From an optimization exercise on the open Yosys and OpenROAD flow, aimed at small area and few clock cycles; shortcuts taken in it are not production practice.
Function was checked by simulation only, so behaviour that the tests miss may differ from the original.
Not every run is shown, and edits may drop behaviour that the tests do not exercise.
Power and IR drop assume default switching activity. The clock port is modelled as an ideal driver; clocking choices that lean on that would not hold on a real chip.

`flow/config.mk`:
```
export PLATFORM = sky130hd
export DESIGN_NAME = axi_lite_memory
export DESIGN_NICKNAME = axi_lite_memory
export VERILOG_FILES = /design/flow/design.v
export SDC_FILE = /design/flow/constraint.sdc
export NUM_CORES = 4
export LEC_CHECK = 0
export CAP_MARGIN = 20
export CORE_MARGIN = 2
export CORE_UTILIZATION = 40
export PLACE_DENSITY = 0.6
export SLEW_MARGIN = 20
```
`flow/constraint.sdc`:
```
create_clock -name core_clock -period 5.0 [get_ports {clk}]
set_input_delay 1.0000 -clock core_clock [delete_from_list [all_inputs] [get_ports {clk}]]
set_output_delay 1.0000 -clock core_clock [all_outputs]
set_load 0.01 [all_outputs]
```
`flow/design.v`:
```
module axi_lite_memory #(
	parameter   AXIL_DATA_WIDTH = 32,
			    AXIL_ADDR_WIDTH = 4
)(
	input wire  						clk,
	input wire  						reset,
	input wire  						arvalid,
	input wire [AXIL_ADDR_WIDTH-1:0]	araddr,
	input wire  						rready,
	output reg  						arready,
	output reg  						rvalid,
	output reg [AXIL_DATA_WIDTH-1:0]	rdata,
	output wire [1:0]					rresp,
	input wire  						awvalid,
	input wire [AXIL_ADDR_WIDTH-1:0]	awaddr,
	input wire  						wvalid,
	input wire [AXIL_DATA_WIDTH-1:0]	wdata,
	input wire [AXIL_DATA_WIDTH/8-1:0]	wstrb,
	input wire  						bready,
	output reg  						awready,
	output reg  						wready,
	output reg  						bvalid,
	output wire [1:0]					bresp
);
	localparam MEMORY_DEPTH = 2**AXIL_ADDR_WIDTH;
	reg [AXIL_DATA_WIDTH-1:0] mem [0:MEMORY_DEPTH-1];  
    reg [AXIL_ADDR_WIDTH-1:0] araddr_nxt, awaddr_nxt; 
    reg [AXIL_ADDR_WIDTH-1:0] araddr_buff, awaddr_buff;
    reg [AXIL_DATA_WIDTH-1:0] wdata_nxt;
    reg [AXIL_DATA_WIDTH-1:0] wdata_buff;
    reg [AXIL_DATA_WIDTH/8-1:0]	wstrb_nxt;
    reg [AXIL_DATA_WIDTH/8-1:0] wstrb_buff;
    reg ar_have, aw_have, w_have;
    reg r_free;    
    reg do_write;  
    integer i;
    assign bresp = 2'b00;  
    assign rresp = 2'b00;  
    always @(*)
    begin
        if (arready == 1)
        begin
            araddr_nxt = araddr;
        end
        else
        begin
            araddr_nxt = araddr_buff;
        end
        if (awready == 1)
        begin
            awaddr_nxt = awaddr;
        end
        else
        begin
            awaddr_nxt = awaddr_buff;
        end
        if (wready == 1)
        begin
            wdata_nxt = wdata;
            wstrb_nxt = wstrb;
        end
        else
        begin
            wdata_nxt = wdata_buff;
            wstrb_nxt = wstrb_buff;
        end
        ar_have  = (arvalid == 1) || (arready == 0);
        aw_have  = (awvalid == 1) || (awready == 0);
        w_have   = (wvalid == 1) || (wready == 0);
        r_free   = (rvalid == 0) || (rready == 1);
        do_write = aw_have && w_have && ((bvalid == 0) || (bready == 1));
    end
	always @(posedge clk)
	begin
		if(!reset)
		begin
			rvalid <= 1'b0;
			bvalid <= 1'b0;
			arready <= 1'b1;
			awready <= 1'b1;
			wready <= 1'b1;
		end
		else
		begin
			if (r_free)
			begin
			    rvalid <= ar_have;
			    arready <= 1'b1;
			    if (ar_have)
			    begin
				    rdata <= mem[araddr_nxt];  
			    end
			end
			else if ((arvalid == 1) && (arready == 1))
			begin
			    araddr_buff <= araddr;
			    arready <= 1'b0;
			end
			if (do_write)
			begin
			    for (i = 0; i < AXIL_DATA_WIDTH/8; i = i + 1)
			    begin
			        if (wstrb_nxt[i])
			            mem[awaddr_nxt][8*i +: 8] <= wdata_nxt[8*i +: 8];  
			    end
			    bvalid <= 1'b1;
			    awready <= 1'b1;
			    wready <= 1'b1;
			end
			else
			begin
			    if ((bvalid == 1) && (bready == 1))
			    begin
			        bvalid <= 1'b0;
			    end
			    if ((awvalid == 1) && (awready == 1))
			    begin
			        awaddr_buff <= awaddr;
			        awready <= 1'b0;
			    end
			    if ((wvalid == 1) && (wready == 1))
			    begin
			        wdata_buff <= wdata;
			        wstrb_buff <= wstrb;
			        wready <= 1'b0;
			    end
			end
		end
	end
endmodule
```
`flow/run.sh`:
```
#!/bin/bash
# synth_recipe.tcl (not shown) runs the flow's synth.tcl, then flattens the netlist and writes it again
# the make line also repeats each setting of config.mk as NAME=value (left out here)
make -C /OpenROAD-flow-scripts/flow DESIGN_CONFIG=/design/flow/config.mk WORK_HOME=/design/flow/orfs CLKGATE_MAP_FILE= SYNTH_SCRIPT=/design/flow/synth_recipe.tcl finish
```
==> flow_summary.ini, run 1 <==
[hold_path]
min_to = bvalid$_SDFFE_PN0P_
worstHoldPathCells = 2
hold_class = reg -> reg
min-delay-start = bvalid$_SDFFE_PN0P_

[yosys]
netlist_area_sq_um = 22800
synth_flop_cell = edfxtp_1
synth_edf_count = 588
synth_seq_area_share_pct = 78.0
yosys_register_bits = 593
synth_area_per_cell_sq_um = 18.2
synthCells = 1253
async_flop_share_pct = 0
ys_types = 25
ys_warn_count = 1

[placed_design]
dpl.hpwl_mm = 32.9
gp_congestion = 0.781
preCtsSetupSlack_ns = 1.07
io_buffers = 87

[critical_path]
endpoint_kind = register
rrSetupSlack_ns = 1.57
required_ns = 5.33
start_kind = register
ff2ff_path_depth = 6
crit_path_max_incr_delay_ns = 0.84
cp_max_fo = 17
critPathBufInv = 2
path_cells = mux2i_4 -> buf_12 -> buf_4 -> mux2i_1 -> o22ai_1 -> or4_1
worstPathArrival_ns = 3.76
critPathSlowestCell = dfxtp_1
cp_top_family = multiplexers
r2r-end = rdata[16]$_DFFE_PP_
r2r-start = arready$_SDFFE_PP1P_
criticalPathCategory = reg -> reg

[finish]
utilization_pct = 47.3
register_area_sq_um = 17800
antenna_cells = 0
syn_to_final_growth_pct = 16.9
nFillCells = 4752
layout-drive-gt1-share_pct = 12.2
multi_input_area_sq_um = 4720
nets = 1431

[power_and_ir_drop]
vdd_drop_max_mv = 0.262
total_power_uw = 10600
p_leak_uw = 0.00910
p_per_area_nw_per_um2 = 398

[route]
via_per_inst = 5.25
remaining_drc_errors = 0
wire_per_inst_um = 22.7
antenna_left = 0
drtIter0Drc = 806
firstDrtPassIters = 6

[sta]
fmax_ghz = 0.291
slew_headroom_pct = 39.6
fin_worst_skew_ns = 0.0137
fin_crit_ns = 3.43
setup_ws_ns = 1.57
period_share_pct = 68.6
setup-violations-final = 0
tightestPinTransition_ns = 0.906
finalHoldViolations = 0
finalSetupTns_ns = 0
rsz0062_at_grt = no
drv_slew = 0

[clock_tree]
postCtsSetupRepairBufs = 0
ctsHtreeMaxLevel = 2
numCtsBuffers = 58
clk_latency_ns = 0.61
cts_hold_buf = 0
cts_root_buffer = clkbuf_16
clk_pin_slew_ns = 0.06
cts_buffer_depth = 3
cts_resized = 0
cts_tree = yes
clock_sinks = 593

[grt]
grt_pass1_vias = 11700
grtUsageTotal_pct = 16.6
grt_max_degree = 39
grt.overflow.total = 0
grt_pass1_wl_mm = 73.3
antenna_found_initial = 0

[floorplan]
die-width_um = 243
initial_utilization_pct = 40.4
dieArea_sq_um = 58800
core-area_sq_um = 56300
rows = 87
ios = 92
die_y_um = 243

[run_status]
status = timing/DRC/antenna clean

[run]
maxCapViolCount = 0
Testbench counts for the RTL of run 1, summed over its fixed seeds: cycles 21,423.
[run 1: Yosys cell counts, types with 4 or more instances]
master | n | share of area (%)
edfxtp_1 | 588 | 78
mux2i_1 | 258 | 11
o22ai_1 | 130 | 3.6
nor2_1 | 67 | 1.1
buf_2 | 50 | 1.1
mux2_2 | 37 | 1.8
or4_1 | 32 | 1.1
nand2_1 | 26 | 0.43
clkbuf_1 | 12 | 0.20
o21ai_1 | 8 | 0.18
nand2b_1 | 7 | 0.19
inv_1 | 6 | 0.099
o32ai_1 | 6 | 0.23
dfxtp_1 | 5 | 0.44
buf_4 | 4 | 0.13
[run 1: state kept, by name, summed over array words and instances, names as in the netlist]
register / count
mem: 512
rdata: 32
wdata_buff: 32
araddr_buff: 4
awaddr_buff: 4
wstrb_buff: 4
arready: 1
awready: 1
bvalid: 1
rvalid: 1
wready: 1
[run 1: worst min-delay path: stages, from the launching register on]
cell	delay, ns
dfxtp_1	0.32
nand2b_1	0.20
a21oi_1	0.12
[run 1: final cells by class]
type,count,area share [%]
Sequential cell,593,66.7
Multi-Input combinational cell,591,17.7
Clock buffer,72,5.89
Timing Repair Buffer,130,4.77
Tap cell,756,3.55
Clock inverter,33,1.25
Inverter,6,0.0846
[run 1: per-layer routing]
layer	GRT usage [%]	part of all wire, %
met2	27.4	48
met1	22.3	44
met4	4.90	2.1
met5	0	0
met3	3.32	5.9
[run 1: worst max-delay path by stage]
| stage | to | cells past startpoint | slack (ns) | startpoint |
|---|---|---|---|---|
| floorplan | rdata[0]$_DFFE_PP_ | 3 | 2.04 | arvalid |
| global placement | rdata[17]$_DFFE_PP_ | 7 | 1.09 | araddr[1] |
| detailed placement | rdata[13]$_DFFE_PP_ | 6 | 1.07 | araddr[3] |
| CTS | rdata[16]$_DFFE_PP_ | 6 | 1.58 | arready$_SDFFE_PP1P_ |
| global route | rdata[18]$_DFFE_PP_ | 6 | 1.46 | arready$_SDFFE_PP1P_ |
| finish | rdata[16]$_DFFE_PP_ | 6 | 1.57 | arready$_SDFFE_PP1P_ |
[run 1: stage by stage]
| step | instance area, sq um | hold WS (ns) | cells |
|---|---|---|---|
| final | 26600 | 0.692 | 2181 |
| after global routing | 26600 | 0.696 | 2181 |
| after CTS | 26600 | 0.682 | 2181 |
| after detailed placement | 24700 | 0.673 | 2076 |
| after global placement | 24700 | 0.666 | 2076 |
| after floorplan | 22800 | 0.526 | 1256 |
[run 1: where the power goes]
part	switching, uW	internal (uW)
Sequential	26.8	5580
Combinational	394	238
Clock	1780	2570
[run 1: logic make-up after synthesis]
kind of cell | synth area share [%]
DFF | 78.0
muxes | 13.2
AOI/OAI and AO/OA | 4.03
and+or+nand+nor | 3.23
buffers and inverters | 1.53
other | 0.0165
[run 1: cell usage in the layout (no fill, tap or decap), drive strengths merged]
cell           synthesis  final
nand2b                 7      7
or4                   32     32
edfxtp               588    588
o22ai                130    130
buf                   54     43
o21ai                  8      8
nand2                 26     26
nor2b                  1      1
o32ai                  6      6
clkdlybuf4s50          0     87
a31oi                  1      1
conb                   1      4
bufinv                 0      7
nor3b                  3      3
mux2i                258    258
and3                   3      3
and4                   2      2
nand3                  1      1
inv                    6      6
dfxtp                  5      5
clkinv                 0     25
and3b                  3      3
a21oi                  1      1
clkinvlp               0      1
nor2                  67     67
nor3                   1      1
clkbuf                12     72
mux2                  37     37
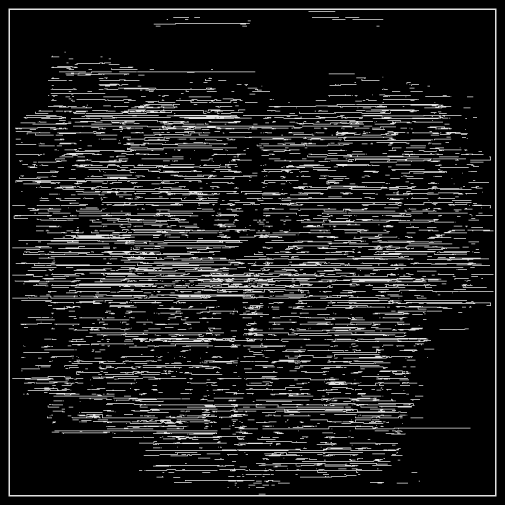
**Above:** run 1 (M1 wires).
(2 px per um)
The wires run mostly horizontal. The layer carries 21.6 mm of wire. The layer holds 44% of the routed length.

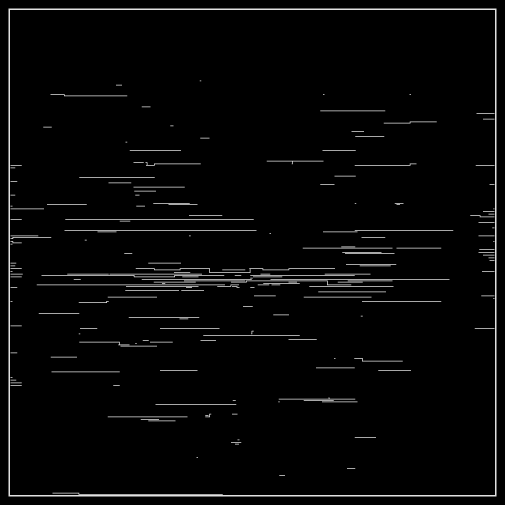
**Above:** run 1 (metal 3).
(2 px per um)
127 nets have wire on it. The layer carries 2910 um of wire. The longest straight run is 95.7 um.
Vias: 11500
WL final: 49.4 mm
GR Util met3: 3.32%

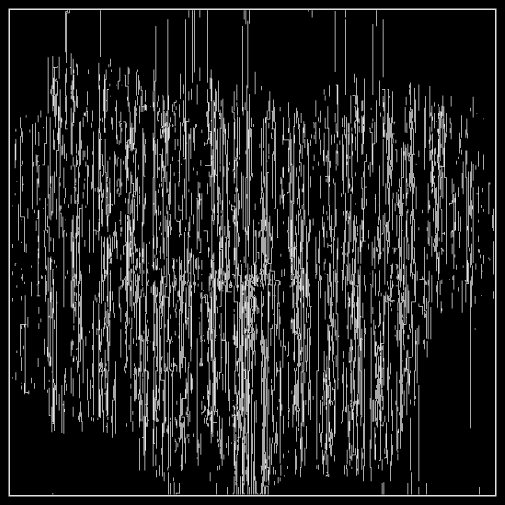
**Above:** run 1 (signal wires on met2).
(2 px per um)
The wires run mostly vertical. 1183 nets have wire on it. The layer carries 23.9 mm of wire. The longest straight run is 84.3 um.

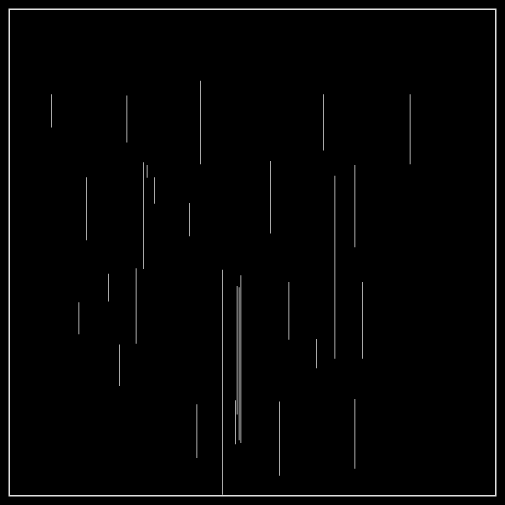
**Above:** run 1 (met4 routing).
(2 px per um)
The layer carries 1050 um of wire. The wires run mostly vertical. 10 nets have wire on it. The longest straight run is 112 um.

--- run 2 (diff from run 1) ---
==> flow/design.v (replaced) <==
module axi_lite_memory #(
	parameter   AXIL_DATA_WIDTH = 32,
			    AXIL_ADDR_WIDTH = 4
)(
	input wire  						clk,
	input wire  						reset,
	input wire  						arvalid,
	input wire [AXIL_ADDR_WIDTH-1:0]	araddr,
	input wire  						rready,
	output reg  						arready,
	output reg  						rvalid,
	output reg [AXIL_DATA_WIDTH-1:0]	rdata,
	output wire [1:0]					rresp,
	input wire  						awvalid,
	input wire [AXIL_ADDR_WIDTH-1:0]	awaddr,
	input wire  						wvalid,
	input wire [AXIL_DATA_WIDTH-1:0]	wdata,
	input wire [AXIL_DATA_WIDTH/8-1:0]	wstrb,
	input wire  						bready,
	output reg  						awready,
	output reg  						wready,
	output reg  						bvalid,
	output wire [1:0]					bresp
);
	localparam MEMORY_DEPTH = 2**AXIL_ADDR_WIDTH;
	reg [AXIL_DATA_WIDTH-1:0] mem [0:MEMORY_DEPTH-1];  
	reg [MEMORY_DEPTH-1:0] rsel;  
	reg b_free;
	reg do_write;
	integer i;
	assign bresp = 2'b00;
	assign rresp = 2'b00;
	always @(*)
	begin
		arready  = (rvalid == 1'b0) || (rready == 1'b1);
		b_free   = (bvalid == 1'b0) || (bready == 1'b1);
		awready  = wvalid && b_free;
		wready   = awvalid && b_free;
		do_write = awvalid && wvalid && b_free;
		rdata    = {AXIL_DATA_WIDTH{1'b0}};
		for (i = 0; i < MEMORY_DEPTH; i = i + 1)
			rdata = rdata | (mem[i] & {AXIL_DATA_WIDTH{rsel[i]}});
	end
	always @(posedge clk)
	begin
		if (arready)
			for (i = 0; i < MEMORY_DEPTH; i = i + 1)
				rsel[i] <= (araddr == i);
		if (!reset)
		begin
			rvalid <= 1'b0;
			bvalid <= 1'b0;
		end
		else
		begin
			if (arready)
				rvalid <= arvalid;
			if (b_free)
				bvalid <= do_write;
		end
		if (do_write)
		begin
			for (i = 0; i < AXIL_DATA_WIDTH/8; i = i + 1)
			begin
				if (wstrb[i])
					mem[awaddr][8*i +: 8] <= wdata[8*i +: 8];
			end
		end
	end
endmodule
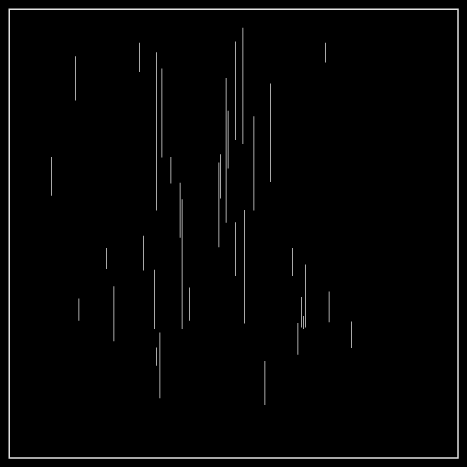
**Above:** run 2 (met4 routing).
(2 px per um)
The layer holds 2.2% of the routed length. The longest straight run is 78.9 um. 17 nets have wire on it. The layer carries 1030 um of wire. The wires run mostly vertical.
Vias: 10300
WL final: 47.5 mm

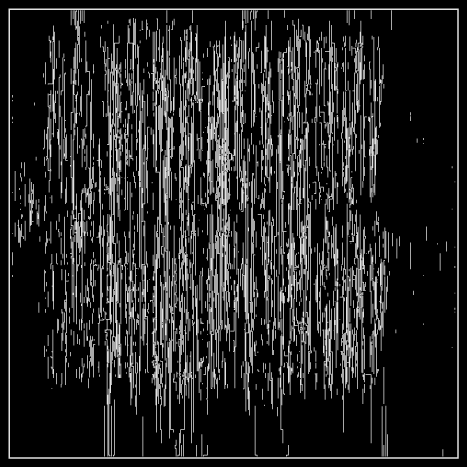
**Above:** run 2 (signal wires on met2).
(2 px per um)
988 nets have wire on it. The wires run mostly vertical. The layer carries 22.3 mm of wire.
M2 GR Usage: 30.1%

==> run 2 against run 1 <==
Compared with the run above:
- via count is 10% lower
- register-to-register slack gained 0.89 ns
- cell count shrank 19%
- critical path depth fell by 1
- largest power group unchanged
==> flow_summary.ini, run 2 <==
[yosys]
async_flop_share_pct = 0
synth_flop_cell = edfxtp_1
synthCells = 995
synth_seq_area_share_pct = 82.4
synth_top_area_share_pct = 82.2
yosysMostFrequentCell = edfxtp_1
ys_top_cells_by_area = edfxtp_1 (82%), a221oi_1 (5.8%), a22o_1 (5.8%), nor2_1 (1.5%), buf_6 (1.4%)
ys_types = 24
synth_area_per_cell_sq_um = 19.4
ys_warn_count = 1
ys_top_cells_by_count = edfxtp_1 (528), a221oi_1 (127), a22o_1 (127)
netlist_area_sq_um = 19300
synth_top_area_cell = edfxtp_1
yosys_register_bits = 530
synth_edf_count = 528

[clock_tree]
numCtsBuffers = 51
clk_pin_slew_ns = 0.06
postCtsSetupRepairBufs = 0
cts_tree = yes
cts_root_buffer = clkbuf_16
ctsHtreeMaxLevel = 2
clk_latency_ns = 0.57
cts_buffer_depth = 3
cts_hold_buf = 0
clock_sinks = 530
cts_resized = 0

[sta]
finalHoldViolations = 0
finalSetupTns_ns = 0
drv_slew = 0
holdWs_ns = 0.580
slew_headroom_pct = 32.1
setup-violations-final = 0
rsz0062_at_grt = no
fin_crit_ns = 4.10
period_share_pct = 82.0
fmax_ghz = 0.244
fin_worst_skew_ns = 0.0208
tightestPinTransition_ns = 1.02
setup_ws_ns = 0.899

[power_and_ir_drop]
vdd_drop_max_mv = 0.221
pwr-share-comb_pct = 6.1
p_per_area_nw_per_um2 = 416
power_frac_seq_pct = 53.2
switchingPower_uw = 1940
intPower_uw = 7340
p_leak_uw = 0.00690
switching_share_pct = 20.9
clkPwrFrac_pct = 40.7

[grt]
grt_use_met1_pct = 27.3
grt_pass1_vias = 10200
grt_pass1_wl_mm = 69.3
grt_max_degree = 33
grt.overflow.total = 0
grtUsageMet3_pct = 3.25
top_usage_layer = met2
antenna_found_initial = 0

[route]
via_per_inst = 5.85
remaining_drc_errors = 0
antenna_left = 0
firstDrtPassIters = 8
drtIter0Drc = 1034

[finish]
final_area_sq_um = 22300
nets = 1152
utilization_pct = 46.8
largest_reg_flops = 512
top_register = mem
layout-drive-gt1-share_pct = 8.07
syn_to_final_growth_pct = 15.7
layout_commonest_cell = edfxtp_1
reg.largest.list = mem (512), rsel (16)
most-common-layout-cells = edfxtp_1 (528), a22o_1 (127), a221oi_1 (127)

[critical_path]
start_kind = register
criticalPathCategory = reg -> out
endpoint_kind = primary output
required_ns = 4.00
path_cells = buf_4 -> a22o_2 -> a221oi_1 -> nand4_1 -> clkdlybuf4s50_1
cp_max_fo = 17
critPathBufInv = 2
critPathSlowestCell = edfxtp_1
crit_path_max_incr_delay_ns = 0.70
worstPathArrival_ns = 3.10
rrSetupSlack_ns = 2.46
cp_top_family = buffers and inverters

[floorplan]
die_y_um = 224
rows = 80
dieArea_sq_um = 50000
die-width_um = 224
initial_utilization_pct = 40.5
ios = 92
core-area_sq_um = 47600

[placed_design]
dpl_cell_area_sq_um = 20700
gp_congestion = 0.789
io_buffers = 87
dpl.hpwl_mm = 29.6
preCtsSetupSlack_ns = 1.23

[run]
maxCapViolCount = 0

[hold_path]
hold_class = reg -> reg

[run_status]
status = timing/DRC/antenna clean
Testbench counts for the RTL of run 2, summed over its fixed seeds: cycles 21,542.
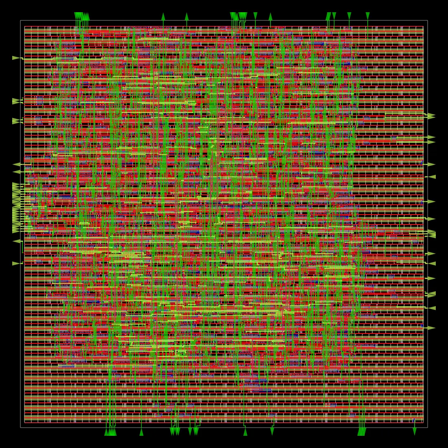
**Above:** run 2 (the routed nets).
GRT Total Usage: 18.9%
Avg WL per Cell: 27.0 um
met3 WL: 3.72 mm
highest metal used: met4

## run 2: kinds of logic after synthesis
kind of cell	share of synthesized area (%)
flip-flops	82.4
AO/OA/AOI/OAI	11.7
AND/OR/NAND/NOR	3.65
buffers and inverters	2.17
other	0.0194
## run 2: through the flow
| stage | instances | total power (uW) |
|---|---|---|
| floorplan | 998 | 5280 |
| global placement | 1663 | 5600 |
| detailed placement | 1663 | 5600 |
| CTS | 1755 | 9320 |
| global route | 1755 | 9550 |
| finish | 1756 | 9280 |
## run 2: cell type report
cell class                 count  area (sq um)
inverter                       1          3.75
clock buffer                  64          1390
antenna                        1          2.50
fill                        3990         25300
multi-input combinational    411          2980
clock inverter                28           251
timing repair buffer         106          1010
sequential                   530         15900
tap                          615           769
## run 2: power groups by stage
stage | clock, uW | sequential (uW) | combinational, uW
5_1_grt | 4000 | 4940 | 600
2_1_floorplan | 0 | 5020 | 262
3_3_place_gp | 0 | 5030 | 566
4_1_cts | 3810 | 4940 | 570
6_report | 3770 | 4940 | 564
3_5_place_dp | 0 | 5030 | 568
## run 2: routing by layer
layer  part of all wire [%]  up-vias
met2                     47      474
met4                    2.2        0
met1                     43     5255
met3                    7.8       79
met5                      0        -
li1                       -     4469
## run 2: path summary, 6_finish.rpt
check / start / depth (start not counted) / end
worst min register to register: bvalid$_SDFFE_PN0N_ / 2 / bvalid$_SDFFE_PN0N_
worst max-delay path: rsel[1]$_DFFE_PP_ / 5 / rdata[31]
worst max register to register: bvalid$_SDFFE_PN0N_ / 3 / mem[14][3]$_DFFE_PP_
worst min-delay path: bvalid$_SDFFE_PN0N_ / 2 / bvalid$_SDFFE_PN0N_
## run 2: worst register-to-register path, cell delays in order, from the launching register on
cell	delay (ns)
dfxtp_1	0.32
nand2b_2	0.13
nand4_1	0.81
nor2_1	0.91
--- run 3 (diff from run 2) ---
--- a/flow/config.mk
+++ b/flow/config.mk
@@ -8,5 +8,6 @@
 export CAP_MARGIN = 20
 export CORE_MARGIN = 2
 export CORE_UTILIZATION = 40
+export CTS_BUF_LIST = sky130_fd_sc_hd__clkbuf_4
 export PLACE_DENSITY = 0.6
 export SLEW_MARGIN = 20
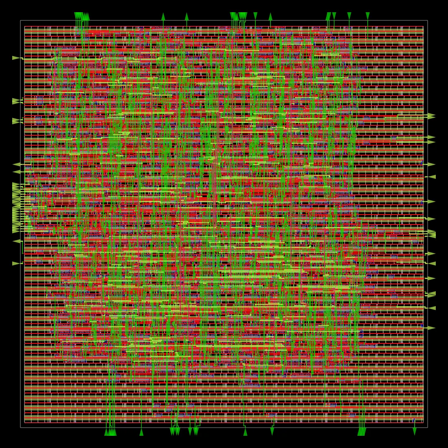
**Above:** run 3 (the routed nets).
met3 WL: 3.81 mm
Vias: 10700
GRT Total Usage: 19.4%
WL met1: 20.2 mm
met2 WL post-DR: 22.8 mm

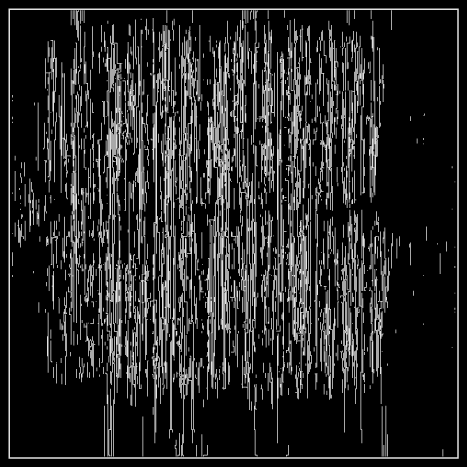
**Above:** run 3 (signal wires on met2).
(2 px per um)
The layer carries 22.8 mm of wire. The longest straight run is 106 um. The wires run mostly vertical. 1082 nets have wire on it. The layer holds 48% of the routed length.

==> run 3 against run 2 <==
Compared with the run above:
- cell count is 6.7% higher
- worst setup slack worse by 0.27 ns
- synthesized cell count stayed put
- global-route usage is 0.43 points higher
- core utilization is 0.15 points lower
- design area is 0.33% lower
==> flow_summary.ini, run 3 <==
[clock_tree]
clock_sinks = 530
cts_root_buffer = clkbuf_4
clk_pin_slew_ns = 0.06
cts_buffer_depth = 3
cts_tree = yes
ctsHtreeMaxLevel = 4
postCtsSetupRepairBufs = 0
cts_resized = 0
cts_hold_buf = 0
numCtsBuffers = 134
clk_latency_ns = 0.83

[critical_path]
endpoint_kind = primary output
critPathSlowestCell = edfxtp_1
required_ns = 4.00
path_cells = buf_4 -> a22o_2 -> a221oi_1 -> nand4_1 -> clkdlybuf4s50_1
start_kind = register
criticalPathCategory = reg -> out
worstPathArrival_ns = 3.37
cp_max_fo = 17
crit_path_max_incr_delay_ns = 0.73
ff2ff_path_depth = 3
rrSetupSlack_ns = 2.50
path_depth = 5

[placed_design]
dp_cells = 1663
dpl.hpwl_mm = 29.6
gp_congestion = 0.789
io_buffers = 87

[floorplan]
initial_utilization_pct = 40.5
die_y_um = 224
core-area_sq_um = 47600
rows = 80
dieArea_sq_um = 50000
die-width_um = 224
ios = 92

[power_and_ir_drop]
vdd_drop_max_mv = 0.156
p_leak_uw = 0.00704
p_per_area_nw_per_um2 = 402
total_power_uw = 8940

[sta]
fmax_ghz = 0.229
drv_slew = 0
finalSetupTns_ns = 0
slew_headroom_pct = 32.4
period_share_pct = 87.5
fin_worst_skew_ns = 0.0388
tightestPinTransition_ns = 1.01
setup-violations-final = 0
rsz0062_at_grt = no
finalHoldViolations = 0

[hold_path]
hold_class = reg -> reg
worstHoldPathCells = 2

[run_status]
status = timing/DRC/antenna clean

[grt]
grt_max_degree = 33
grt_pass1_vias = 10900
grt.overflow.total = 0
grt_pass1_wl_mm = 70.1
antenna_found_initial = 1

[route]
remaining_drc_errors = 0
wl_mm = 47.8
wire_per_inst_um = 25.5
via_per_inst = 5.71
drtIter0Drc = 1035
antenna_left = 0

[finish]
layout_commonest_cell = edfxtp_1
most-common-layout-cells = edfxtp_1 (528), clkbuf_4 (186), a22o_1 (127), a221oi_1 (127), clkdlybuf4s50_1 (87)
reg.largest.list = mem (512), rsel (16)
instances_no_fill = 1874
layout-drive-gt1-share_pct = 17.4
syn_to_final_growth_pct = 15.3
register_area_sq_um = 15900
largest_reg_flops = 512
top_register = mem
nets = 1235
nFillCells = 4111

[yosys]
yosys_register_bits = 530
synth_xor_xnor_area_share_pct = 0
synthMuxAreaShare_pct = 0
synth_top_area_cell = edfxtp_1
synth_top_family_by_area = compound AO/OA/AOI/OAI gates
ys_warn_count = 1
yosys.area_share.simple_pct = 3.65
synth_top_area_share_pct = 82.2
synth_seq_area_share_pct = 82.4
ys_top_cells_by_area = edfxtp_1 (82%), a221oi_1 (5.8%), a22o_1 (5.8%), nor2_1 (1.5%), buf_6 (1.4%)
yosysMostFrequentCell = edfxtp_1
ys_types = 24
synthCells = 995
synth_compound_area_share_pct = 11.7
async_flop_share_pct = 0
synth_area_per_cell_sq_um = 19.4
synth_edf_count = 528
netlist_area_sq_um = 19300
ys_top_cells_by_count = edfxtp_1 (528), a221oi_1 (127), a22o_1 (127)

[run]
maxCapViolCount = 0
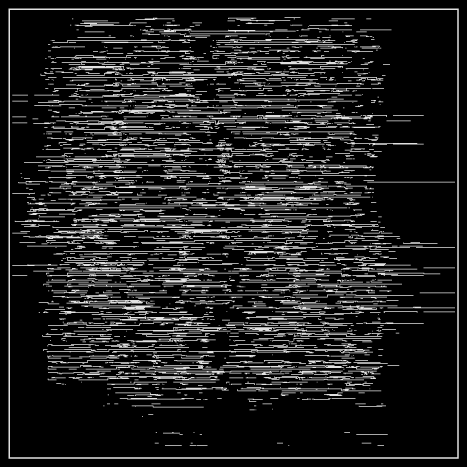
**Above:** run 3 (M1 wires).
(2 px per um)
The layer carries 20.2 mm of wire. The longest straight run is 77.7 um. The wires run mostly horizontal.

## run 3: stage by stage
stage	cell area, sq um	setup WS, ns	hold slack (ns)	util (%)
after floorplan	19300	2.48	0.582	-
after global placement	20700	1.40	0.578	43.4
after detailed placement	20700	1.23	0.579	43.4
after CTS	22200	0.590	0.585	46.7
after global routing	22200	0.528	0.611	46.7
final	22200	0.625	0.581	46.7
## run 3: power by group
part	switching [uW]	leakage (uW)	internal (uW)
registers	26.1	0.00481	4910
logic	347	0.00129	215
clock network	1590	0.000953	1850
## run 3: metal layers
metal	GRT usage, %	wire length (um)
met5	0	0
met4	7.20	1000
met3	4.47	3810
met2	30.3	22800
met1	26.7	20200
## run 3: path summary, 6_finish.rpt
check | start | endpoint
hold reg to reg | bvalid$_SDFFE_PN0N_ | bvalid$_SDFFE_PN0N_
setup / recovery | rsel[1]$_DFFE_PP_ | rdata[31]
setup reg to reg | bvalid$_SDFFE_PN0N_ | mem[11][6]$_DFFE_PP_
hold / removal | bvalid$_SDFFE_PN0N_ | bvalid$_SDFFE_PN0N_
## run 3: cell type report
type | count | area share [%]
repair buffers | 106 | 4.56
well taps | 615 | 3.46
multi-input cells | 411 | 13.4
clock buffers | 186 | 6.28
flip-flops and latches | 530 | 71.5
clock inverters | 24 | 0.760
diodes | 1 | 0.0113
inverters | 1 | 0.0169
## run 3: worst reg2reg max path, cell delays in order, from the launching register on
cell and delay [ns]:
dfxtp_1 0.32, nand2b_2 0.13, nand4_1 0.80, nor2_1 0.90
## run 3: kinds of logic after synthesis
| group | count (synthesis) |
|---|---|
| AOI/OAI and AO/OA | 258 |
| buffers and inverters | 57 |
| DFF | 530 |
| other | 1 |
| and+or+nand+nor | 149 |
--- run 4 (diff from run 3) ---
==> flow/flow/run.sh (new file) <==
#!/bin/bash
# Standard ORFS layout, with two changes that only shrink buffering:
#  - ports are buffered with the smallest buffer (buf_1) instead of clkdlybuf4s50_1;
#  - CTS uses clkbuf_16 leaf clusters of up to 28 sinks and no dummy loads.
set -euo pipefail
cd "$(dirname "$0")/.."
export BUFFER_PORTS_ARGS="-buffer_cell sky130_fd_sc_hd__buf_1"
export CTS_ARGS="-sink_clustering_enable -repair_clock_nets -dont_use_dummy_load -buf_list sky130_fd_sc_hd__clkbuf_16 -sink_clustering_size 28 -sink_clustering_max_diameter 200"
bash standard.sh finish > flow_standard.log 2>&1
==> flow/standard.sh (new file) <==
#!/bin/bash
# synth_recipe.tcl (not shown) runs the flow's synth.tcl, then flattens the netlist and writes it again
# the make line also repeats each setting of config.mk as NAME=value (left out here)
make -C /OpenROAD-flow-scripts/flow DESIGN_CONFIG=/design/flow/config.mk WORK_HOME=/design/flow/orfs CLKGATE_MAP_FILE= SYNTH_SCRIPT=/design/flow/synth_recipe.tcl "${@:-finish}"
--- a/flow/config.mk
+++ b/flow/config.mk
@@ -8,6 +8,5 @@
 export CAP_MARGIN = 20
 export CORE_MARGIN = 2
 export CORE_UTILIZATION = 40
-export CTS_BUF_LIST = sky130_fd_sc_hd__clkbuf_4
 export PLACE_DENSITY = 0.6
 export SLEW_MARGIN = 20
removed: flow/run.sh
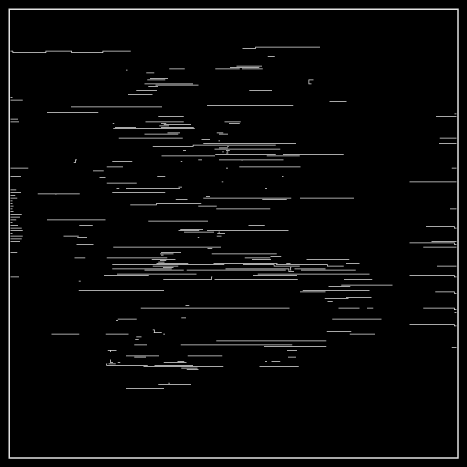
**Above:** run 4 (metal 3).
(2 px per um)
The layer holds 6.8% of the routed length. The longest straight run is 74.1 um. The layer carries 3170 um of wire.

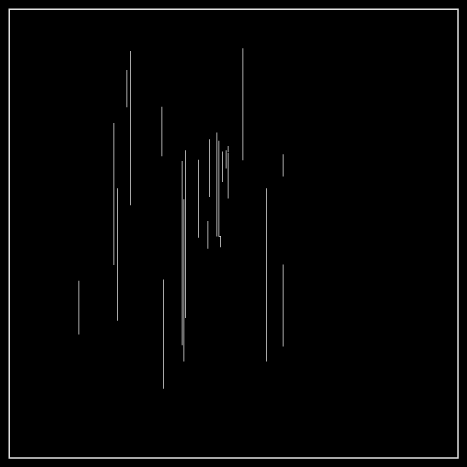
**Above:** run 4 (met4 routing).
(2 px per um)
The layer carries 1020 um of wire. The layer holds 2.2% of the routed length. The wires run mostly vertical. The longest straight run is 91.8 um.
WL final: 46.8 mm
Vias: 10000

==> run 4 against run 3 <==
Compared with the run above:
- non-clock buffer count is 1 lower
- fmax grew 21%
- sequential share of layout area rose by 5.4 points
- largest cell class unchanged
- cell count down 10%
- largest power group unchanged
- critical path depth did not move
- still clean on timing, DRC and antenna
- critical path type unchanged
==> flow_summary.ini, run 4 <==
[sta]
fin_worst_skew_ns = 0.0210
period_share_pct = 72.6
slew_headroom_pct = 35.2
tightestPinTransition_ns = 0.969
finalSetupTns_ns = 0
setup-violations-final = 0
fin_crit_ns = 3.63
fmax_ghz = 0.275
setup_ws_ns = 1.37
holdWs_ns = 0.607
rsz0062_at_grt = no
drv_slew = 0
finalHoldViolations = 0

[clock_tree]
numCtsBuffers = 22
cts_buffer_depth = 3
cts_hold_buf = 0
cts_tree = yes
ctsHtreeMaxLevel = 1
clk_pin_slew_ns = 0.11
clk_latency_ns = 0.56
postCtsSetupRepairBufs = 0
cts_root_buffer = clkbuf_16
cts_resized = 0
clock_sinks = 530

[yosys]
yosys_register_bits = 530
yosysMostFrequentCell = edfxtp_1
ys_warn_count = 1
synthCells = 995
synth_flop_cell = edfxtp_1
synth_top_area_cell = edfxtp_1
ys_top_cells_by_count = edfxtp_1 (528), a221oi_1 (127), a22o_1 (127)
synth_edf_count = 528
ys_top_cells_by_area = edfxtp_1 (82%), a221oi_1 (5.8%), a22o_1 (5.8%), nor2_1 (1.5%), buf_6 (1.4%)
netlist_area_sq_um = 19300
synth_top_area_share_pct = 82.2
ys_types = 24
synth_seq_area_share_pct = 82.4
async_flop_share_pct = 0
synth_area_per_cell_sq_um = 19.4

[route]
firstDrtPassIters = 5
antenna_left = 0
wire_per_inst_um = 27.8
drtIter0Drc = 958
via_per_inst = 5.96
remaining_drc_errors = 0

[floorplan]
die-width_um = 224
dieArea_sq_um = 50000
ios = 92
core-area_sq_um = 47600
rows = 80
initial_utilization_pct = 40.5
die_y_um = 224

[placed_design]
io_buffers = 87
gp_congestion = 0.798
dpl.hpwl_mm = 29.8
preCtsSetupSlack_ns = 1.69

[hold_path]
hold_class = reg -> reg
min-delay-start = bvalid$_SDFFE_PN0N_

[power_and_ir_drop]
p_leak_uw = 0.00611
pwr-share-comb_pct = 6.8
clkPwrFrac_pct = 27.1
intPower_uw = 5840
power_frac_seq_pct = 66.1
total_power_uw = 7430
switchingPower_uw = 1590
p_per_area_nw_per_um2 = 360
switching_share_pct = 21.4
vdd_drop_max_mv = 0.248

[critical_path]
cp-startpoint = rsel[15]$_DFFE_PP_
worstPathArrival_ns = 2.63
criticalPathCategory = reg -> out
r2r-start = bvalid$_SDFFE_PN0N_
start_kind = register
cp_max_fo = 17
endpoint_kind = primary output
required_ns = 4.00

[finish]
antenna_cells = 0
reg.largest.list = mem (512), rsel (16)
layout-drive-gt1-share_pct = 4.02
register_area_sq_um = 15900
nets = 1122
multi_input_area_sq_um = 2980
nFillCells = 4172
top_register = mem
most-common-layout-cells = edfxtp_1 (528), a22o_1 (127), a221oi_1 (127)
layout_commonest_cell = edfxtp_1
syn_to_final_growth_pct = 7.15
largest_reg_flops = 512

[run]
maxCapViolCount = 0

[grt]
grt_use_met1_pct = 26.3
grtUsageMet3_pct = 2.28
grt_max_degree = 33
grt_pass1_vias = 9956
top_usage_layer = met2
antenna_found_initial = 0
grtUsageTotal_pct = 18.5
grt_pass1_wl_mm = 67.4
grt_util_met2_pct = 30.6
grt.overflow.total = 0

[run_status]
status = timing/DRC/antenna clean
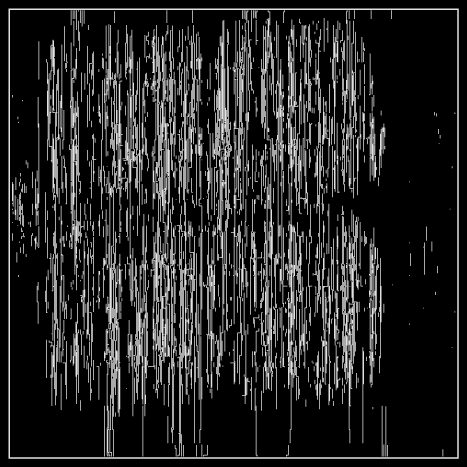
**Above:** run 4 (signal wires on met2).
(2 px per um)
972 nets have wire on it. The wires run mostly vertical. The longest straight run is 87.0 um. The layer holds 48% of the routed length. The layer carries 22.6 mm of wire.

run 4: cell count changes in the layout (fill, tap and decap cells not counted):
| cell | before | now |
|---|---|---|
| buf_1 | 0 | 87 |
| clkinv_1 | 13 | 0 |
| diode_2 | 1 | 0 |
| clkbuf_16 | 0 | 22 |
| bufinv_16 | 3 | 0 |
| clkdlybuf4s50_1 | 87 | 0 |
| buf_4 | 19 | 18 |
| inv_2 | 8 | 0 |
| clkbuf_4 | 186 | 0 |
run 4: cell type report:
| cell class | instances | share of cell area [%] |
|---|---|---|
| Clock buffer | 22 | 2.66 |
| Inverter | 1 | 0.0182 |
| Multi-Input combinational cell | 411 | 14.4 |
| Sequential cell | 530 | 76.9 |
| Tap cell | 615 | 3.72 |
| Timing Repair Buffer | 105 | 2.23 |
run 4: metal layers:
layer / vias up / share of wire (%) / wire (um)
li1: 4365 / - / -
met1: 5215 / 43 / 20000
met2: 402 / 48 / 22600
met3: 53 / 6.8 / 3170
met4: 0 / 2.2 / 1020
met5: - / 0 / 0
run 4: metrics by stage:
| stage | instances | cell area (sq um) | util (%) |
|---|---|---|---|
| 6_report | 1684 | 20700 | 43.4 |
| 5_1_grt | 1684 | 20700 | 43.4 |
| 4_1_cts | 1684 | 20700 | 43.4 |
| 2_1_floorplan | 998 | 19300 | - |
| 3_3_place_gp | 1662 | 20100 | 42.2 |
| 3_5_place_dp | 1662 | 20100 | 42.2 |
run 4: final timing paths:
check                                       endpoint  cells after the start  slack (ns)
worst min-delay path             bvalid$_SDFFE_PN0N_                      2        0.61
worst max-delay path                       rdata[18]                      5        1.37
worst min register to register   bvalid$_SDFFE_PN0N_                      2        0.61
worst max register to register  mem[9][27]$_DFFE_PP_                      3        2.51
run 4: worst max-delay path: stages, from the launching register on:
cell and delay, ns:
edfxtp_1 0.70, buf_4 0.34, a22o_1 0.22, a221oi_1 0.45
nand4_1 0.18, buf_1 0.17
run 4: cell families (layout without fill, tap and decap cells):
group | after synthesis | after routing | share of synthesized area, %
and+or+nand+nor | 149 | 149 | 3.65
buffers and inverters | 57 | 128 | 2.17
other | 1 | 4 | 0.0194
AOI/OAI and AO/OA | 258 | 258 | 11.7
DFF | 530 | 530 | 82.4
run 4: power groups by stage:
| stage | logic [uW] | clock network, uW | registers, uW |
|---|---|---|---|
| floorplan | 262 | 0 | 5020 |
| global placement | 510 | 0 | 5020 |
| detailed placement | 514 | 0 | 5020 |
| CTS | 514 | 2040 | 4920 |
| global route | 543 | 2190 | 4920 |
| finish | 506 | 2010 | 4920 |
--- run 5 (diff from run 4) ---
--- a/flow/design.v
+++ b/flow/design.v
@@ -24,46 +24,69 @@
 );
 	localparam MEMORY_DEPTH = 2**AXIL_ADDR_WIDTH;
 	reg [AXIL_DATA_WIDTH-1:0] mem [0:MEMORY_DEPTH-1];  
-	reg [MEMORY_DEPTH-1:0] rsel;  
-	reg b_free;
-	reg do_write;
+	reg [MEMORY_DEPTH-1:0] rsel;
+	reg [AXIL_ADDR_WIDTH-1:0]   awaddr_buff;
+	reg [AXIL_DATA_WIDTH-1:0]   wdata_buff;
+	reg [AXIL_DATA_WIDTH/8-1:0] wstrb_buff;
+	reg aw_full, w_full;
+	reg commit;    
+	reg aw_wait;   
+	reg w_wait;    
+	reg b_free;    
+	reg aw_take, w_take, complete;
 	integer i;
 	assign bresp = 2'b00;
 	assign rresp = 2'b00;
 	always @(*)
 	begin
 		arready  = (rvalid == 1'b0) || (rready == 1'b1);
-		b_free   = (bvalid == 1'b0) || (bready == 1'b1);
-		awready  = wvalid && b_free;
-		wready   = awvalid && b_free;
-		do_write = awvalid && wvalid && b_free;
 		rdata    = {AXIL_DATA_WIDTH{1'b0}};
 		for (i = 0; i < MEMORY_DEPTH; i = i + 1)
 			rdata = rdata | (mem[i] & {AXIL_DATA_WIDTH{rsel[i]}});
+		commit   = aw_full && w_full;
+		aw_wait  = w_full && !commit;
+		w_wait   = aw_full && !commit;
+		b_free   = (bvalid == 1'b0) || (bready == 1'b1);
+		awready  = (!aw_full || commit) && (b_free || !(wvalid || aw_wait));
+		wready   = (!w_full || commit) && (b_free || !(awvalid || w_wait));
+		aw_take  = awvalid && awready;
+		w_take   = wvalid && wready;
+		complete = (aw_take && (w_take || aw_wait)) || (w_take && w_wait);
 	end
 	always @(posedge clk)
 	begin
 		if (arready)
 			for (i = 0; i < MEMORY_DEPTH; i = i + 1)
 				rsel[i] <= (araddr == i);
+		if (aw_take)
+			awaddr_buff <= awaddr;
+		if (w_take)
+		begin
+			wdata_buff <= wdata;
+			wstrb_buff <= wstrb;
+		end
 		if (!reset)
 		begin
-			rvalid <= 1'b0;
-			bvalid <= 1'b0;
+			rvalid  <= 1'b0;
+			bvalid  <= 1'b0;
+			aw_full <= 1'b0;
+			w_full  <= 1'b0;
 		end
 		else
 		begin
 			if (arready)
 				rvalid <= arvalid;
 			if (b_free)
-				bvalid <= do_write;
+				bvalid <= complete;
+			aw_full <= aw_take || (aw_full && !commit);
+			w_full  <= w_take || (w_full && !commit);
 		end
-		if (do_write)
+		if (commit)
 		begin
 			for (i = 0; i < AXIL_DATA_WIDTH/8; i = i + 1)
 			begin
-				if (wstrb[i])
-					mem[awaddr][8*i +: 8] <= wdata[8*i +: 8];
+				if (wstrb_buff[i])
+					mem[awaddr_buff][8*i +: 8] <= wdata_buff[8*i +: 8];
 			end
 		end
 	end
==> flow/flow/run.sh (replaced) <==
#!/bin/bash
# Standard ORFS layout, with two changes that only shrink buffering:
#  - ports are buffered with the smallest buffer (buf_1) instead of clkdlybuf4s50_1;
#  - CTS uses clkbuf_16 leaf clusters of up to 32 sinks and no dummy loads.
set -euo pipefail
cd "$(dirname "$0")/.."
export BUFFER_PORTS_ARGS="-buffer_cell sky130_fd_sc_hd__buf_1"
export CTS_ARGS="-sink_clustering_enable -repair_clock_nets -dont_use_dummy_load -buf_list sky130_fd_sc_hd__clkbuf_16 -sink_clustering_size 32 -sink_clustering_max_diameter 200"
bash standard.sh finish > flow_standard.log 2>&1
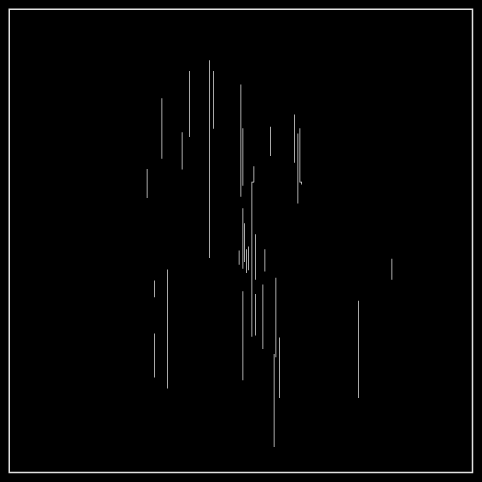
**Above:** run 5 (met4 routing).
(2 px per um)
The layer holds 1.9% of the routed length. 22 nets have wire on it.
WL final: 51.9 mm
Vias: 10800

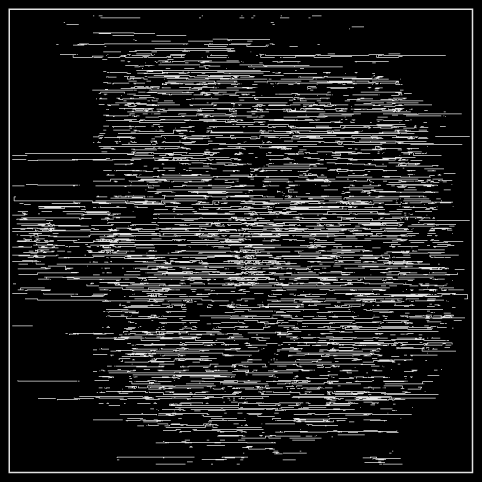
**Above:** run 5 (M1 wires).
(2 px per um)
The layer holds 43% of the routed length. The wires run mostly horizontal. 1137 nets have wire on it. The longest straight run is 69.5 um.
met1 Use GR: 27.6%

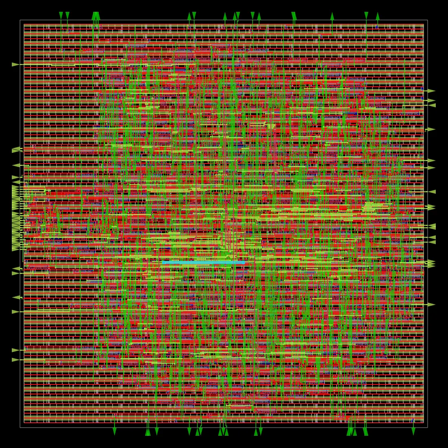
**Above:** run 5 (the routed nets).
met3 WL: 4.73 mm
WL met1: 22.3 mm

==> run 5 against run 4 <==
Compared with the run above:
- sequential share of layout area increased by 0.29 points
- cell count increased by 7.8%
- fmax decreased by 1.9%
- core utilization increased by 0.068 points
- clock power increased by 4%
- critical endpoint is now rdata[8]
- clock-buffer cell count decreased by 1
- worst setup slack got worse by 0.069 ns
- non-clock buffer count increased by 5
- sequential power increased by 11%
- global-route usage increased by 0.80 points
- area after synthesis increased by 6.8%
==> flow_summary.ini, run 5 <==
[run_status]
status = timing/DRC/antenna clean

[route]
wire_per_inst_um = 28.6
drtIter0Drc = 1341
firstDrtPassIters = 6
remaining_drc_errors = 0
via_per_inst = 5.97
antenna_left = 0

[grt]
grt_pass1_vias = 10600
grtUsageTotal_pct = 19.3
grt.overflow.total = 0
grt_pass1_wl_mm = 74.2
grt_max_degree = 37
antenna_found_initial = 0

[finish]
layout_commonest_cell = edfxtp_1
antenna_cells = 0
top_register = mem
most-common-layout-cells = edfxtp_1 (568), a22o_1 (128), a221oi_1 (124)
largest_reg_flops = 512
layout-drive-gt1-share_pct = 5.63
instances_no_fill = 1816
nFillCells = 4430
syn_to_final_growth_pct = 7.76
reg.largest.list = mem (512), wdata_buff (32), rsel (16)
nets = 1189

[clock_tree]
cts_buffer_depth = 3
ctsHtreeMaxLevel = 1
cts_tree = yes
cts_root_buffer = clkbuf_16
clock_sinks = 572
cts_resized = 0
numCtsBuffers = 21
clk_pin_slew_ns = 0.12
clk_latency_ns = 0.57
cts_hold_buf = 0
postCtsSetupRepairBufs = 0

[yosys]
ys_types = 27
ys_top_cells_by_count = edfxtp_1 (568), a22o_1 (128), a221oi_1 (124)
netlist_area_sq_um = 20600
ys_top_cells_by_area = edfxtp_1 (83%), a22o_1 (5.4%), a221oi_1 (5.3%), nor2_1 (1.4%), nand4_1 (1.0%)
synthCells = 1059
yosys_register_bits = 572
synth_top_area_share_pct = 82.8
synth_edf_count = 568
synth_area_per_cell_sq_um = 19.4
synth_seq_area_share_pct = 83.2
synth_flop_cell = edfxtp_1
async_flop_share_pct = 0
yosysMostFrequentCell = edfxtp_1
ys_warn_count = 1
synth_top_area_cell = edfxtp_1

[sta]
slew_headroom_pct = 20.7
rsz0062_at_grt = no
setup-violations-final = 0
period_share_pct = 74.0
fin_crit_ns = 3.70
finalSetupTns_ns = 0
holdWs_ns = 0.589
finalHoldViolations = 0
fin_worst_skew_ns = 0.0176
drv_slew = 0
tightestPinTransition_ns = 1.19
fmax_ghz = 0.270

[run]
maxCapViolCount = 0

[critical_path]
worstPathArrival_ns = 2.70
start_kind = register
cp_max_fo = 19
required_ns = 4.00
endpoint_kind = primary output
criticalPathCategory = reg -> out

[floorplan]
die_y_um = 231
core-area_sq_um = 51100
rows = 83
initial_utilization_pct = 40.3
die-width_um = 231
ios = 92
dieArea_sq_um = 53300

[power_and_ir_drop]
p_per_area_nw_per_um2 = 360
p_leak_uw = 0.00657
vdd_drop_max_mv = 0.240
total_power_uw = 7990

[hold_path]
hold_class = in -> reg

[placed_design]
gp_congestion = 0.788
dpl.hpwl_mm = 30.4
io_buffers = 87
dp_cells = 1795
Testbench counts for the RTL of run 5, summed over its fixed seeds: cycles 21,542.
run 5: cell count changes in the layout (fill, tap and decap cells not counted), moves of 4 or more:
cell	previous run	this run
edfxtp_1	528	568
nor2_2	0	15
nor2_1	75	62
a21oi_1	0	4
nand2b_1	5	9
nand4_1	37	33
nor2b_1	3	7
run 5: layout make-up:
cell class | instances | area (sq um) | area share (%)
sequential | 572 | 17100 | 77.2
multi-input combinational | 429 | 3150 | 14.2
tap | 680 | 851 | 3.83
clock buffer | 21 | 526 | 2.37
timing repair buffer | 110 | 515 | 2.32
inverter | 4 | 15.0 | 0.0676
run 5: critical path, stage by stage (launching register included):
cell and delay, ns:
edfxtp_1 0.77, buf_4 0.42, a22o_1 0.24, a221oi_1 0.27, nand4_1 0.23, buf_1 0.18
run 5: final timing paths:
| kind | from | end | slack, ns | depth (start not counted) |
|---|---|---|---|---|
| worst min register to register | w_full$_SDFF_PN0_ | w_full$_SDFF_PN0_ | 0.61 | 2 |
| worst max register to register | aw_full$_SDFF_PN0_ | mem[6][19]$_DFFE_PP_ | 2.35 | 2 |
| worst min-delay path | wdata[31] | wdata_buff[31]$_DFFE_PP_ | 0.59 | 1 |
| worst max-delay path | rsel[6]$_DFFE_PP_ | rdata[8] | 1.30 | 5 |
run 5: kinds of logic (layout without fill, tap and decap cells):
logic type	after synthesis	in the layout	share of synthesized area, %
other	1	4	0.0182
AND/OR/NAND/NOR	155	155	3.53
flip-flops	572	572	83.2
buffers and inverters	61	135	1.79
AO/OA/AOI/OAI	270	270	11.5
run 5: through the flow:
| stage | utilization, % | instance area, sq um | setup WS, ns |
|---|---|---|---|
| final | 43.4 | 22200 | 1.30 |
| after global placement | 42.3 | 21600 | 1.89 |
| after floorplan | - | 20600 | 0.632 |
| after detailed placement | 42.4 | 21700 | 1.88 |
| after global routing | 43.4 | 22200 | 1.08 |
| after CTS | 43.4 | 22200 | 1.26 |
run 5: power breakdown:
part	internal [uW]	total (uW)	switching, uW
clock network	767	2100	1340
registers	5330	5450	117
logic	152	434	282
total	6250	7990	1740
run 5: metal layers:
metal  track usage, %  part of all wire, %
met1             27.6                   43
met2             30.1                   46
met3             4.37                  9.1
met4             4.21                  1.9
met5            0.643                0.087
--- run 6 (diff from run 5) ---
==> flow/flow/run.sh (replaced) <==
#!/bin/bash
# Standard ORFS layout (standard.sh), with three changes:
#  - synthesis maps logic with an area-oriented abc script (flow/my_synth.tcl);
#  - ports are buffered with the smallest buffer (buf_1) instead of clkdlybuf4s50_1;
#  - CTS uses clkbuf_16 leaf clusters of up to 32 sinks and no dummy loads.
set -euo pipefail
cd "$(dirname "$0")/.."
work=$PWD
export MY_ABC_SCRIPT=$work/flow/area_map.abc
export FLOW_SYNTH_TCL=$work/synth_recipe.tcl
export BUFFER_PORTS_ARGS="-buffer_cell sky130_fd_sc_hd__buf_1"
export CTS_ARGS="-sink_clustering_enable -repair_clock_nets -dont_use_dummy_load -buf_list sky130_fd_sc_hd__clkbuf_16 -sink_clustering_size 32 -sink_clustering_max_diameter 200"
bash standard.sh SYNTH_SCRIPT=$work/flow/my_synth.tcl finish > flow_standard.log 2>&1
==> flow/flow/area_map.abc (new file) <==
&get -n
&st
&dch
&nf -a
&st
&dch
&nf -a
&put
==> flow/flow/my_synth.tcl (new file) <==
# The standard flow's synthesis (synth_recipe.tcl, which sources ORFS's synth.tcl) with one change:
# abc's technology-mapping script is an area-oriented one (area_map.abc) instead of
# ORFS's abc_speed.script. Flip-flop mapping (dfflibmap), flattening and renaming
# are the standard flow's own, so the registers are the standard synthesis's.
proc abc {args} {
  set i [lsearch -exact $args -script]
  if {$i >= 0 && [string match *abc_speed.script [lindex $args [expr {$i + 1}]]]} {
    lset args [expr {$i + 1}] $::env(MY_ABC_SCRIPT)
  }
  yosys abc {*}$args
}
source $::env(FLOW_SYNTH_TCL)
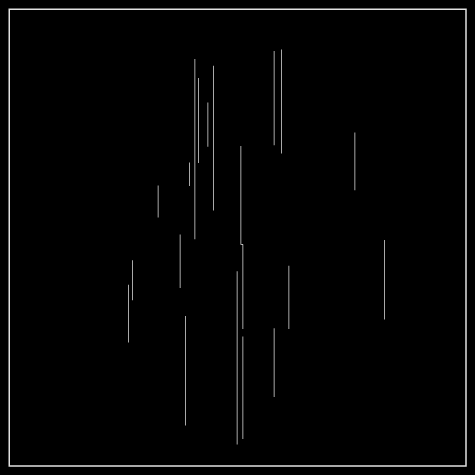
**Above:** run 6 (met4 routing).
(2 px per um)
The longest straight run is 89.8 um. 12 nets have wire on it. The wires run mostly vertical. The layer holds 1.6% of the routed length.
Vias: 10700
WL final: 52.1 mm

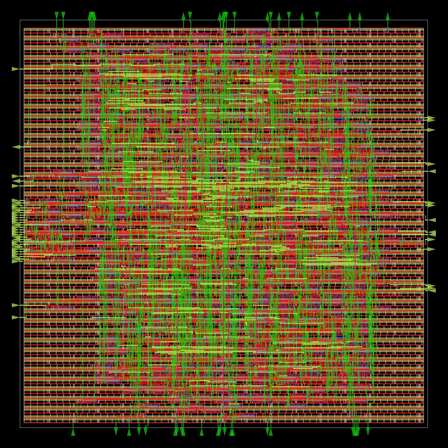
**Above:** run 6 (the routed nets).
met3 WL: 5.14 mm
GRT Total Usage: 20.2%
met2 WL post-DR: 24.5 mm

==> run 6 against run 5 <==
Compared with the run above:
- design area down 1.2%
- global-route usage increased by 0.90 points
- combinational power is 5.5% lower
- first-iteration DRC count is 41% higher
- flip-flop and latch count stayed put
- sequential share of layout area increased by 0.93 points
- fmax down 1.6%
- area after synthesis shrank 2.9%
- via count is 0.93% lower
==> flow_summary.ini, run 6 <==
[run_status]
status = timing/DRC/antenna clean

[critical_path]
cp_max_fo = 20
start_kind = register
worstPathArrival_ns = 2.76
endpoint_kind = primary output
required_ns = 4.00
cp_top_family = flip-flops
critPathSlowestCell = edfxtp_1
criticalPathCategory = reg -> out
critPathBufInv = 2
path_cells = buf_4 -> a222oi_1 -> and3_1 -> nand4_1 -> buf_1
crit_path_max_incr_delay_ns = 0.90

[sta]
finalSetupTns_ns = 0
fin_worst_skew_ns = 0.00711
rsz0062_at_grt = no
tightestPinTransition_ns = 1.14
slew_headroom_pct = 23.4
period_share_pct = 75.2
fmax_ghz = 0.266
setup-violations-final = 0
finalHoldViolations = 0
drv_slew = 0
fin_crit_ns = 3.76

[placed_design]
dpl.hpwl_mm = 30.1
gp_congestion = 0.777
io_buffers = 87
dp_cells = 1762

[yosys]
synth_area_per_cell_sq_um = 20.3
ys_top_cells_by_area = edfxtp_1 (85%), a222oi_1 (5.4%), a22oi_1 (1.9%), nor2_1 (1.4%), and4_1 (0.88%)
yosysMostFrequentCell = edfxtp_1
yosys_register_bits = 572
synth_edf_count = 568
synth_top_area_share_pct = 85.2
async_flop_share_pct = 0
netlist_area_sq_um = 20000
synth_top_area_cell = edfxtp_1
synthCells = 986
ys_types = 23
ys_warn_count = 1
ys_top_cells_by_count = edfxtp_1 (568), a222oi_1 (108), nor2_1 (77)
synth_seq_area_share_pct = 85.6

[floorplan]
initial_utilization_pct = 40.7
die-width_um = 228
die_y_um = 228
core-area_sq_um = 49200
ios = 92
rows = 81
dieArea_sq_um = 51800

[finish]
nFillCells = 4182
nets = 1175
most-common-layout-cells = edfxtp_1 (568), a222oi_1 (108), buf_1 (87)
layout-drive-gt1-share_pct = 5.53
reg.largest.list = mem (512), wdata_buff (32), rsel (16)
instances_no_fill = 1786
antenna_cells = 0
syn_to_final_growth_pct = 9.61
top_register = mem
layout_commonest_cell = edfxtp_1
largest_reg_flops = 512

[route]
wire_per_inst_um = 29.2
remaining_drc_errors = 0
drtIter0Drc = 1886
via_per_inst = 6.02
firstDrtPassIters = 8
antenna_left = 0

[grt]
grt_pass1_vias = 10500
grt_max_degree = 37
grt.overflow.total = 0
antenna_found_initial = 0
grt_pass1_wl_mm = 74.1

[clock_tree]
clock_sinks = 572
cts_resized = 0
clk_pin_slew_ns = 0.11
cts_tree = yes
numCtsBuffers = 21
clk_latency_ns = 0.56
postCtsSetupRepairBufs = 0
cts_root_buffer = clkbuf_16
ctsHtreeMaxLevel = 1
cts_buffer_depth = 3
cts_hold_buf = 0

[power_and_ir_drop]
p_leak_uw = 0.00640
p_per_area_nw_per_um2 = 363
vdd_drop_max_mv = 0.211

[run]
maxCapViolCount = 0

[hold_path]
hold_class = in -> reg
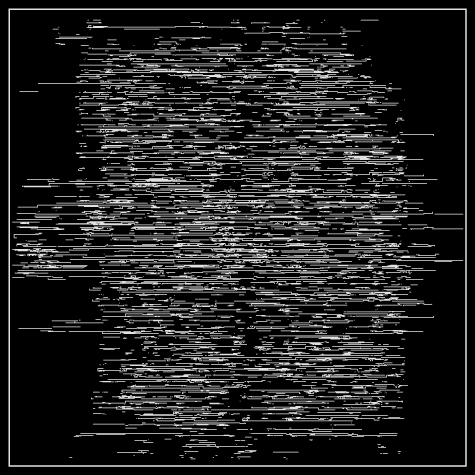
**Above:** run 6 (M1 wires).
(2 px per um)
The layer holds 41% of the routed length. The layer carries 21.6 mm of wire. The wires run mostly horizontal. The longest straight run is 64.9 um. 1113 nets have wire on it.

-- run 6: cell types whose count changed in the layout (fill, tap and decap cells not counted), sizes merged, moves of 6 or more --
cell and delta:
nand4 -17, nand2 +20, a22o -111, buf +6
a221oi -111, nand3 +17, and3 +14, a22oi +50
a222oi +108, and4 +20
-- run 6: power breakdown --
group	leakage, uW	switching [uW]	internal (uW)
Combinational	0.000939	270	140
Sequential	0.00520	125	5330
Clock	0.000259	1320	765
Total	0.00640	1710	6240
-- run 6: layer usage --
metal	GRT usage, %	routed length (um)
met4	3.96	843
met5	0	0
met2	32.2	24500
met1	29.3	21600
met3	3.61	5140
-- run 6: final cells by class --
type	instances	area [sq um]	share of cell area, %
clock buffer	21	526	2.40
inverter	2	7.51	0.0342
multi-input combinational	411	2870	13.1
sequential	572	17100	78.1
tap	664	831	3.79
timing repair buffer	116	556	2.53
-- run 6: logic make-up after synthesis --
group                  after synthesis  share of synthesized area, %
AND/OR/NAND/NOR                    209                          5.22
other                                1                        0.0187
buffers and inverters                6                         0.188
AO/OA/AOI/OAI                      198                          8.93
flip-flops                         572                          85.6
-- run 6: worst register-to-register path: cells and delay by family, from the launching register on --
kind,cells,cell delay (ns)
simple gates,2,1.59
flops,1,0.61
-- run 6: final timing paths --
path / startpoint / end / slack (ns) / cells past startpoint
setup reg to reg: aw_full$_SDFF_PN0_ / mem[10][15]$_DFFE_PP_ / 2.42 / 2
hold reg to reg: bvalid$_SDFFE_PN0N_ / bvalid$_SDFFE_PN0N_ / 0.64 / 3
hold / removal: wdata[9] / wdata_buff[9]$_DFFE_PP_ / 0.59 / 1
setup / recovery: rsel[12]$_DFFE_PP_ / rdata[5] / 1.24 / 5
-- run 6: metrics by stage --
| step | cell area [sq um] | hold WS [ns] | setup slack [ns] | utilization, % | power [uW] |
|---|---|---|---|---|---|
| after floorplan | 20000 | 0.616 | 2.43 | - | 5720 |
| after global placement | 21300 | 0.599 | 1.75 | 43.4 | 5970 |
| after detailed placement | 21400 | 0.609 | 1.85 | 43.5 | 5980 |
| after CTS | 21900 | 0.577 | 1.22 | 44.5 | 7970 |
| after global routing | 21900 | 0.582 | 1.13 | 44.6 | 8170 |
| final | 21900 | 0.594 | 1.24 | 44.6 | 7950 |
--- run 7 (diff from run 6) ---
--- a/flow/design.v
+++ b/flow/design.v
@@ -24,6 +24,7 @@
 );
 	localparam MEMORY_DEPTH = 2**AXIL_ADDR_WIDTH;
 	reg [AXIL_DATA_WIDTH-1:0] mem [0:MEMORY_DEPTH-1];  
+	reg [AXIL_ADDR_WIDTH-1:0] araddr_q;
 	reg [MEMORY_DEPTH-1:0] rsel;
 	reg [AXIL_ADDR_WIDTH-1:0]   awaddr_buff;
 	reg [AXIL_DATA_WIDTH-1:0]   wdata_buff;
@@ -42,7 +43,10 @@
 		arready  = (rvalid == 1'b0) || (rready == 1'b1);
 		rdata    = {AXIL_DATA_WIDTH{1'b0}};
 		for (i = 0; i < MEMORY_DEPTH; i = i + 1)
+		begin
+			rsel[i] = (araddr_q == i);
 			rdata = rdata | (mem[i] & {AXIL_DATA_WIDTH{rsel[i]}});
+		end
 		commit   = aw_full && w_full;
 		aw_wait  = w_full && !commit;
 		w_wait   = aw_full && !commit;
@@ -56,8 +60,7 @@
 	always @(posedge clk)
 	begin
 		if (arready)
-			for (i = 0; i < MEMORY_DEPTH; i = i + 1)
-				rsel[i] <= (araddr == i);
+			araddr_q <= araddr;
 		if (aw_take)
 			awaddr_buff <= awaddr;
 		if (w_take)
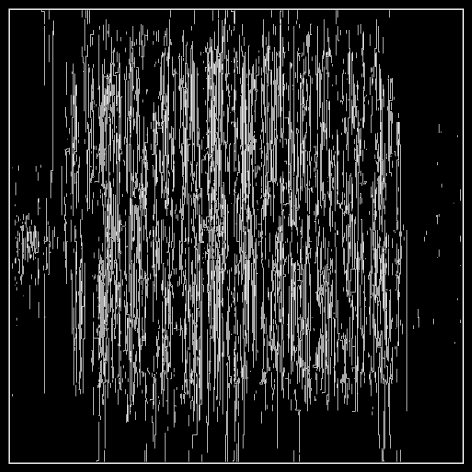
**Above:** run 7 (signal wires on met2).
(2 px per um)
The wires run mostly vertical. The longest straight run is 90.4 um.
Vias: 10700
WL final: 51.3 mm

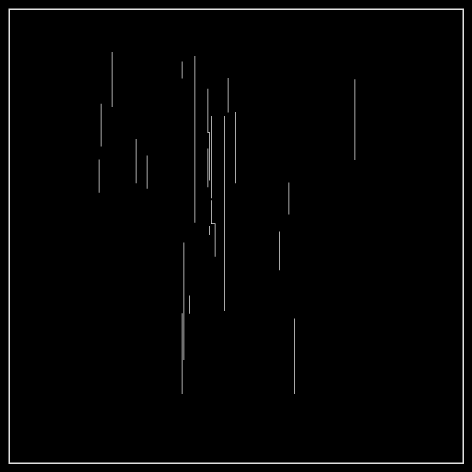
**Above:** run 7 (met4 routing).
(2 px per um)
13 nets have wire on it. The longest straight run is 97.2 um. The layer holds 1.4% of the routed length. The layer carries 703 um of wire.

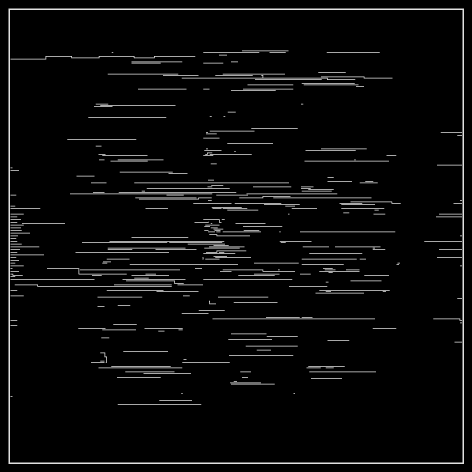
**Above:** run 7 (metal 3).
(2 px per um)
178 nets have wire on it. The longest straight run is 81.0 um.

==> run 7 against run 6 <==
Compared with the run above:
- still clean on timing, DRC and antenna
- sequential power fell by 3%
- design area shrank 0.49%
- clock-buffer cell count is the same
- total power decreased by 2.8%
- clock power about the same
- area after synthesis shrank 1.3%
- clock skew rose by 0.042 ns
- fmax down 12%
- critical endpoint is now rdata[28]
- highest routed layer unchanged
==> flow_summary.ini, run 7 <==
[run_status]
status = timing/DRC/antenna clean

[grt]
grt.overflow.total = 0
grtUsageTotal_pct = 20.1
grt_max_degree = 37
antenna_found_initial = 0
top_usage_layer = met2
grt_util_met2_pct = 32.2
grt_use_met1_pct = 29.5
grt_pass1_wl_mm = 73.5
grt_pass1_vias = 10500
grtUsageMet3_pct = 2.93

[sta]
drv_slew = 0
period_share_pct = 85.9
fmax_ghz = 0.233
rsz0062_at_grt = no
finalSetupTns_ns = 0
tightestPinTransition_ns = 1.11
fin_crit_ns = 4.29
setup-violations-final = 0
fin_worst_skew_ns = 0.0486
slew_headroom_pct = 25.5
finalHoldViolations = 0

[power_and_ir_drop]
p_leak_uw = 0.00631
vdd_drop_max_mv = 0.219
p_per_area_nw_per_um2 = 354

[yosys]
synth_top_area_share_pct = 84.5
synth_area_per_cell_sq_um = 20.1
yosys_register_bits = 560
synth_seq_area_share_pct = 85.0
synth_compound_area_share_pct = 9.11
synth_top_family_by_area = compound AO/OA/AOI/OAI gates
synth_top_area_cell = edfxtp_1
synth_xor_xnor_area_share_pct = 0
ys_types = 25
netlist_area_sq_um = 19700
yosys.area_share.adder_pct = 0
yosys.area_share.simple_pct = 5.73
yosysMostFrequentCell = edfxtp_1
ys_warn_count = 1
async_flop_share_pct = 0
synth_flop_cell = edfxtp_1
synthMuxAreaShare_pct = 0
synth_edf_count = 556
ys_top_cells_by_count = edfxtp_1 (556), a222oi_1 (87), a22oi_1 (68), nor2_1 (68), nand2_1 (37)
ys_top_cells_by_area = edfxtp_1 (85%), a222oi_1 (4.4%), a22oi_1 (2.6%), nor2_1 (1.3%), and4_1 (1.0%)
synthCells = 982

[floorplan]
die-width_um = 226
rows = 81
initial_utilization_pct = 40.4
die_y_um = 226
ios = 92
core-area_sq_um = 48800
dieArea_sq_um = 51200

[finish]
layout_commonest_cell = edfxtp_1
largest_reg_flops = 512
final_area_sq_um = 21800
most-common-layout-cells = edfxtp_1 (556), a222oi_1 (87), buf_1 (87)
reg.largest.list = mem (512), wdata_buff (32)
nets = 1174
antenna_cells = 0
layout-drive-gt1-share_pct = 7.23
syn_to_final_growth_pct = 10.5
top_register = mem

[clock_tree]
cts_root_buffer = clkbuf_16
cts_buffer_depth = 3
numCtsBuffers = 21
ctsHtreeMaxLevel = 1
clock_sinks = 560
cts_tree = yes
clk_latency_ns = 0.57
cts_resized = 0
cts_hold_buf = 0
postCtsSetupRepairBufs = 0
clk_pin_slew_ns = 0.11

[critical_path]
rrSetupSlack_ns = 2.50
start_kind = register
cp_max_fo = 32
endpoint_kind = primary output
criticalPathCategory = reg -> out
worstPathArrival_ns = 3.29
required_ns = 4.00

[run]
maxCapViolCount = 0

[route]
drtIter0Drc = 1910
antenna_left = 0
via_per_inst = 6.01
firstDrtPassIters = 8
wire_per_inst_um = 28.7
remaining_drc_errors = 0

[placed_design]
gp_congestion = 0.755
dpl_cell_area_sq_um = 21300
io_buffers = 87
dpl.hpwl_mm = 29.1

[hold_path]
hold_class = in -> reg
Testbench counts for the RTL of run 7, summed over its fixed seeds: cycles 21,542.
[run 7: path summary, 6_finish.rpt]
check | startpoint | end | cells past startpoint
max | araddr_q[2]$_DFFE_PP_ | rdata[28] | 5
min | wdata[6] | wdata_buff[6]$_DFFE_PP_ | 1
max reg2reg | w_full$_SDFF_PN0_ | mem[1][10]$_DFFE_PP_ | 2
min reg2reg | bvalid$_SDFFE_PN0N_ | bvalid$_SDFFE_PN0N_ | 3
[run 7: cell type report]
| class | instances | area [sq um] |
|---|---|---|
| Fill cell | 4263 | 27000 |
| Sequential cell | 560 | 16800 |
| Multi-Input combinational cell | 419 | 3110 |
| Tap cell | 664 | 831 |
| Timing Repair Buffer | 119 | 574 |
| Clock buffer | 21 | 526 |
| Inverter | 2 | 7.51 |
[run 7: logic make-up after synthesis]
kind of cell,Yosys count
AOI/OAI and AO/OA,205
other,1
buffers and inverters,6
and+or+nand+nor,210
DFF,560
[run 7: metrics by stage]
step | util, % | worst slack, ns | std cells | total power [uW] | hold slack, ns
2_1_floorplan | - | 0.0503 | 985 | 5560 | 0.616
3_3_place_gp | 43.5 | 1.36 | 1761 | 5760 | 0.599
3_5_place_dp | 43.5 | 1.23 | 1763 | 5770 | 0.622
4_1_cts | 44.6 | 0.647 | 1784 | 7760 | 0.569
5_1_grt | 44.7 | 0.506 | 1785 | 7950 | 0.564
6_report | 44.7 | 0.706 | 1785 | 7730 | 0.589
[run 7: worst max-delay path, cell delays in order (launching register included)]
cell and delay [ns]:
edfxtp_1 0.82, and4b_2 1.09, a222oi_1 0.26, and4_1 0.24, nand4_1 0.14, buf_1 0.17
[run 7: power by group]
part           internal [uW]  total (uW)  switching (uW)
registers               5220        5310            96.8
clock network            764        2060            1300
logic                    122         351             230
[run 7: metal layers]
metal / vias to the layer above / part of all wire [%] / wire length, um
met5: - / 0 / 0
met4: 0 / 1.4 / 703
met3: 50 / 8.8 / 4500
met2: 572 / 47 / 24300
met1: 5538 / 43 / 21800
li1: 4560 / - / -
--- run 8 (diff from run 7) ---
--- a/flow/design.v
+++ b/flow/design.v
@@ -35,7 +35,30 @@
 	reg w_wait;    
 	reg b_free;    
 	reg aw_take, w_take, complete;
-	integer i;
+	integer i, w;
+	reg  [AXIL_DATA_WIDTH/8-1:0] wen   [0:MEMORY_DEPTH-1];
+	wire [AXIL_DATA_WIDTH-1:0]   mem_nxt [0:MEMORY_DEPTH-1];
+	genvar gw, gl;
+	generate
+		for (gw = 0; gw < MEMORY_DEPTH; gw = gw + 1)
+		begin : g_word
+			for (gl = 0; gl < AXIL_DATA_WIDTH/8; gl = gl + 1)
+			begin : g_lane
+				wire en_n;
+				axi_lite_memory_inv u_inv (
+					.a(wen[gw][gl]),
+					.y(en_n)
+				);
+				axi_lite_memory_lane u_lane (
+					.en(wen[gw][gl]),
+					.en_n(en_n),
+					.d(wdata_buff[8*gl +: 8]),
+					.q(mem[gw][8*gl +: 8]),
+					.y(mem_nxt[gw][8*gl +: 8])
+				);
+			end
+		end
+	endgenerate
 	assign bresp = 2'b00;
 	assign rresp = 2'b00;
 	always @(*)
@@ -56,6 +79,8 @@
 		aw_take  = awvalid && awready;
 		w_take   = wvalid && wready;
 		complete = (aw_take && (w_take || aw_wait)) || (w_take && w_wait);
+		for (i = 0; i < MEMORY_DEPTH; i = i + 1)
+			wen[i] = {AXIL_DATA_WIDTH/8{commit && (awaddr_buff == i)}} & wstrb_buff;
 	end
 	always @(posedge clk)
 	begin
@@ -84,13 +109,22 @@
 			aw_full <= aw_take || (aw_full && !commit);
 			w_full  <= w_take || (w_full && !commit);
 		end
-		if (commit)
-		begin
-			for (i = 0; i < AXIL_DATA_WIDTH/8; i = i + 1)
-			begin
-				if (wstrb_buff[i])
-					mem[awaddr_buff][8*i +: 8] <= wdata_buff[8*i +: 8];
-			end
-		end
+		for (w = 0; w < MEMORY_DEPTH; w = w + 1)
+			mem[w] <= mem_nxt[w];
 	end
 endmodule
+module axi_lite_memory_lane (
+	input wire       en,
+	input wire       en_n,
+	input wire [7:0] d,
+	input wire [7:0] q,
+	output wire [7:0] y
+);
+	assign y = (d & {8{en}}) | (q & {8{en_n}});
+endmodule
+module axi_lite_memory_inv (
+	input wire  a,
+	output wire y
+);
+	assign y = ~a;
+endmodule
==> flow/flow/run.sh (replaced) <==
#!/bin/bash
# Standard ORFS layout (standard.sh), with three changes:
#  - synthesis maps logic with an area-oriented abc script (flow/my_synth.tcl);
#  - ports are buffered with the smallest buffer (buf_1) instead of clkdlybuf4s50_1;
#  - CTS uses clkbuf_16 leaf clusters of up to 28 sinks and no dummy loads.
set -euo pipefail
cd "$(dirname "$0")/.."
work=$PWD
export MY_ABC_SCRIPT=$work/flow/area_map.abc
export FLOW_SYNTH_TCL=$work/synth_recipe.tcl
export BUFFER_PORTS_ARGS="-buffer_cell sky130_fd_sc_hd__buf_1"
export CTS_ARGS="-sink_clustering_enable -repair_clock_nets -dont_use_dummy_load -buf_list sky130_fd_sc_hd__clkbuf_16 -sink_clustering_size 28 -sink_clustering_max_diameter 200"
bash standard.sh SYNTH_SCRIPT=$work/flow/my_synth.tcl finish > flow_standard.log 2>&1
--- a/flow/config.mk
+++ b/flow/config.mk
@@ -7,6 +7,7 @@
 export LEC_CHECK = 0
 export CAP_MARGIN = 20
 export CORE_MARGIN = 2
-export CORE_UTILIZATION = 40
-export PLACE_DENSITY = 0.6
+export CORE_UTILIZATION = 70
+export PLACE_DENSITY = 0.85
 export SLEW_MARGIN = 20
+export SYNTH_HIERARCHICAL = 1
==> run 8 against run 7 <==
Compared with the run above:
- still clean on timing, DRC and antenna
- cell count up 17%
- total power up 2.4%
- worst hold slack worse by 0.11 ns
- die area down 43%
- clock-buffer cell count up 2
- area after synthesis down 1.2%
- core utilization up 32 points
==> flow_summary.ini, run 8 <==
[run_status]
status = timing/DRC/antenna clean

[floorplan]
initial_utilization_pct = 70.6
die_y_um = 171
ios = 92
die-width_um = 171
dieArea_sq_um = 29200
core-area_sq_um = 27600
rows = 61

[hold_path]
min_to = mem[14][26]$_DFF_P_
min-delay-start = mem[14][26]$_DFF_P_
worstHoldPathCells = 1
hold_class = reg -> reg

[sta]
setup-violations-final = 0
finalHoldViolations = 0
holdWs_ns = 0.482
setup_ws_ns = 0.607
fin_crit_ns = 4.39
period_share_pct = 87.9
finalSetupTns_ns = 0
rsz0062_at_grt = no
fmax_ghz = 0.228
slew_headroom_pct = 27.5
drv_slew = 0
tightestPinTransition_ns = 1.09
fin_worst_skew_ns = 0.0131

[clock_tree]
clk_pin_slew_ns = 0.10
clk_latency_ns = 0.57
ctsHtreeMaxLevel = 1
cts_resized = 0
numCtsBuffers = 23
cts_root_buffer = clkbuf_16
cts_hold_buf = 0
clock_sinks = 560
cts_buffer_depth = 3
cts_tree = yes
postCtsSetupRepairBufs = 0

[yosys]
synthCells = 1562
synth_top_area_share_pct = 53.0
netlist_area_sq_um = 19500
ys_top_cells_by_area = dfxtp_1 (53%), a22o_1 (24%), edfxtp_1 (6.8%), a222oi_1 (4.5%), a22oi_1 (2.5%)
ys_top_cells_by_count = a22o_1 (534), dfxtp_1 (516), a222oi_1 (87)
synth_seq_area_share_pct = 59.7
async_flop_share_pct = 0
yosys_register_bits = 560
synth_top_area_cell = dfxtp_1
yosysMostFrequentCell = a22o_1
ys_warn_count = 11
ys_types = 29
synth_area_per_cell_sq_um = 12.5
synth_edf_count = 44
synth_flop_cell = dfxtp_1

[critical_path]
path_cells = and4b_1 -> buf_4 -> a222oi_1 -> and4_1 -> nand3_1 -> buf_1
r2r-start = w_full$_SDFF_PN0_
ff2ff_path_depth = 5
endpoint_kind = primary output
start_kind = register
criticalPathCategory = reg -> out
rrSetupSlack_ns = 1.61
worstPathArrival_ns = 3.39
r2r-end = mem[3][16]$_DFF_P_
cp_max_fo = 17
crit_path_max_incr_delay_ns = 0.93
required_ns = 4.00
critPathSlowestCell = and4b_1
cp-startpoint = araddr_q[2]$_DFFE_PP_

[finish]
utilization_pct = 76.9
reg.largest.list = mem (512), wdata_buff (32)
layout_commonest_cell = a22o_1
layout-drive-gt1-share_pct = 4.05
antenna_cells = 0
nets = 1758
largest_reg_flops = 512
syn_to_final_growth_pct = 8.89
top_register = mem
final_area_sq_um = 21200
most-common-layout-cells = a22o_1 (534), dfxtp_1 (516), a222oi_1 (87), buf_1 (87)

[grt]
grt_util_met2_pct = 63.0
grt_pass1_vias = 15800
grt.overflow.total = 0
grt_pass1_wl_mm = 92.7
top_usage_layer = met2
grtUsageTotal_pct = 41.5
antenna_found_initial = 2
grt_max_degree = 37

[run]
maxCapViolCount = 0

[route]
drtIter0Drc = 2748
firstDrtPassIters = 7
remaining_drc_errors = 0
antenna_left = 0
via_per_inst = 7.82
wire_per_inst_um = 29.8

[power_and_ir_drop]
p_leak_uw = 0.00783
switching_share_pct = 24.1
clkPwrFrac_pct = 27.1
switchingPower_uw = 1900
pwr-share-comb_pct = 6.9
p_per_area_nw_per_um2 = 372
vdd_drop_max_mv = 0.266
power_frac_seq_pct = 66.0
intPower_uw = 6010

[placed_design]
dpl.hpwl_mm = 39.4
io_buffers = 87
dpl_cell_area_sq_um = 20700
preCtsSetupSlack_ns = 1.23
gp_congestion = 0.919
Testbench counts for the RTL of run 8, summed over its fixed seeds: cycles 21,542.
[run 8: cell types whose count changed after synthesis, sizes merged, moves of 10 or more]
cell,previous run,this run
a22o,22,534
clkinv,2,66
nand3,20,10
dfxtp,4,516
and2,2,66
edfxtp,556,44
nor2,68,15
[run 8: worst max-delay path, delay by kind of cell, from the launching register on]
family | cells | cell delay, ns
AOI/OAI and AO/OA | 1 | 0.13
buffers and inverters | 2 | 0.59
DFF | 1 | 0.82
and+or+nand+nor | 3 | 1.28
[run 8: per-module statistics from Yosys, one instance, submodules excluded]
module,flops+latches,cells,cell area (sq um),times used
axi_lite_memory,560,986,14800,1
axi_lite_memory_lane,0,8,70.1,64
axi_lite_memory_inv,0,1,3.75,64
[run 8: how the worst max path moves through the flow]
| stage | depth (start not counted) | endpoint |
|---|---|---|
| after floorplan | 4 | rdata[2] |
| after global placement | 6 | rdata[6] |
| after detailed placement | 6 | rdata[2] |
| after CTS | 6 | rdata[2] |
| after global routing | 6 | rdata[2] |
| final | 6 | rdata[6] |
[run 8: logic make-up (layout without fill, tap and decap cells)]
kind of cell	Yosys count	in the layout	synth area share (%)
other	1	4	0.0192
and+or+nand+nor	215	215	6.66
AOI/OAI and AO/OA	716	716	32.2
buffers and inverters	70	210	1.42
DFF	560	560	59.7
[run 8: layout make-up]
class                           instances  area (sq um)
Inverter                               66           248
Multi-Input combinational cell        935          7710
Tap cell                              378           473
Fill cell                            1857          6390
Clock buffer                           23           576
Timing Repair Buffer                  121           582
Sequential cell                       560         11700
[run 8: power by group through the flow]
stage / logic (uW) / registers, uW / clock network, uW
floorplan: 372 / 5180 / 0
global placement: 503 / 5280 / 0
detailed placement: 526 / 5300 / 0
CTS: 530 / 5200 / 2130
global route: 577 / 5250 / 2280
finish: 544 / 5220 / 2140
[run 8: metal layers]
layer | vias to the layer above | wire length [um]
met2 | 1379 | 27000
met3 | 318 | 8590
met5 | - | 24
met1 | 7779 | 22700
met4 | 4 | 3910
li1 | 6800 | -
[run 8: per-stage QoR]
stage	total power [uW]	std cells
finish	7910	2083
global route	8110	2083
CTS	7860	2083
detailed placement	5820	2060
global placement	5780	2060
floorplan	5550	1565
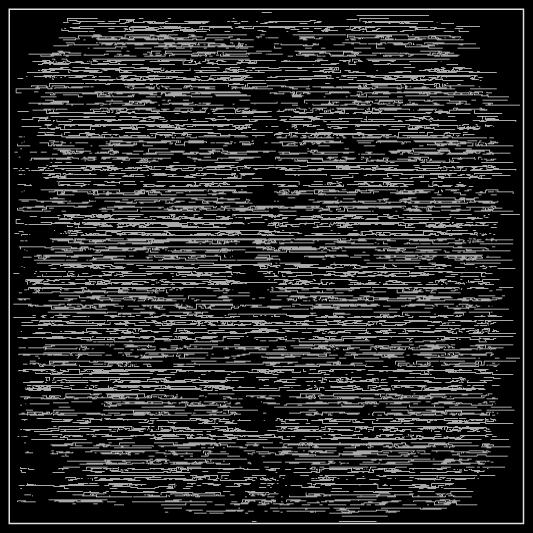
**Above:** run 8 (M1 wires).
(3 px per um)
The longest straight run is 57.5 um. The wires run mostly horizontal. The layer holds 36% of the routed length. 1686 nets have wire on it.
met1 Use GR: 54.4%
WL final: 62.2 mm
Vias: 16300

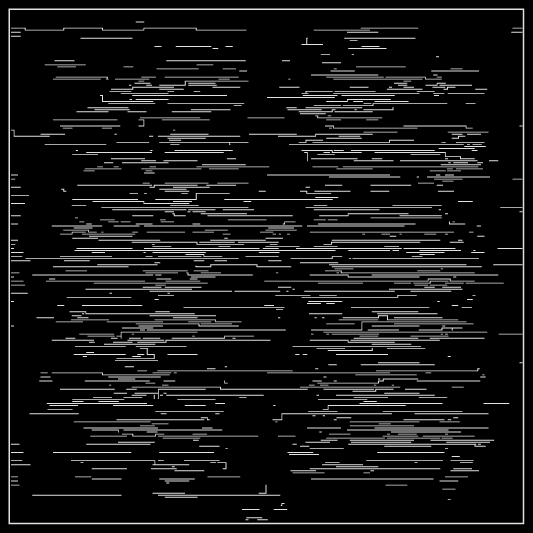
**Above:** run 8 (metal 3).
(3 px per um)
The wires run mostly horizontal. 348 nets have wire on it. The layer carries 8590 um of wire. The layer holds 14% of the routed length.
GR Util met3: 10.4%

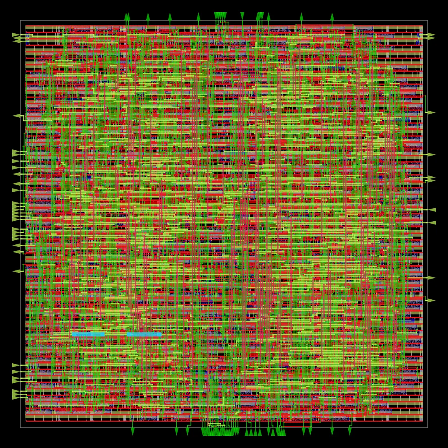
**Above:** run 8 (the routed nets).
WL met1: 22.7 mm
met3 WL: 8.59 mm

**Run 8: met4 routing**

(3 px per um)
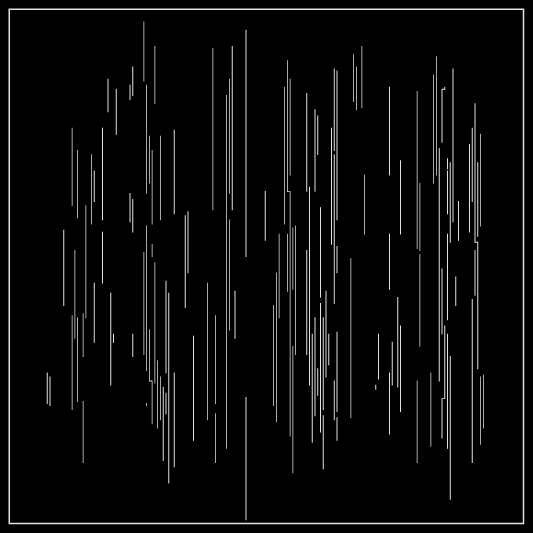

--- run 9 (diff from run 8) ---
--- a/flow/design.v
+++ b/flow/design.v
@@ -36,6 +36,23 @@
 	reg b_free;    
 	reg aw_take, w_take, complete;
 	integer i, w;
+	wire [AXIL_ADDR_WIDTH-1:0]   araddr_nxt, awaddr_nxt;
+	wire [AXIL_DATA_WIDTH-1:0]   wdata_nxt;
+	wire [AXIL_DATA_WIDTH/8-1:0] wstrb_nxt;
+	wire arready_n, aw_take_n, w_take_n;
+	axi_lite_memory_inv u_ar_inv (.a(arready), .y(arready_n));
+	axi_lite_memory_inv u_aw_inv (.a(aw_take), .y(aw_take_n));
+	axi_lite_memory_inv u_w_inv  (.a(w_take),  .y(w_take_n));
+	axi_lite_memory_lane #(.W(AXIL_ADDR_WIDTH)) u_ar_hold (
+		.en(arready), .en_n(arready_n), .d(araddr), .q(araddr_q), .y(araddr_nxt)
+	);
+	axi_lite_memory_lane #(.W(AXIL_ADDR_WIDTH)) u_aw_hold (
+		.en(aw_take), .en_n(aw_take_n), .d(awaddr), .q(awaddr_buff), .y(awaddr_nxt)
+	);
+	axi_lite_memory_lane #(.W(AXIL_DATA_WIDTH + AXIL_DATA_WIDTH/8)) u_w_hold (
+		.en(w_take), .en_n(w_take_n), .d({wstrb, wdata}), .q({wstrb_buff, wdata_buff}),
+		.y({wstrb_nxt, wdata_nxt})
+	);
 	reg  [AXIL_DATA_WIDTH/8-1:0] wen   [0:MEMORY_DEPTH-1];
 	wire [AXIL_DATA_WIDTH-1:0]   mem_nxt [0:MEMORY_DEPTH-1];
 	genvar gw, gl;
@@ -84,15 +101,10 @@
 	end
 	always @(posedge clk)
 	begin
-		if (arready)
-			araddr_q <= araddr;
-		if (aw_take)
-			awaddr_buff <= awaddr;
-		if (w_take)
-		begin
-			wdata_buff <= wdata;
-			wstrb_buff <= wstrb;
-		end
+		araddr_q    <= araddr_nxt;
+		awaddr_buff <= awaddr_nxt;
+		wdata_buff  <= wdata_nxt;
+		wstrb_buff  <= wstrb_nxt;
 		if (!reset)
 		begin
 			rvalid  <= 1'b0;
@@ -113,14 +125,16 @@
 			mem[w] <= mem_nxt[w];
 	end
 endmodule
-module axi_lite_memory_lane (
-	input wire       en,
-	input wire       en_n,
-	input wire [7:0] d,
-	input wire [7:0] q,
-	output wire [7:0] y
+module axi_lite_memory_lane #(
+	parameter W = 8
+)(
+	input wire         en,
+	input wire         en_n,
+	input wire [W-1:0] d,
+	input wire [W-1:0] q,
+	output wire [W-1:0] y
 );
-	assign y = (d & {8{en}}) | (q & {8{en_n}});
+	assign y = (d & {W{en}}) | (q & {W{en_n}});
 endmodule
 module axi_lite_memory_inv (
 	input wire  a,
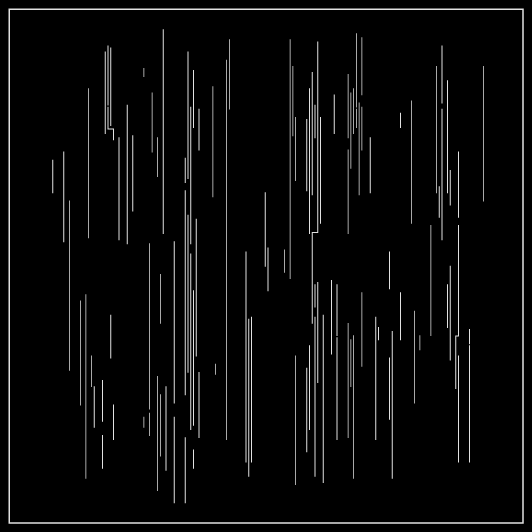
**Above:** run 9 (met4 routing).
(3 px per um)
78 nets have wire on it. The wires run mostly vertical. The layer carries 3430 um of wire.
WL final: 62.1 mm
Vias: 16500

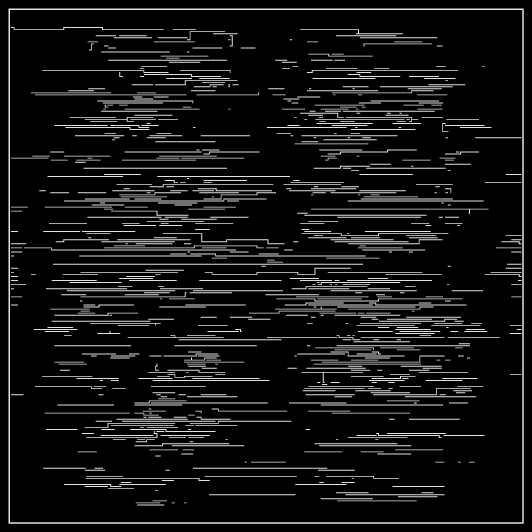
**Above:** run 9 (metal 3).
(3 px per um)
353 nets have wire on it. The longest straight run is 103 um. The layer holds 13% of the routed length. The wires run mostly horizontal.
GR Util met3: 8.74%

==> run 9 against run 8 <==
Compared with the run above:
- core utilization hardly changed
- via count increased by 1.1%
- wire length about the same
- combinational power is 28% higher
- clock power is essentially flat
- synthesized cell count rose by 3.0%
- worst setup slack improved by 0.28 ns
- total power grew 5.2%
- register-to-register slack about the same
==> flow_summary.ini, run 9 <==
[floorplan]
die_y_um = 171
rows = 61
core-area_sq_um = 27600
ios = 92
dieArea_sq_um = 29200
initial_utilization_pct = 70.6
die-width_um = 171

[clock_tree]
cts_resized = 0
clk_latency_ns = 0.57
numCtsBuffers = 23
ctsHtreeMaxLevel = 1
cts_root_buffer = clkbuf_16
cts_hold_buf = 0
cts_buffer_depth = 3
postCtsSetupRepairBufs = 0
cts_tree = yes
clk_pin_slew_ns = 0.11
clock_sinks = 560

[critical_path]
endpoint_kind = primary output
worstPathArrival_ns = 3.11
required_ns = 4.00
critPathBufInv = 2
path_cells = nor4b_2 -> buf_12 -> a222oi_1 -> and4_1 -> nand3_1 -> buf_1
cp_top_family = simple AND/OR/NAND/NOR gates
start_kind = register
cp_max_fo = 27
criticalPathCategory = reg -> out
critPathSlowestCell = dfxtp_1
crit_path_max_incr_delay_ns = 0.84

[grt]
grt_pass1_wl_mm = 93.1
grt.overflow.total = 0
grt_pass1_vias = 15700
antenna_found_initial = 1
grt_max_degree = 37
grtUsageTotal_pct = 41.5

[sta]
finalHoldViolations = 0
setup-violations-final = 0
finalSetupTns_ns = 0
fin_worst_skew_ns = 0.0149
tightestPinTransition_ns = 1.29
period_share_pct = 82.2
fin_crit_ns = 4.11
setup_ws_ns = 0.890
fmax_ghz = 0.243
drv_slew = 0
rsz0062_at_grt = no
slew_headroom_pct = 13.3

[finish]
utilization_pct = 76.9
top_register = mem
antenna_cells = 0
reg.largest.list = mem (512), wdata_buff (32)
final_area_sq_um = 21200
layout_commonest_cell = a22o_1
largest_reg_flops = 512
layout-drive-gt1-share_pct = 3.61
nets = 1799
syn_to_final_growth_pct = 8.81
register_area_sq_um = 11200
instances_no_fill = 2124
multi_input_area_sq_um = 8100
nFillCells = 1791
most-common-layout-cells = a22o_1 (578), dfxtp_1 (560), a222oi_1 (87), buf_1 (87), clkinv_1 (69)

[yosys]
ys_top_cells_by_area = dfxtp_1 (58%), a22o_1 (26%), a222oi_1 (4.5%), a22oi_1 (2.5%), and2_0 (2.1%)
synth_top_area_share_pct = 57.6
synthCells = 1609
synth_top_family_by_area = compound AO/OA/AOI/OAI gates
yosysMostFrequentCell = a22o_1
yosys_register_bits = 560
ys_types = 28
yosys.area_share.adder_pct = 0
yosys.area_share.simple_pct = 6.68
synth_flop_cell = dfxtp_1
synth_top_area_cell = dfxtp_1
synth_area_per_cell_sq_um = 12.1
ys_top_cells_by_count = a22o_1 (578), dfxtp_1 (560), a222oi_1 (87)
netlist_area_sq_um = 19500
ys_warn_count = 11
synth_seq_area_share_pct = 57.6
synth_edf_count = 0
synth_compound_area_share_pct = 34.2
synth_xor_xnor_area_share_pct = 0
async_flop_share_pct = 0
synthMuxAreaShare_pct = 0

[placed_design]
dpl_cell_area_sq_um = 20600
dp_cells = 2101
preCtsSetupSlack_ns = 1.51
dpl.hpwl_mm = 38.9
gp_congestion = 0.909
io_buffers = 87

[hold_path]
hold_class = reg -> reg

[power_and_ir_drop]
p_per_area_nw_per_um2 = 393
p_leak_uw = 0.00782
switching_share_pct = 26.4
clkPwrFrac_pct = 25.8
vdd_drop_max_mv = 0.321
switchingPower_uw = 2200
pwr-share-comb_pct = 8.4
power_frac_seq_pct = 65.8
intPower_uw = 6120

[run_status]
status = timing/DRC/antenna clean

[route]
firstDrtPassIters = 10
via_per_inst = 7.75
antenna_left = 0
remaining_drc_errors = 0
drtIter0Drc = 2910

[run]
maxCapViolCount = 0
Testbench counts for the RTL of run 9, summed over its fixed seeds: cycles 21,542.
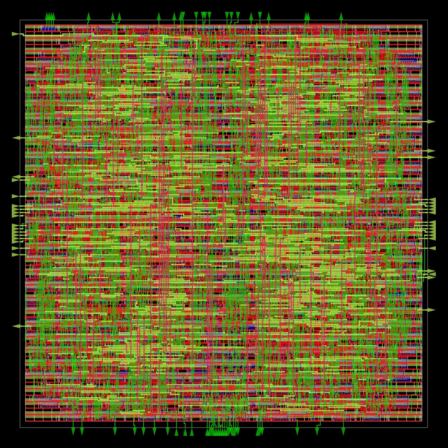
**Above:** run 9 (the routed nets).
Avg WL per Cell: 29.2 um
met2 WL post-DR: 27.3 mm
WL met1: 23.1 mm

==> run 9: changes by cell type in the layout (fill, tap and decap cells not counted), sizes merged <==
cell    previous run  this run
edfxtp            44         0
a22o             534       578
buf              121       115
clkinv            66        69
dfxtp            516       560
==> run 9: metrics by stage <==
stage / hold slack, ns / power [uW]
after floorplan: 0.434 / 5810
after global placement: 0.451 / 6170
after detailed placement: 0.452 / 6210
after CTS: 0.482 / 8260
after global routing: 0.490 / 8530
final: 0.482 / 8320
==> run 9: worst paths after layout <==
path / startpoint / to / slack, ns / depth (start not counted)
max: araddr_q[1]$_DFF_P_ / rdata[24] / 0.89 / 6
min: mem[12][11]$_DFF_P_ / mem[12][11]$_DFF_P_ / 0.48 / 1
max reg2reg: aw_full$_SDFF_PN0_ / mem[3][0]$_DFF_P_ / 1.62 / 5
min reg2reg: mem[12][11]$_DFF_P_ / mem[12][11]$_DFF_P_ / 0.48 / 1
==> run 9: cell families after synthesis <==
| kind of cell | Yosys count |
|---|---|
| other cells | 1 |
| compound gates | 760 |
| flops | 560 |
| buf+inv | 73 |
| simple gates | 215 |
==> run 9: per-module statistics from Yosys, one instance, submodules excluded, excerpt <==
module                times used  cells inside  flip-flops and latches
axi_lite_memory_lane          64             8                       0
axi_lite_memory                1           986                     560
axi_lite_memory_inv           67             1                       0
==> run 9: metal layers <==
layer	part of all wire, %	wire length (um)	track usage, %	up-vias
met3	13	8290	8.74	257
met2	44	27300	63.8	1402
met1	37	23100	56.0	7847
li1	-	-	-	6959
met5	0	0	0	-
met4	5.5	3430	20.5	0
==> run 9: worst register-to-register path, delay by kind of cell (launching register included) <==
family | cells | cell delay [ns]
DFF | 1 | 0.53
and+or+nand+nor | 3 | 1.81
buffers and inverters | 1 | 0.59
AOI/OAI and AO/OA | 1 | 0.36
==> run 9: power by group through the flow <==
stage	clock [uW]	combinational, uW	sequential, uW
2_1_floorplan	0	486	5320
3_3_place_gp	0	650	5520
3_5_place_dp	0	680	5530
4_1_cts	2130	684	5440
5_1_grt	2280	745	5510
6_report	2150	699	5480
==> run 9: area by class of cell <==
class	instances	share of cell area, %
flip-flops and latches	560	52.9
multi-input cells	979	38.2
inverters	69	1.22
well taps	378	2.23
repair buffers	115	2.65
clock buffers	23	2.72
--- run 10 (diff from run 9) ---
--- a/flow/design.v
+++ b/flow/design.v
@@ -54,6 +54,7 @@
 		.y({wstrb_nxt, wdata_nxt})
 	);
 	reg  [AXIL_DATA_WIDTH/8-1:0] wen   [0:MEMORY_DEPTH-1];
+	reg  [AXIL_DATA_WIDTH/8-1:0] wen_n [0:MEMORY_DEPTH-1];
 	wire [AXIL_DATA_WIDTH-1:0]   mem_nxt [0:MEMORY_DEPTH-1];
 	genvar gw, gl;
 	generate
@@ -61,14 +62,9 @@
 		begin : g_word
 			for (gl = 0; gl < AXIL_DATA_WIDTH/8; gl = gl + 1)
 			begin : g_lane
-				wire en_n;
-				axi_lite_memory_inv u_inv (
-					.a(wen[gw][gl]),
-					.y(en_n)
-				);
 				axi_lite_memory_lane u_lane (
 					.en(wen[gw][gl]),
-					.en_n(en_n),
+					.en_n(wen_n[gw][gl]),
 					.d(wdata_buff[8*gl +: 8]),
 					.q(mem[gw][8*gl +: 8]),
 					.y(mem_nxt[gw][8*gl +: 8])
@@ -97,7 +93,10 @@
 		w_take   = wvalid && wready;
 		complete = (aw_take && (w_take || aw_wait)) || (w_take && w_wait);
 		for (i = 0; i < MEMORY_DEPTH; i = i + 1)
-			wen[i] = {AXIL_DATA_WIDTH/8{commit && (awaddr_buff == i)}} & wstrb_buff;
+		begin
+			wen[i]   = {AXIL_DATA_WIDTH/8{commit && (awaddr_buff == i)}} & wstrb_buff;
+			wen_n[i] = ~wen[i];
+		end
 	end
 	always @(posedge clk)
 	begin
==> run 10 against run 9 <==
Compared with the run above:
- critical path depth is the same
- wire length grew 3.5%
- total power is essentially flat
- worst hold slack is essentially flat
- flip-flop and latch count is the same
- die area shrank 0.82%
- clock skew grew 0.0090 ns
- global-route usage grew 1.7 points
- combinational power grew 0.7%
- worst setup slack lost 0.29 ns
- clock-buffer cell count is the same
- largest cell class unchanged
- largest power group unchanged
==> flow_summary.ini, run 10 <==
[floorplan]
core-area_sq_um = 27000
die-width_um = 170
ios = 92
dieArea_sq_um = 28900
rows = 60
die_y_um = 170
initial_utilization_pct = 71.4

[finish]
antenna_cells = 0
reg.largest.list = mem (512), wdata_buff (32)
largest_reg_flops = 512
instances_no_fill = 2075
utilization_pct = 77.6
nFillCells = 1758
layout_commonest_cell = a22o_1
top_register = mem
layout-drive-gt1-share_pct = 3.75
most-common-layout-cells = a22o_1 (575), dfxtp_1 (560), a222oi_1 (101)
syn_to_final_growth_pct = 8.59
nets = 1787

[hold_path]
min-delay-start = mem[1][15]$_DFF_P_
hold_class = reg -> reg

[route]
firstDrtPassIters = 12
antenna_left = 0
top_layer = met4
drtIter0Drc = 3376
remaining_drc_errors = 0
via_per_inst = 8.13
wl_met3_mm = 8.80
num_vias = 16900
dr_wl_met2_mm = 27.6
wire_per_inst_um = 31.0
wl_mm = 64.3
met1_length_mm = 23.4

[clock_tree]
cts_root_buffer = clkbuf_16
cts_resized = 0
cts_tree = yes
cts_hold_buf = 0
ctsHtreeMaxLevel = 1
cts_buffer_depth = 3
postCtsSetupRepairBufs = 0
clock_sinks = 560
numCtsBuffers = 23
clk_pin_slew_ns = 0.10

[yosys]
yosysMostFrequentCell = a22o_1
ys_top_cells_by_count = a22o_1 (575), dfxtp_1 (560), a222oi_1 (101)
synth_top_area_share_pct = 58.1
synth_seq_area_share_pct = 58.1
async_flop_share_pct = 0
synthCells = 1595
ys_top_cells_by_area = dfxtp_1 (58%), a22o_1 (26%), a222oi_1 (5.2%), a22oi_1 (2.1%), nand2_1 (1.8%)
synth_flop_cell = dfxtp_1
synth_top_area_cell = dfxtp_1
yosys_register_bits = 560
netlist_area_sq_um = 19300
synth_area_per_cell_sq_um = 12.1
ys_warn_count = 13
ys_types = 26
synth_edf_count = 0

[power_and_ir_drop]
switching_share_pct = 26.5
vdd_drop_max_mv = 0.385
switchingPower_uw = 2200
pwr-share-comb_pct = 8.5
intPower_uw = 6120
clkPwrFrac_pct = 25.8
p_per_area_nw_per_um2 = 397
p_leak_uw = 0.00782
power_frac_seq_pct = 65.8

[critical_path]
required_ns = 4.00
criticalPathCategory = reg -> out
critPathSlowestCell = and4b_1
path_cells = and4b_1 -> buf_4 -> a222oi_1 -> and3_1 -> nand4_1 -> buf_1
cp_max_fo = 18
r2r-start = aw_full$_SDFF_PN0_
endpoint_kind = primary output
cp_top_family = simple AND/OR/NAND/NOR gates
crit_path_max_incr_delay_ns = 0.95
cp-startpoint = araddr_q[0]$_DFF_P_
worstPathArrival_ns = 3.40
start_kind = register
critPathBufInv = 2

[sta]
rsz0062_at_grt = no
fmax_ghz = 0.227
setup_ws_ns = 0.595
period_share_pct = 88.1
setup-violations-final = 0
drv_slew = 0
holdWs_ns = 0.482
slew_headroom_pct = 24.4
tightestPinTransition_ns = 1.13
finalSetupTns_ns = 0
fin_worst_skew_ns = 0.0240
fin_crit_ns = 4.40
finalHoldViolations = 0

[grt]
grt_pass1_vias = 16100
antenna_found_initial = 0
grtUsageTotal_pct = 43.2
grt.overflow.total = 0
grt_pass1_wl_mm = 96.4
grt_max_degree = 38

[placed_design]
io_buffers = 87
dpl.hpwl_mm = 40.3
preCtsSetupSlack_ns = 1.29
gp_congestion = 0.935
dp_cells = 2052

[run]
maxCapViolCount = 0

[run_status]
status = timing/DRC/antenna clean
Testbench counts for the RTL of run 10, summed over its fixed seeds: cycles 21,542.
-- run 10: power groups by stage --
stage	clock [uW]	combinational [uW]	sequential, uW
final	2150	704	5470
after global routing	2280	744	5510
after CTS	2130	684	5440
after detailed placement	0	680	5530
after global placement	0	650	5520
after floorplan	0	486	5330
-- run 10: cell families after synthesis --
group	count (synthesis)	share of synthesized area, %
compound gates	755	34.5
flops	560	58.1
simple gates	222	6.25
buf+inv	57	1.19
other cells	1	0.0194
-- run 10: final cells by class --
type	instances	area [sq um]	area share [%]
multi-input combinational	981	8000	38.1
sequential	560	11200	53.5
timing repair buffer	117	552	2.63
inverter	53	199	0.949
tap	341	427	2.04
clock buffer	23	576	2.75
-- run 10: worst paths after layout --
| check | endpoint | depth (start not counted) | slack, ns |
|---|---|---|---|
| min reg2reg | mem[1][15]$_DFF_P_ | 1 | 0.48 |
| min | mem[1][15]$_DFF_P_ | 1 | 0.48 |
| max reg2reg | mem[2][30]$_DFF_P_ | 5 | 2.08 |
| max | rdata[17] | 6 | 0.60 |
-- run 10: modules after synthesis, one instance, submodules excluded, excerpt --
module | area [sq um] | cells | flip-flops and latches | times used
axi_lite_memory | 14400 | 1036 | 560 | 1
axi_lite_memory_inv | 3.75 | 1 | 0 | 3
axi_lite_memory_lane | 70.1 | 8 | 0 | 64
-- run 10: routing by layer --
layer | vias to the layer above | track usage [%]
met3 | 346 | 10.0
met1 | 8029 | 57.1
met2 | 1535 | 65.2
met5 | - | 0
li1 | 6951 | -
met4 | 0 | 25.3
-- run 10: per-stage QoR --
stage | instance area, sq um | power, uW
after floorplan | 19300 | 5820
after global placement | 20400 | 6170
after detailed placement | 20400 | 6210
after CTS | 21000 | 8250
after global routing | 21000 | 8540
final | 21000 | 8330
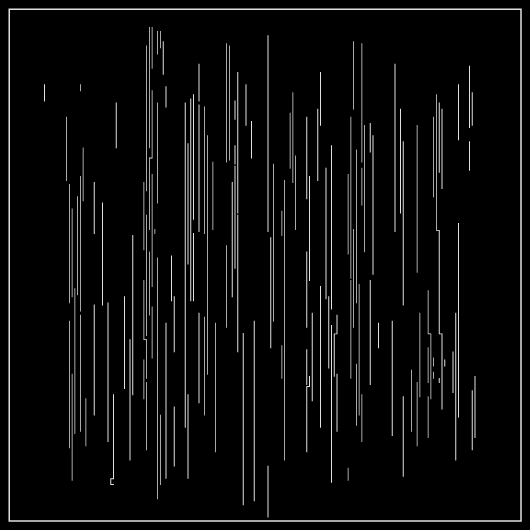
**Above:** run 10 (met4 routing).
(3 px per um)
The wires run mostly vertical. The layer carries 4460 um of wire. The layer holds 6.9% of the routed length.

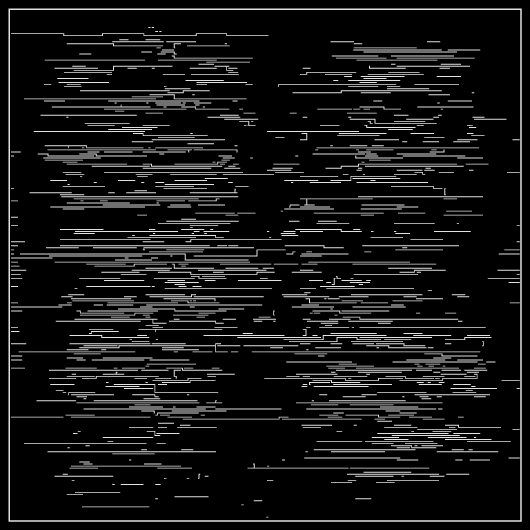
**Above:** run 10 (metal 3).
(3 px per um)
The longest straight run is 75.9 um. The layer carries 8800 um of wire. 394 nets have wire on it.

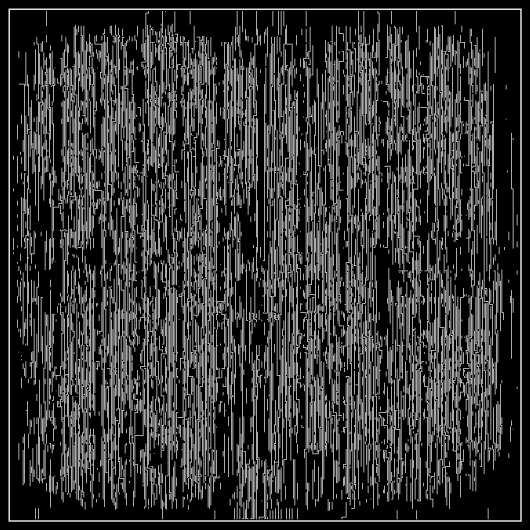
**Above:** run 10 (signal wires on met2).
(3 px per um)
The layer holds 43% of the routed length. The wires run mostly vertical. The longest straight run is 61.7 um.

**Run 10: the routed nets**

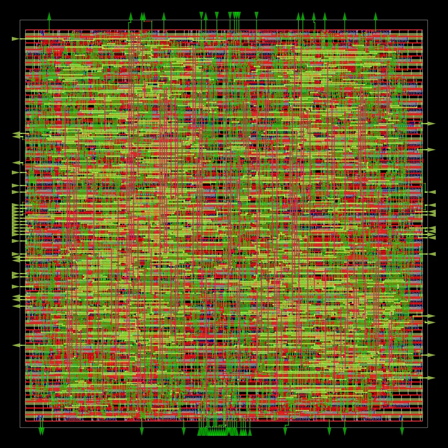

--- run 11 (diff from run 10) ---
==> flow/flow/run.sh (replaced) <==
#!/bin/bash
# Standard ORFS layout (standard.sh), with three changes:
#  - synthesis maps logic with an area-oriented abc script (flow/my_synth.tcl);
#  - ports are buffered with the smallest buffer (buf_1) instead of clkdlybuf4s50_1;
#  - CTS uses clkbuf_16 leaf clusters of up to 30 sinks and no dummy loads.
set -euo pipefail
cd "$(dirname "$0")/.."
work=$PWD
export MY_ABC_SCRIPT=$work/flow/area_map.abc
export FLOW_SYNTH_TCL=$work/synth_recipe.tcl
export BUFFER_PORTS_ARGS="-buffer_cell sky130_fd_sc_hd__buf_1"
export CTS_ARGS="-sink_clustering_enable -repair_clock_nets -dont_use_dummy_load -buf_list sky130_fd_sc_hd__clkbuf_16 -sink_clustering_size 30 -sink_clustering_max_diameter 200"
bash standard.sh SYNTH_SCRIPT=$work/flow/my_synth.tcl finish > flow_standard.log 2>&1
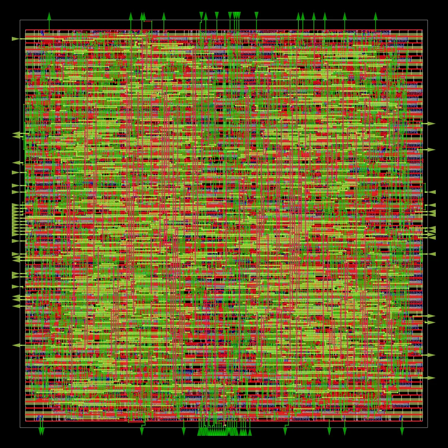
**Above:** run 11 (the routed nets).
Vias: 16800
Avg WL per Cell: 31.1 um
met2 WL post-DR: 27.8 mm

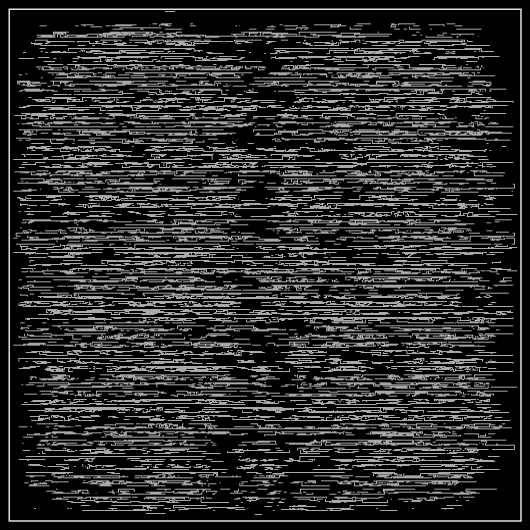
**Above:** run 11 (M1 wires).
(3 px per um)
The longest straight run is 59.8 um. The layer holds 36% of the routed length.
WL final: 64.5 mm
met1 Use GR: 56.7%

==> run 11 against run 10 <==
Compared with the run above:
- clock-buffer cell count shrank 1
- design area shrank 0.12%
- non-clock buffer count is the same
- clock skew rose by 0.0065 ns
- first-iteration DRC count is 3.8% lower
- clock power is 3% lower
- still clean
- highest routed layer unchanged
==> flow_summary.ini, run 11 <==
[clock_tree]
clk_latency_ns = 0.57
cts_tree = yes
ctsHtreeMaxLevel = 1
cts_buffer_depth = 3
clock_sinks = 560
cts_hold_buf = 0
clk_pin_slew_ns = 0.11
numCtsBuffers = 22
cts_resized = 0
postCtsSetupRepairBufs = 0
cts_root_buffer = clkbuf_16

[floorplan]
die_y_um = 170
rows = 60
die-width_um = 170
initial_utilization_pct = 71.4
core-area_sq_um = 27000
ios = 92

[run_status]
status = timing/DRC/antenna clean

[finish]
nets = 1786
antenna_cells = 0
syn_to_final_growth_pct = 8.46
layout-drive-gt1-share_pct = 3.69
nFillCells = 1768
reg.largest.list = mem (512), wdata_buff (32)
final_area_sq_um = 20900

[grt]
grt_max_degree = 38
grtUsageTotal_pct = 43.3
grt.overflow.total = 0
grt_pass1_wl_mm = 96.6

[yosys]
netlist_area_sq_um = 19300
ys_warn_count = 13
synthCells = 1595
async_flop_share_pct = 0
ys_top_cells_by_count = a22o_1 (575), dfxtp_1 (560), a222oi_1 (101)
synth_edf_count = 0
yosys_register_bits = 560
ys_types = 26
synth_seq_area_share_pct = 58.1
ys_top_cells_by_area = dfxtp_1 (58%), a22o_1 (26%), a222oi_1 (5.2%), a22oi_1 (2.1%), nand2_1 (1.8%)

[sta]
slew_headroom_pct = 23.4
finalSetupTns_ns = 0
holdWs_ns = 0.477
fmax_ghz = 0.227
fin_worst_skew_ns = 0.0304
setup-violations-final = 0
drv_slew = 0
finalHoldViolations = 0
setup_ws_ns = 0.596
period_share_pct = 88.1
fin_crit_ns = 4.40

[critical_path]
worstPathArrival_ns = 3.40
start_kind = register
endpoint_kind = primary output
required_ns = 4.00

[power_and_ir_drop]
vdd_drop_max_mv = 0.282
switchingPower_uw = 2180
p_per_area_nw_per_um2 = 395
total_power_uw = 8270
switching_share_pct = 26.4
power_frac_seq_pct = 66.2

[placed_design]
preCtsSetupSlack_ns = 1.29
dpl.hpwl_mm = 40.3

[route]
antenna_left = 0
firstDrtPassIters = 9
via_per_inst = 8.09

[hold_path]
hold_class = reg -> reg
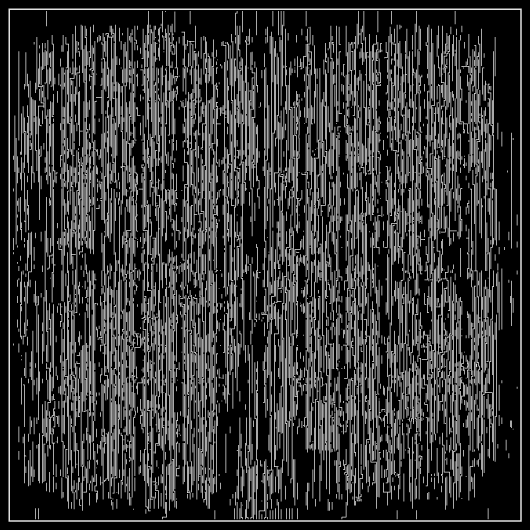
**Above:** run 11 (signal wires on met2).
(3 px per um)
The layer carries 27.8 mm of wire. The longest straight run is 68.8 um. The wires run mostly vertical.
M2 GR Usage: 65.9%

==> run 11: cell counts after synthesis <==
Identical to the previous run, type by type.
==> run 11: through the flow <==
stage	cells	util [%]
6_report	2074	77.5
5_1_grt	2074	77.5
4_1_cts	2074	77.5
3_5_place_dp	2052	75.4
3_3_place_gp	2052	75.4
2_1_floorplan	1598	-
==> run 11: logic make-up after synthesis <==
kind of cell | share of synthesized area (%)
other | 0.0194
buffers and inverters | 1.19
AND/OR/NAND/NOR | 6.25
flip-flops | 58.1
AO/OA/AOI/OAI | 34.5
==> run 11: path summary, 6_finish.rpt <==
path	to	depth (start not counted)	slack, ns	start
setup / recovery	rdata[17]	6	0.60	araddr_q[1]$_DFF_P_
hold / removal	mem[8][0]$_DFF_P_	1	0.48	mem[8][0]$_DFF_P_
setup reg to reg	wdata_buff[12]$_DFF_P_	7	2.06	w_full$_SDFF_PN0_
hold reg to reg	mem[8][0]$_DFF_P_	1	0.48	mem[8][0]$_DFF_P_
==> run 11: worst max-delay path, stage by stage (launching register included) <==
cell	delay (ns)
dfxtp_1	0.83
and4b_1	0.94
buf_4	0.43
a222oi_1	0.13
and3_1	0.22
nand4_1	0.11
buf_1	0.16
==> run 11: layout make-up <==
cell class / count / area [sq um] / area share, %
tap: 341 / 427 / 2.04
inverter: 53 / 199 / 0.950
clock buffer: 22 / 551 / 2.63
timing repair buffer: 117 / 552 / 2.64
multi-input combinational: 981 / 8000 / 38.2
sequential: 560 / 11200 / 53.6
==> run 11: power by group through the flow <==
stage / clock, uW / combinational, uW / sequential, uW
after global placement: 0 / 650 / 5520
after detailed placement: 0 / 680 / 5530
after global routing: 2230 / 745 / 5510
after floorplan: 0 / 486 / 5330
after CTS: 2080 / 684 / 5440
final: 2090 / 704 / 5480
==> run 11: Yosys stat by module (local to each module, per instance), excerpt <==
module | cell area (sq um) | flip-flops and latches | copies in the design | cells inside
axi_lite_memory | 14400 | 560 | 1 | 1036
axi_lite_memory_lane | 70.1 | 0 | 64 | 8
axi_lite_memory_inv | 3.75 | 0 | 3 | 1
==> run 11: routing by layer <==
layer / vias up / routed length (um) / track usage (%)
met4: 0 / 4260 / 24.8
met2: 1558 / 27800 / 65.9
met3: 353 / 9370 / 10.6
met1: 7905 / 23000 / 56.7
li1: 6956 / - / -
met5: - / 0 / 0

-- port drivers added, routing unchanged --
No port has a modelled driver above. Below, the same layouts with a new extraction and two added sets of constraints.
Step 1 sets driving cells, clkbuf_16 on the clock port and buf_2 on the other inputs (assumed; they add their load-dependent delay and slew).
Step 2 moves the port delays by t, midway between the first and last clock arrival at a register: inputs arrive t later, outputs are due t later. That takes back most of the time a late clock gives input paths.
a / b / c = ideal / step 1 / step 2; a / b = the first two.
run	shift t [ns]	setup slack, ns	worst data-port slew with drivers (ns)
run 1	0.657	1.569 / 1.569 / 1.087	0.07
run 2	0.615	0.899 / 0.846 / 1.268	0.05
run 3	0.861	0.625 / 0.572 / 1.285	0.05
run 4	0.595	1.370 / 1.316 / 1.722	0.07
run 5	0.621	1.300 / 1.238 / 1.858	0.06
run 6	0.619	1.239 / 1.181 / 1.800	0.05
run 7	0.603	0.706 / 0.652 / 1.256	0.04
run 8	0.613	0.607 / 0.552 / 1.165	0.06
run 9	0.615	0.890 / 0.835 / 1.450	0.04
run 10	0.611	0.595 / 0.543 / 1.154	0.04
run 11	0.607	0.596 / 0.544 / 1.151	0.04
After both steps setup and hold are still met in every run listed. The setup slack of run 1, which loses most, moves by 0.000 ns with the drivers and by -0.482 ns with both steps.
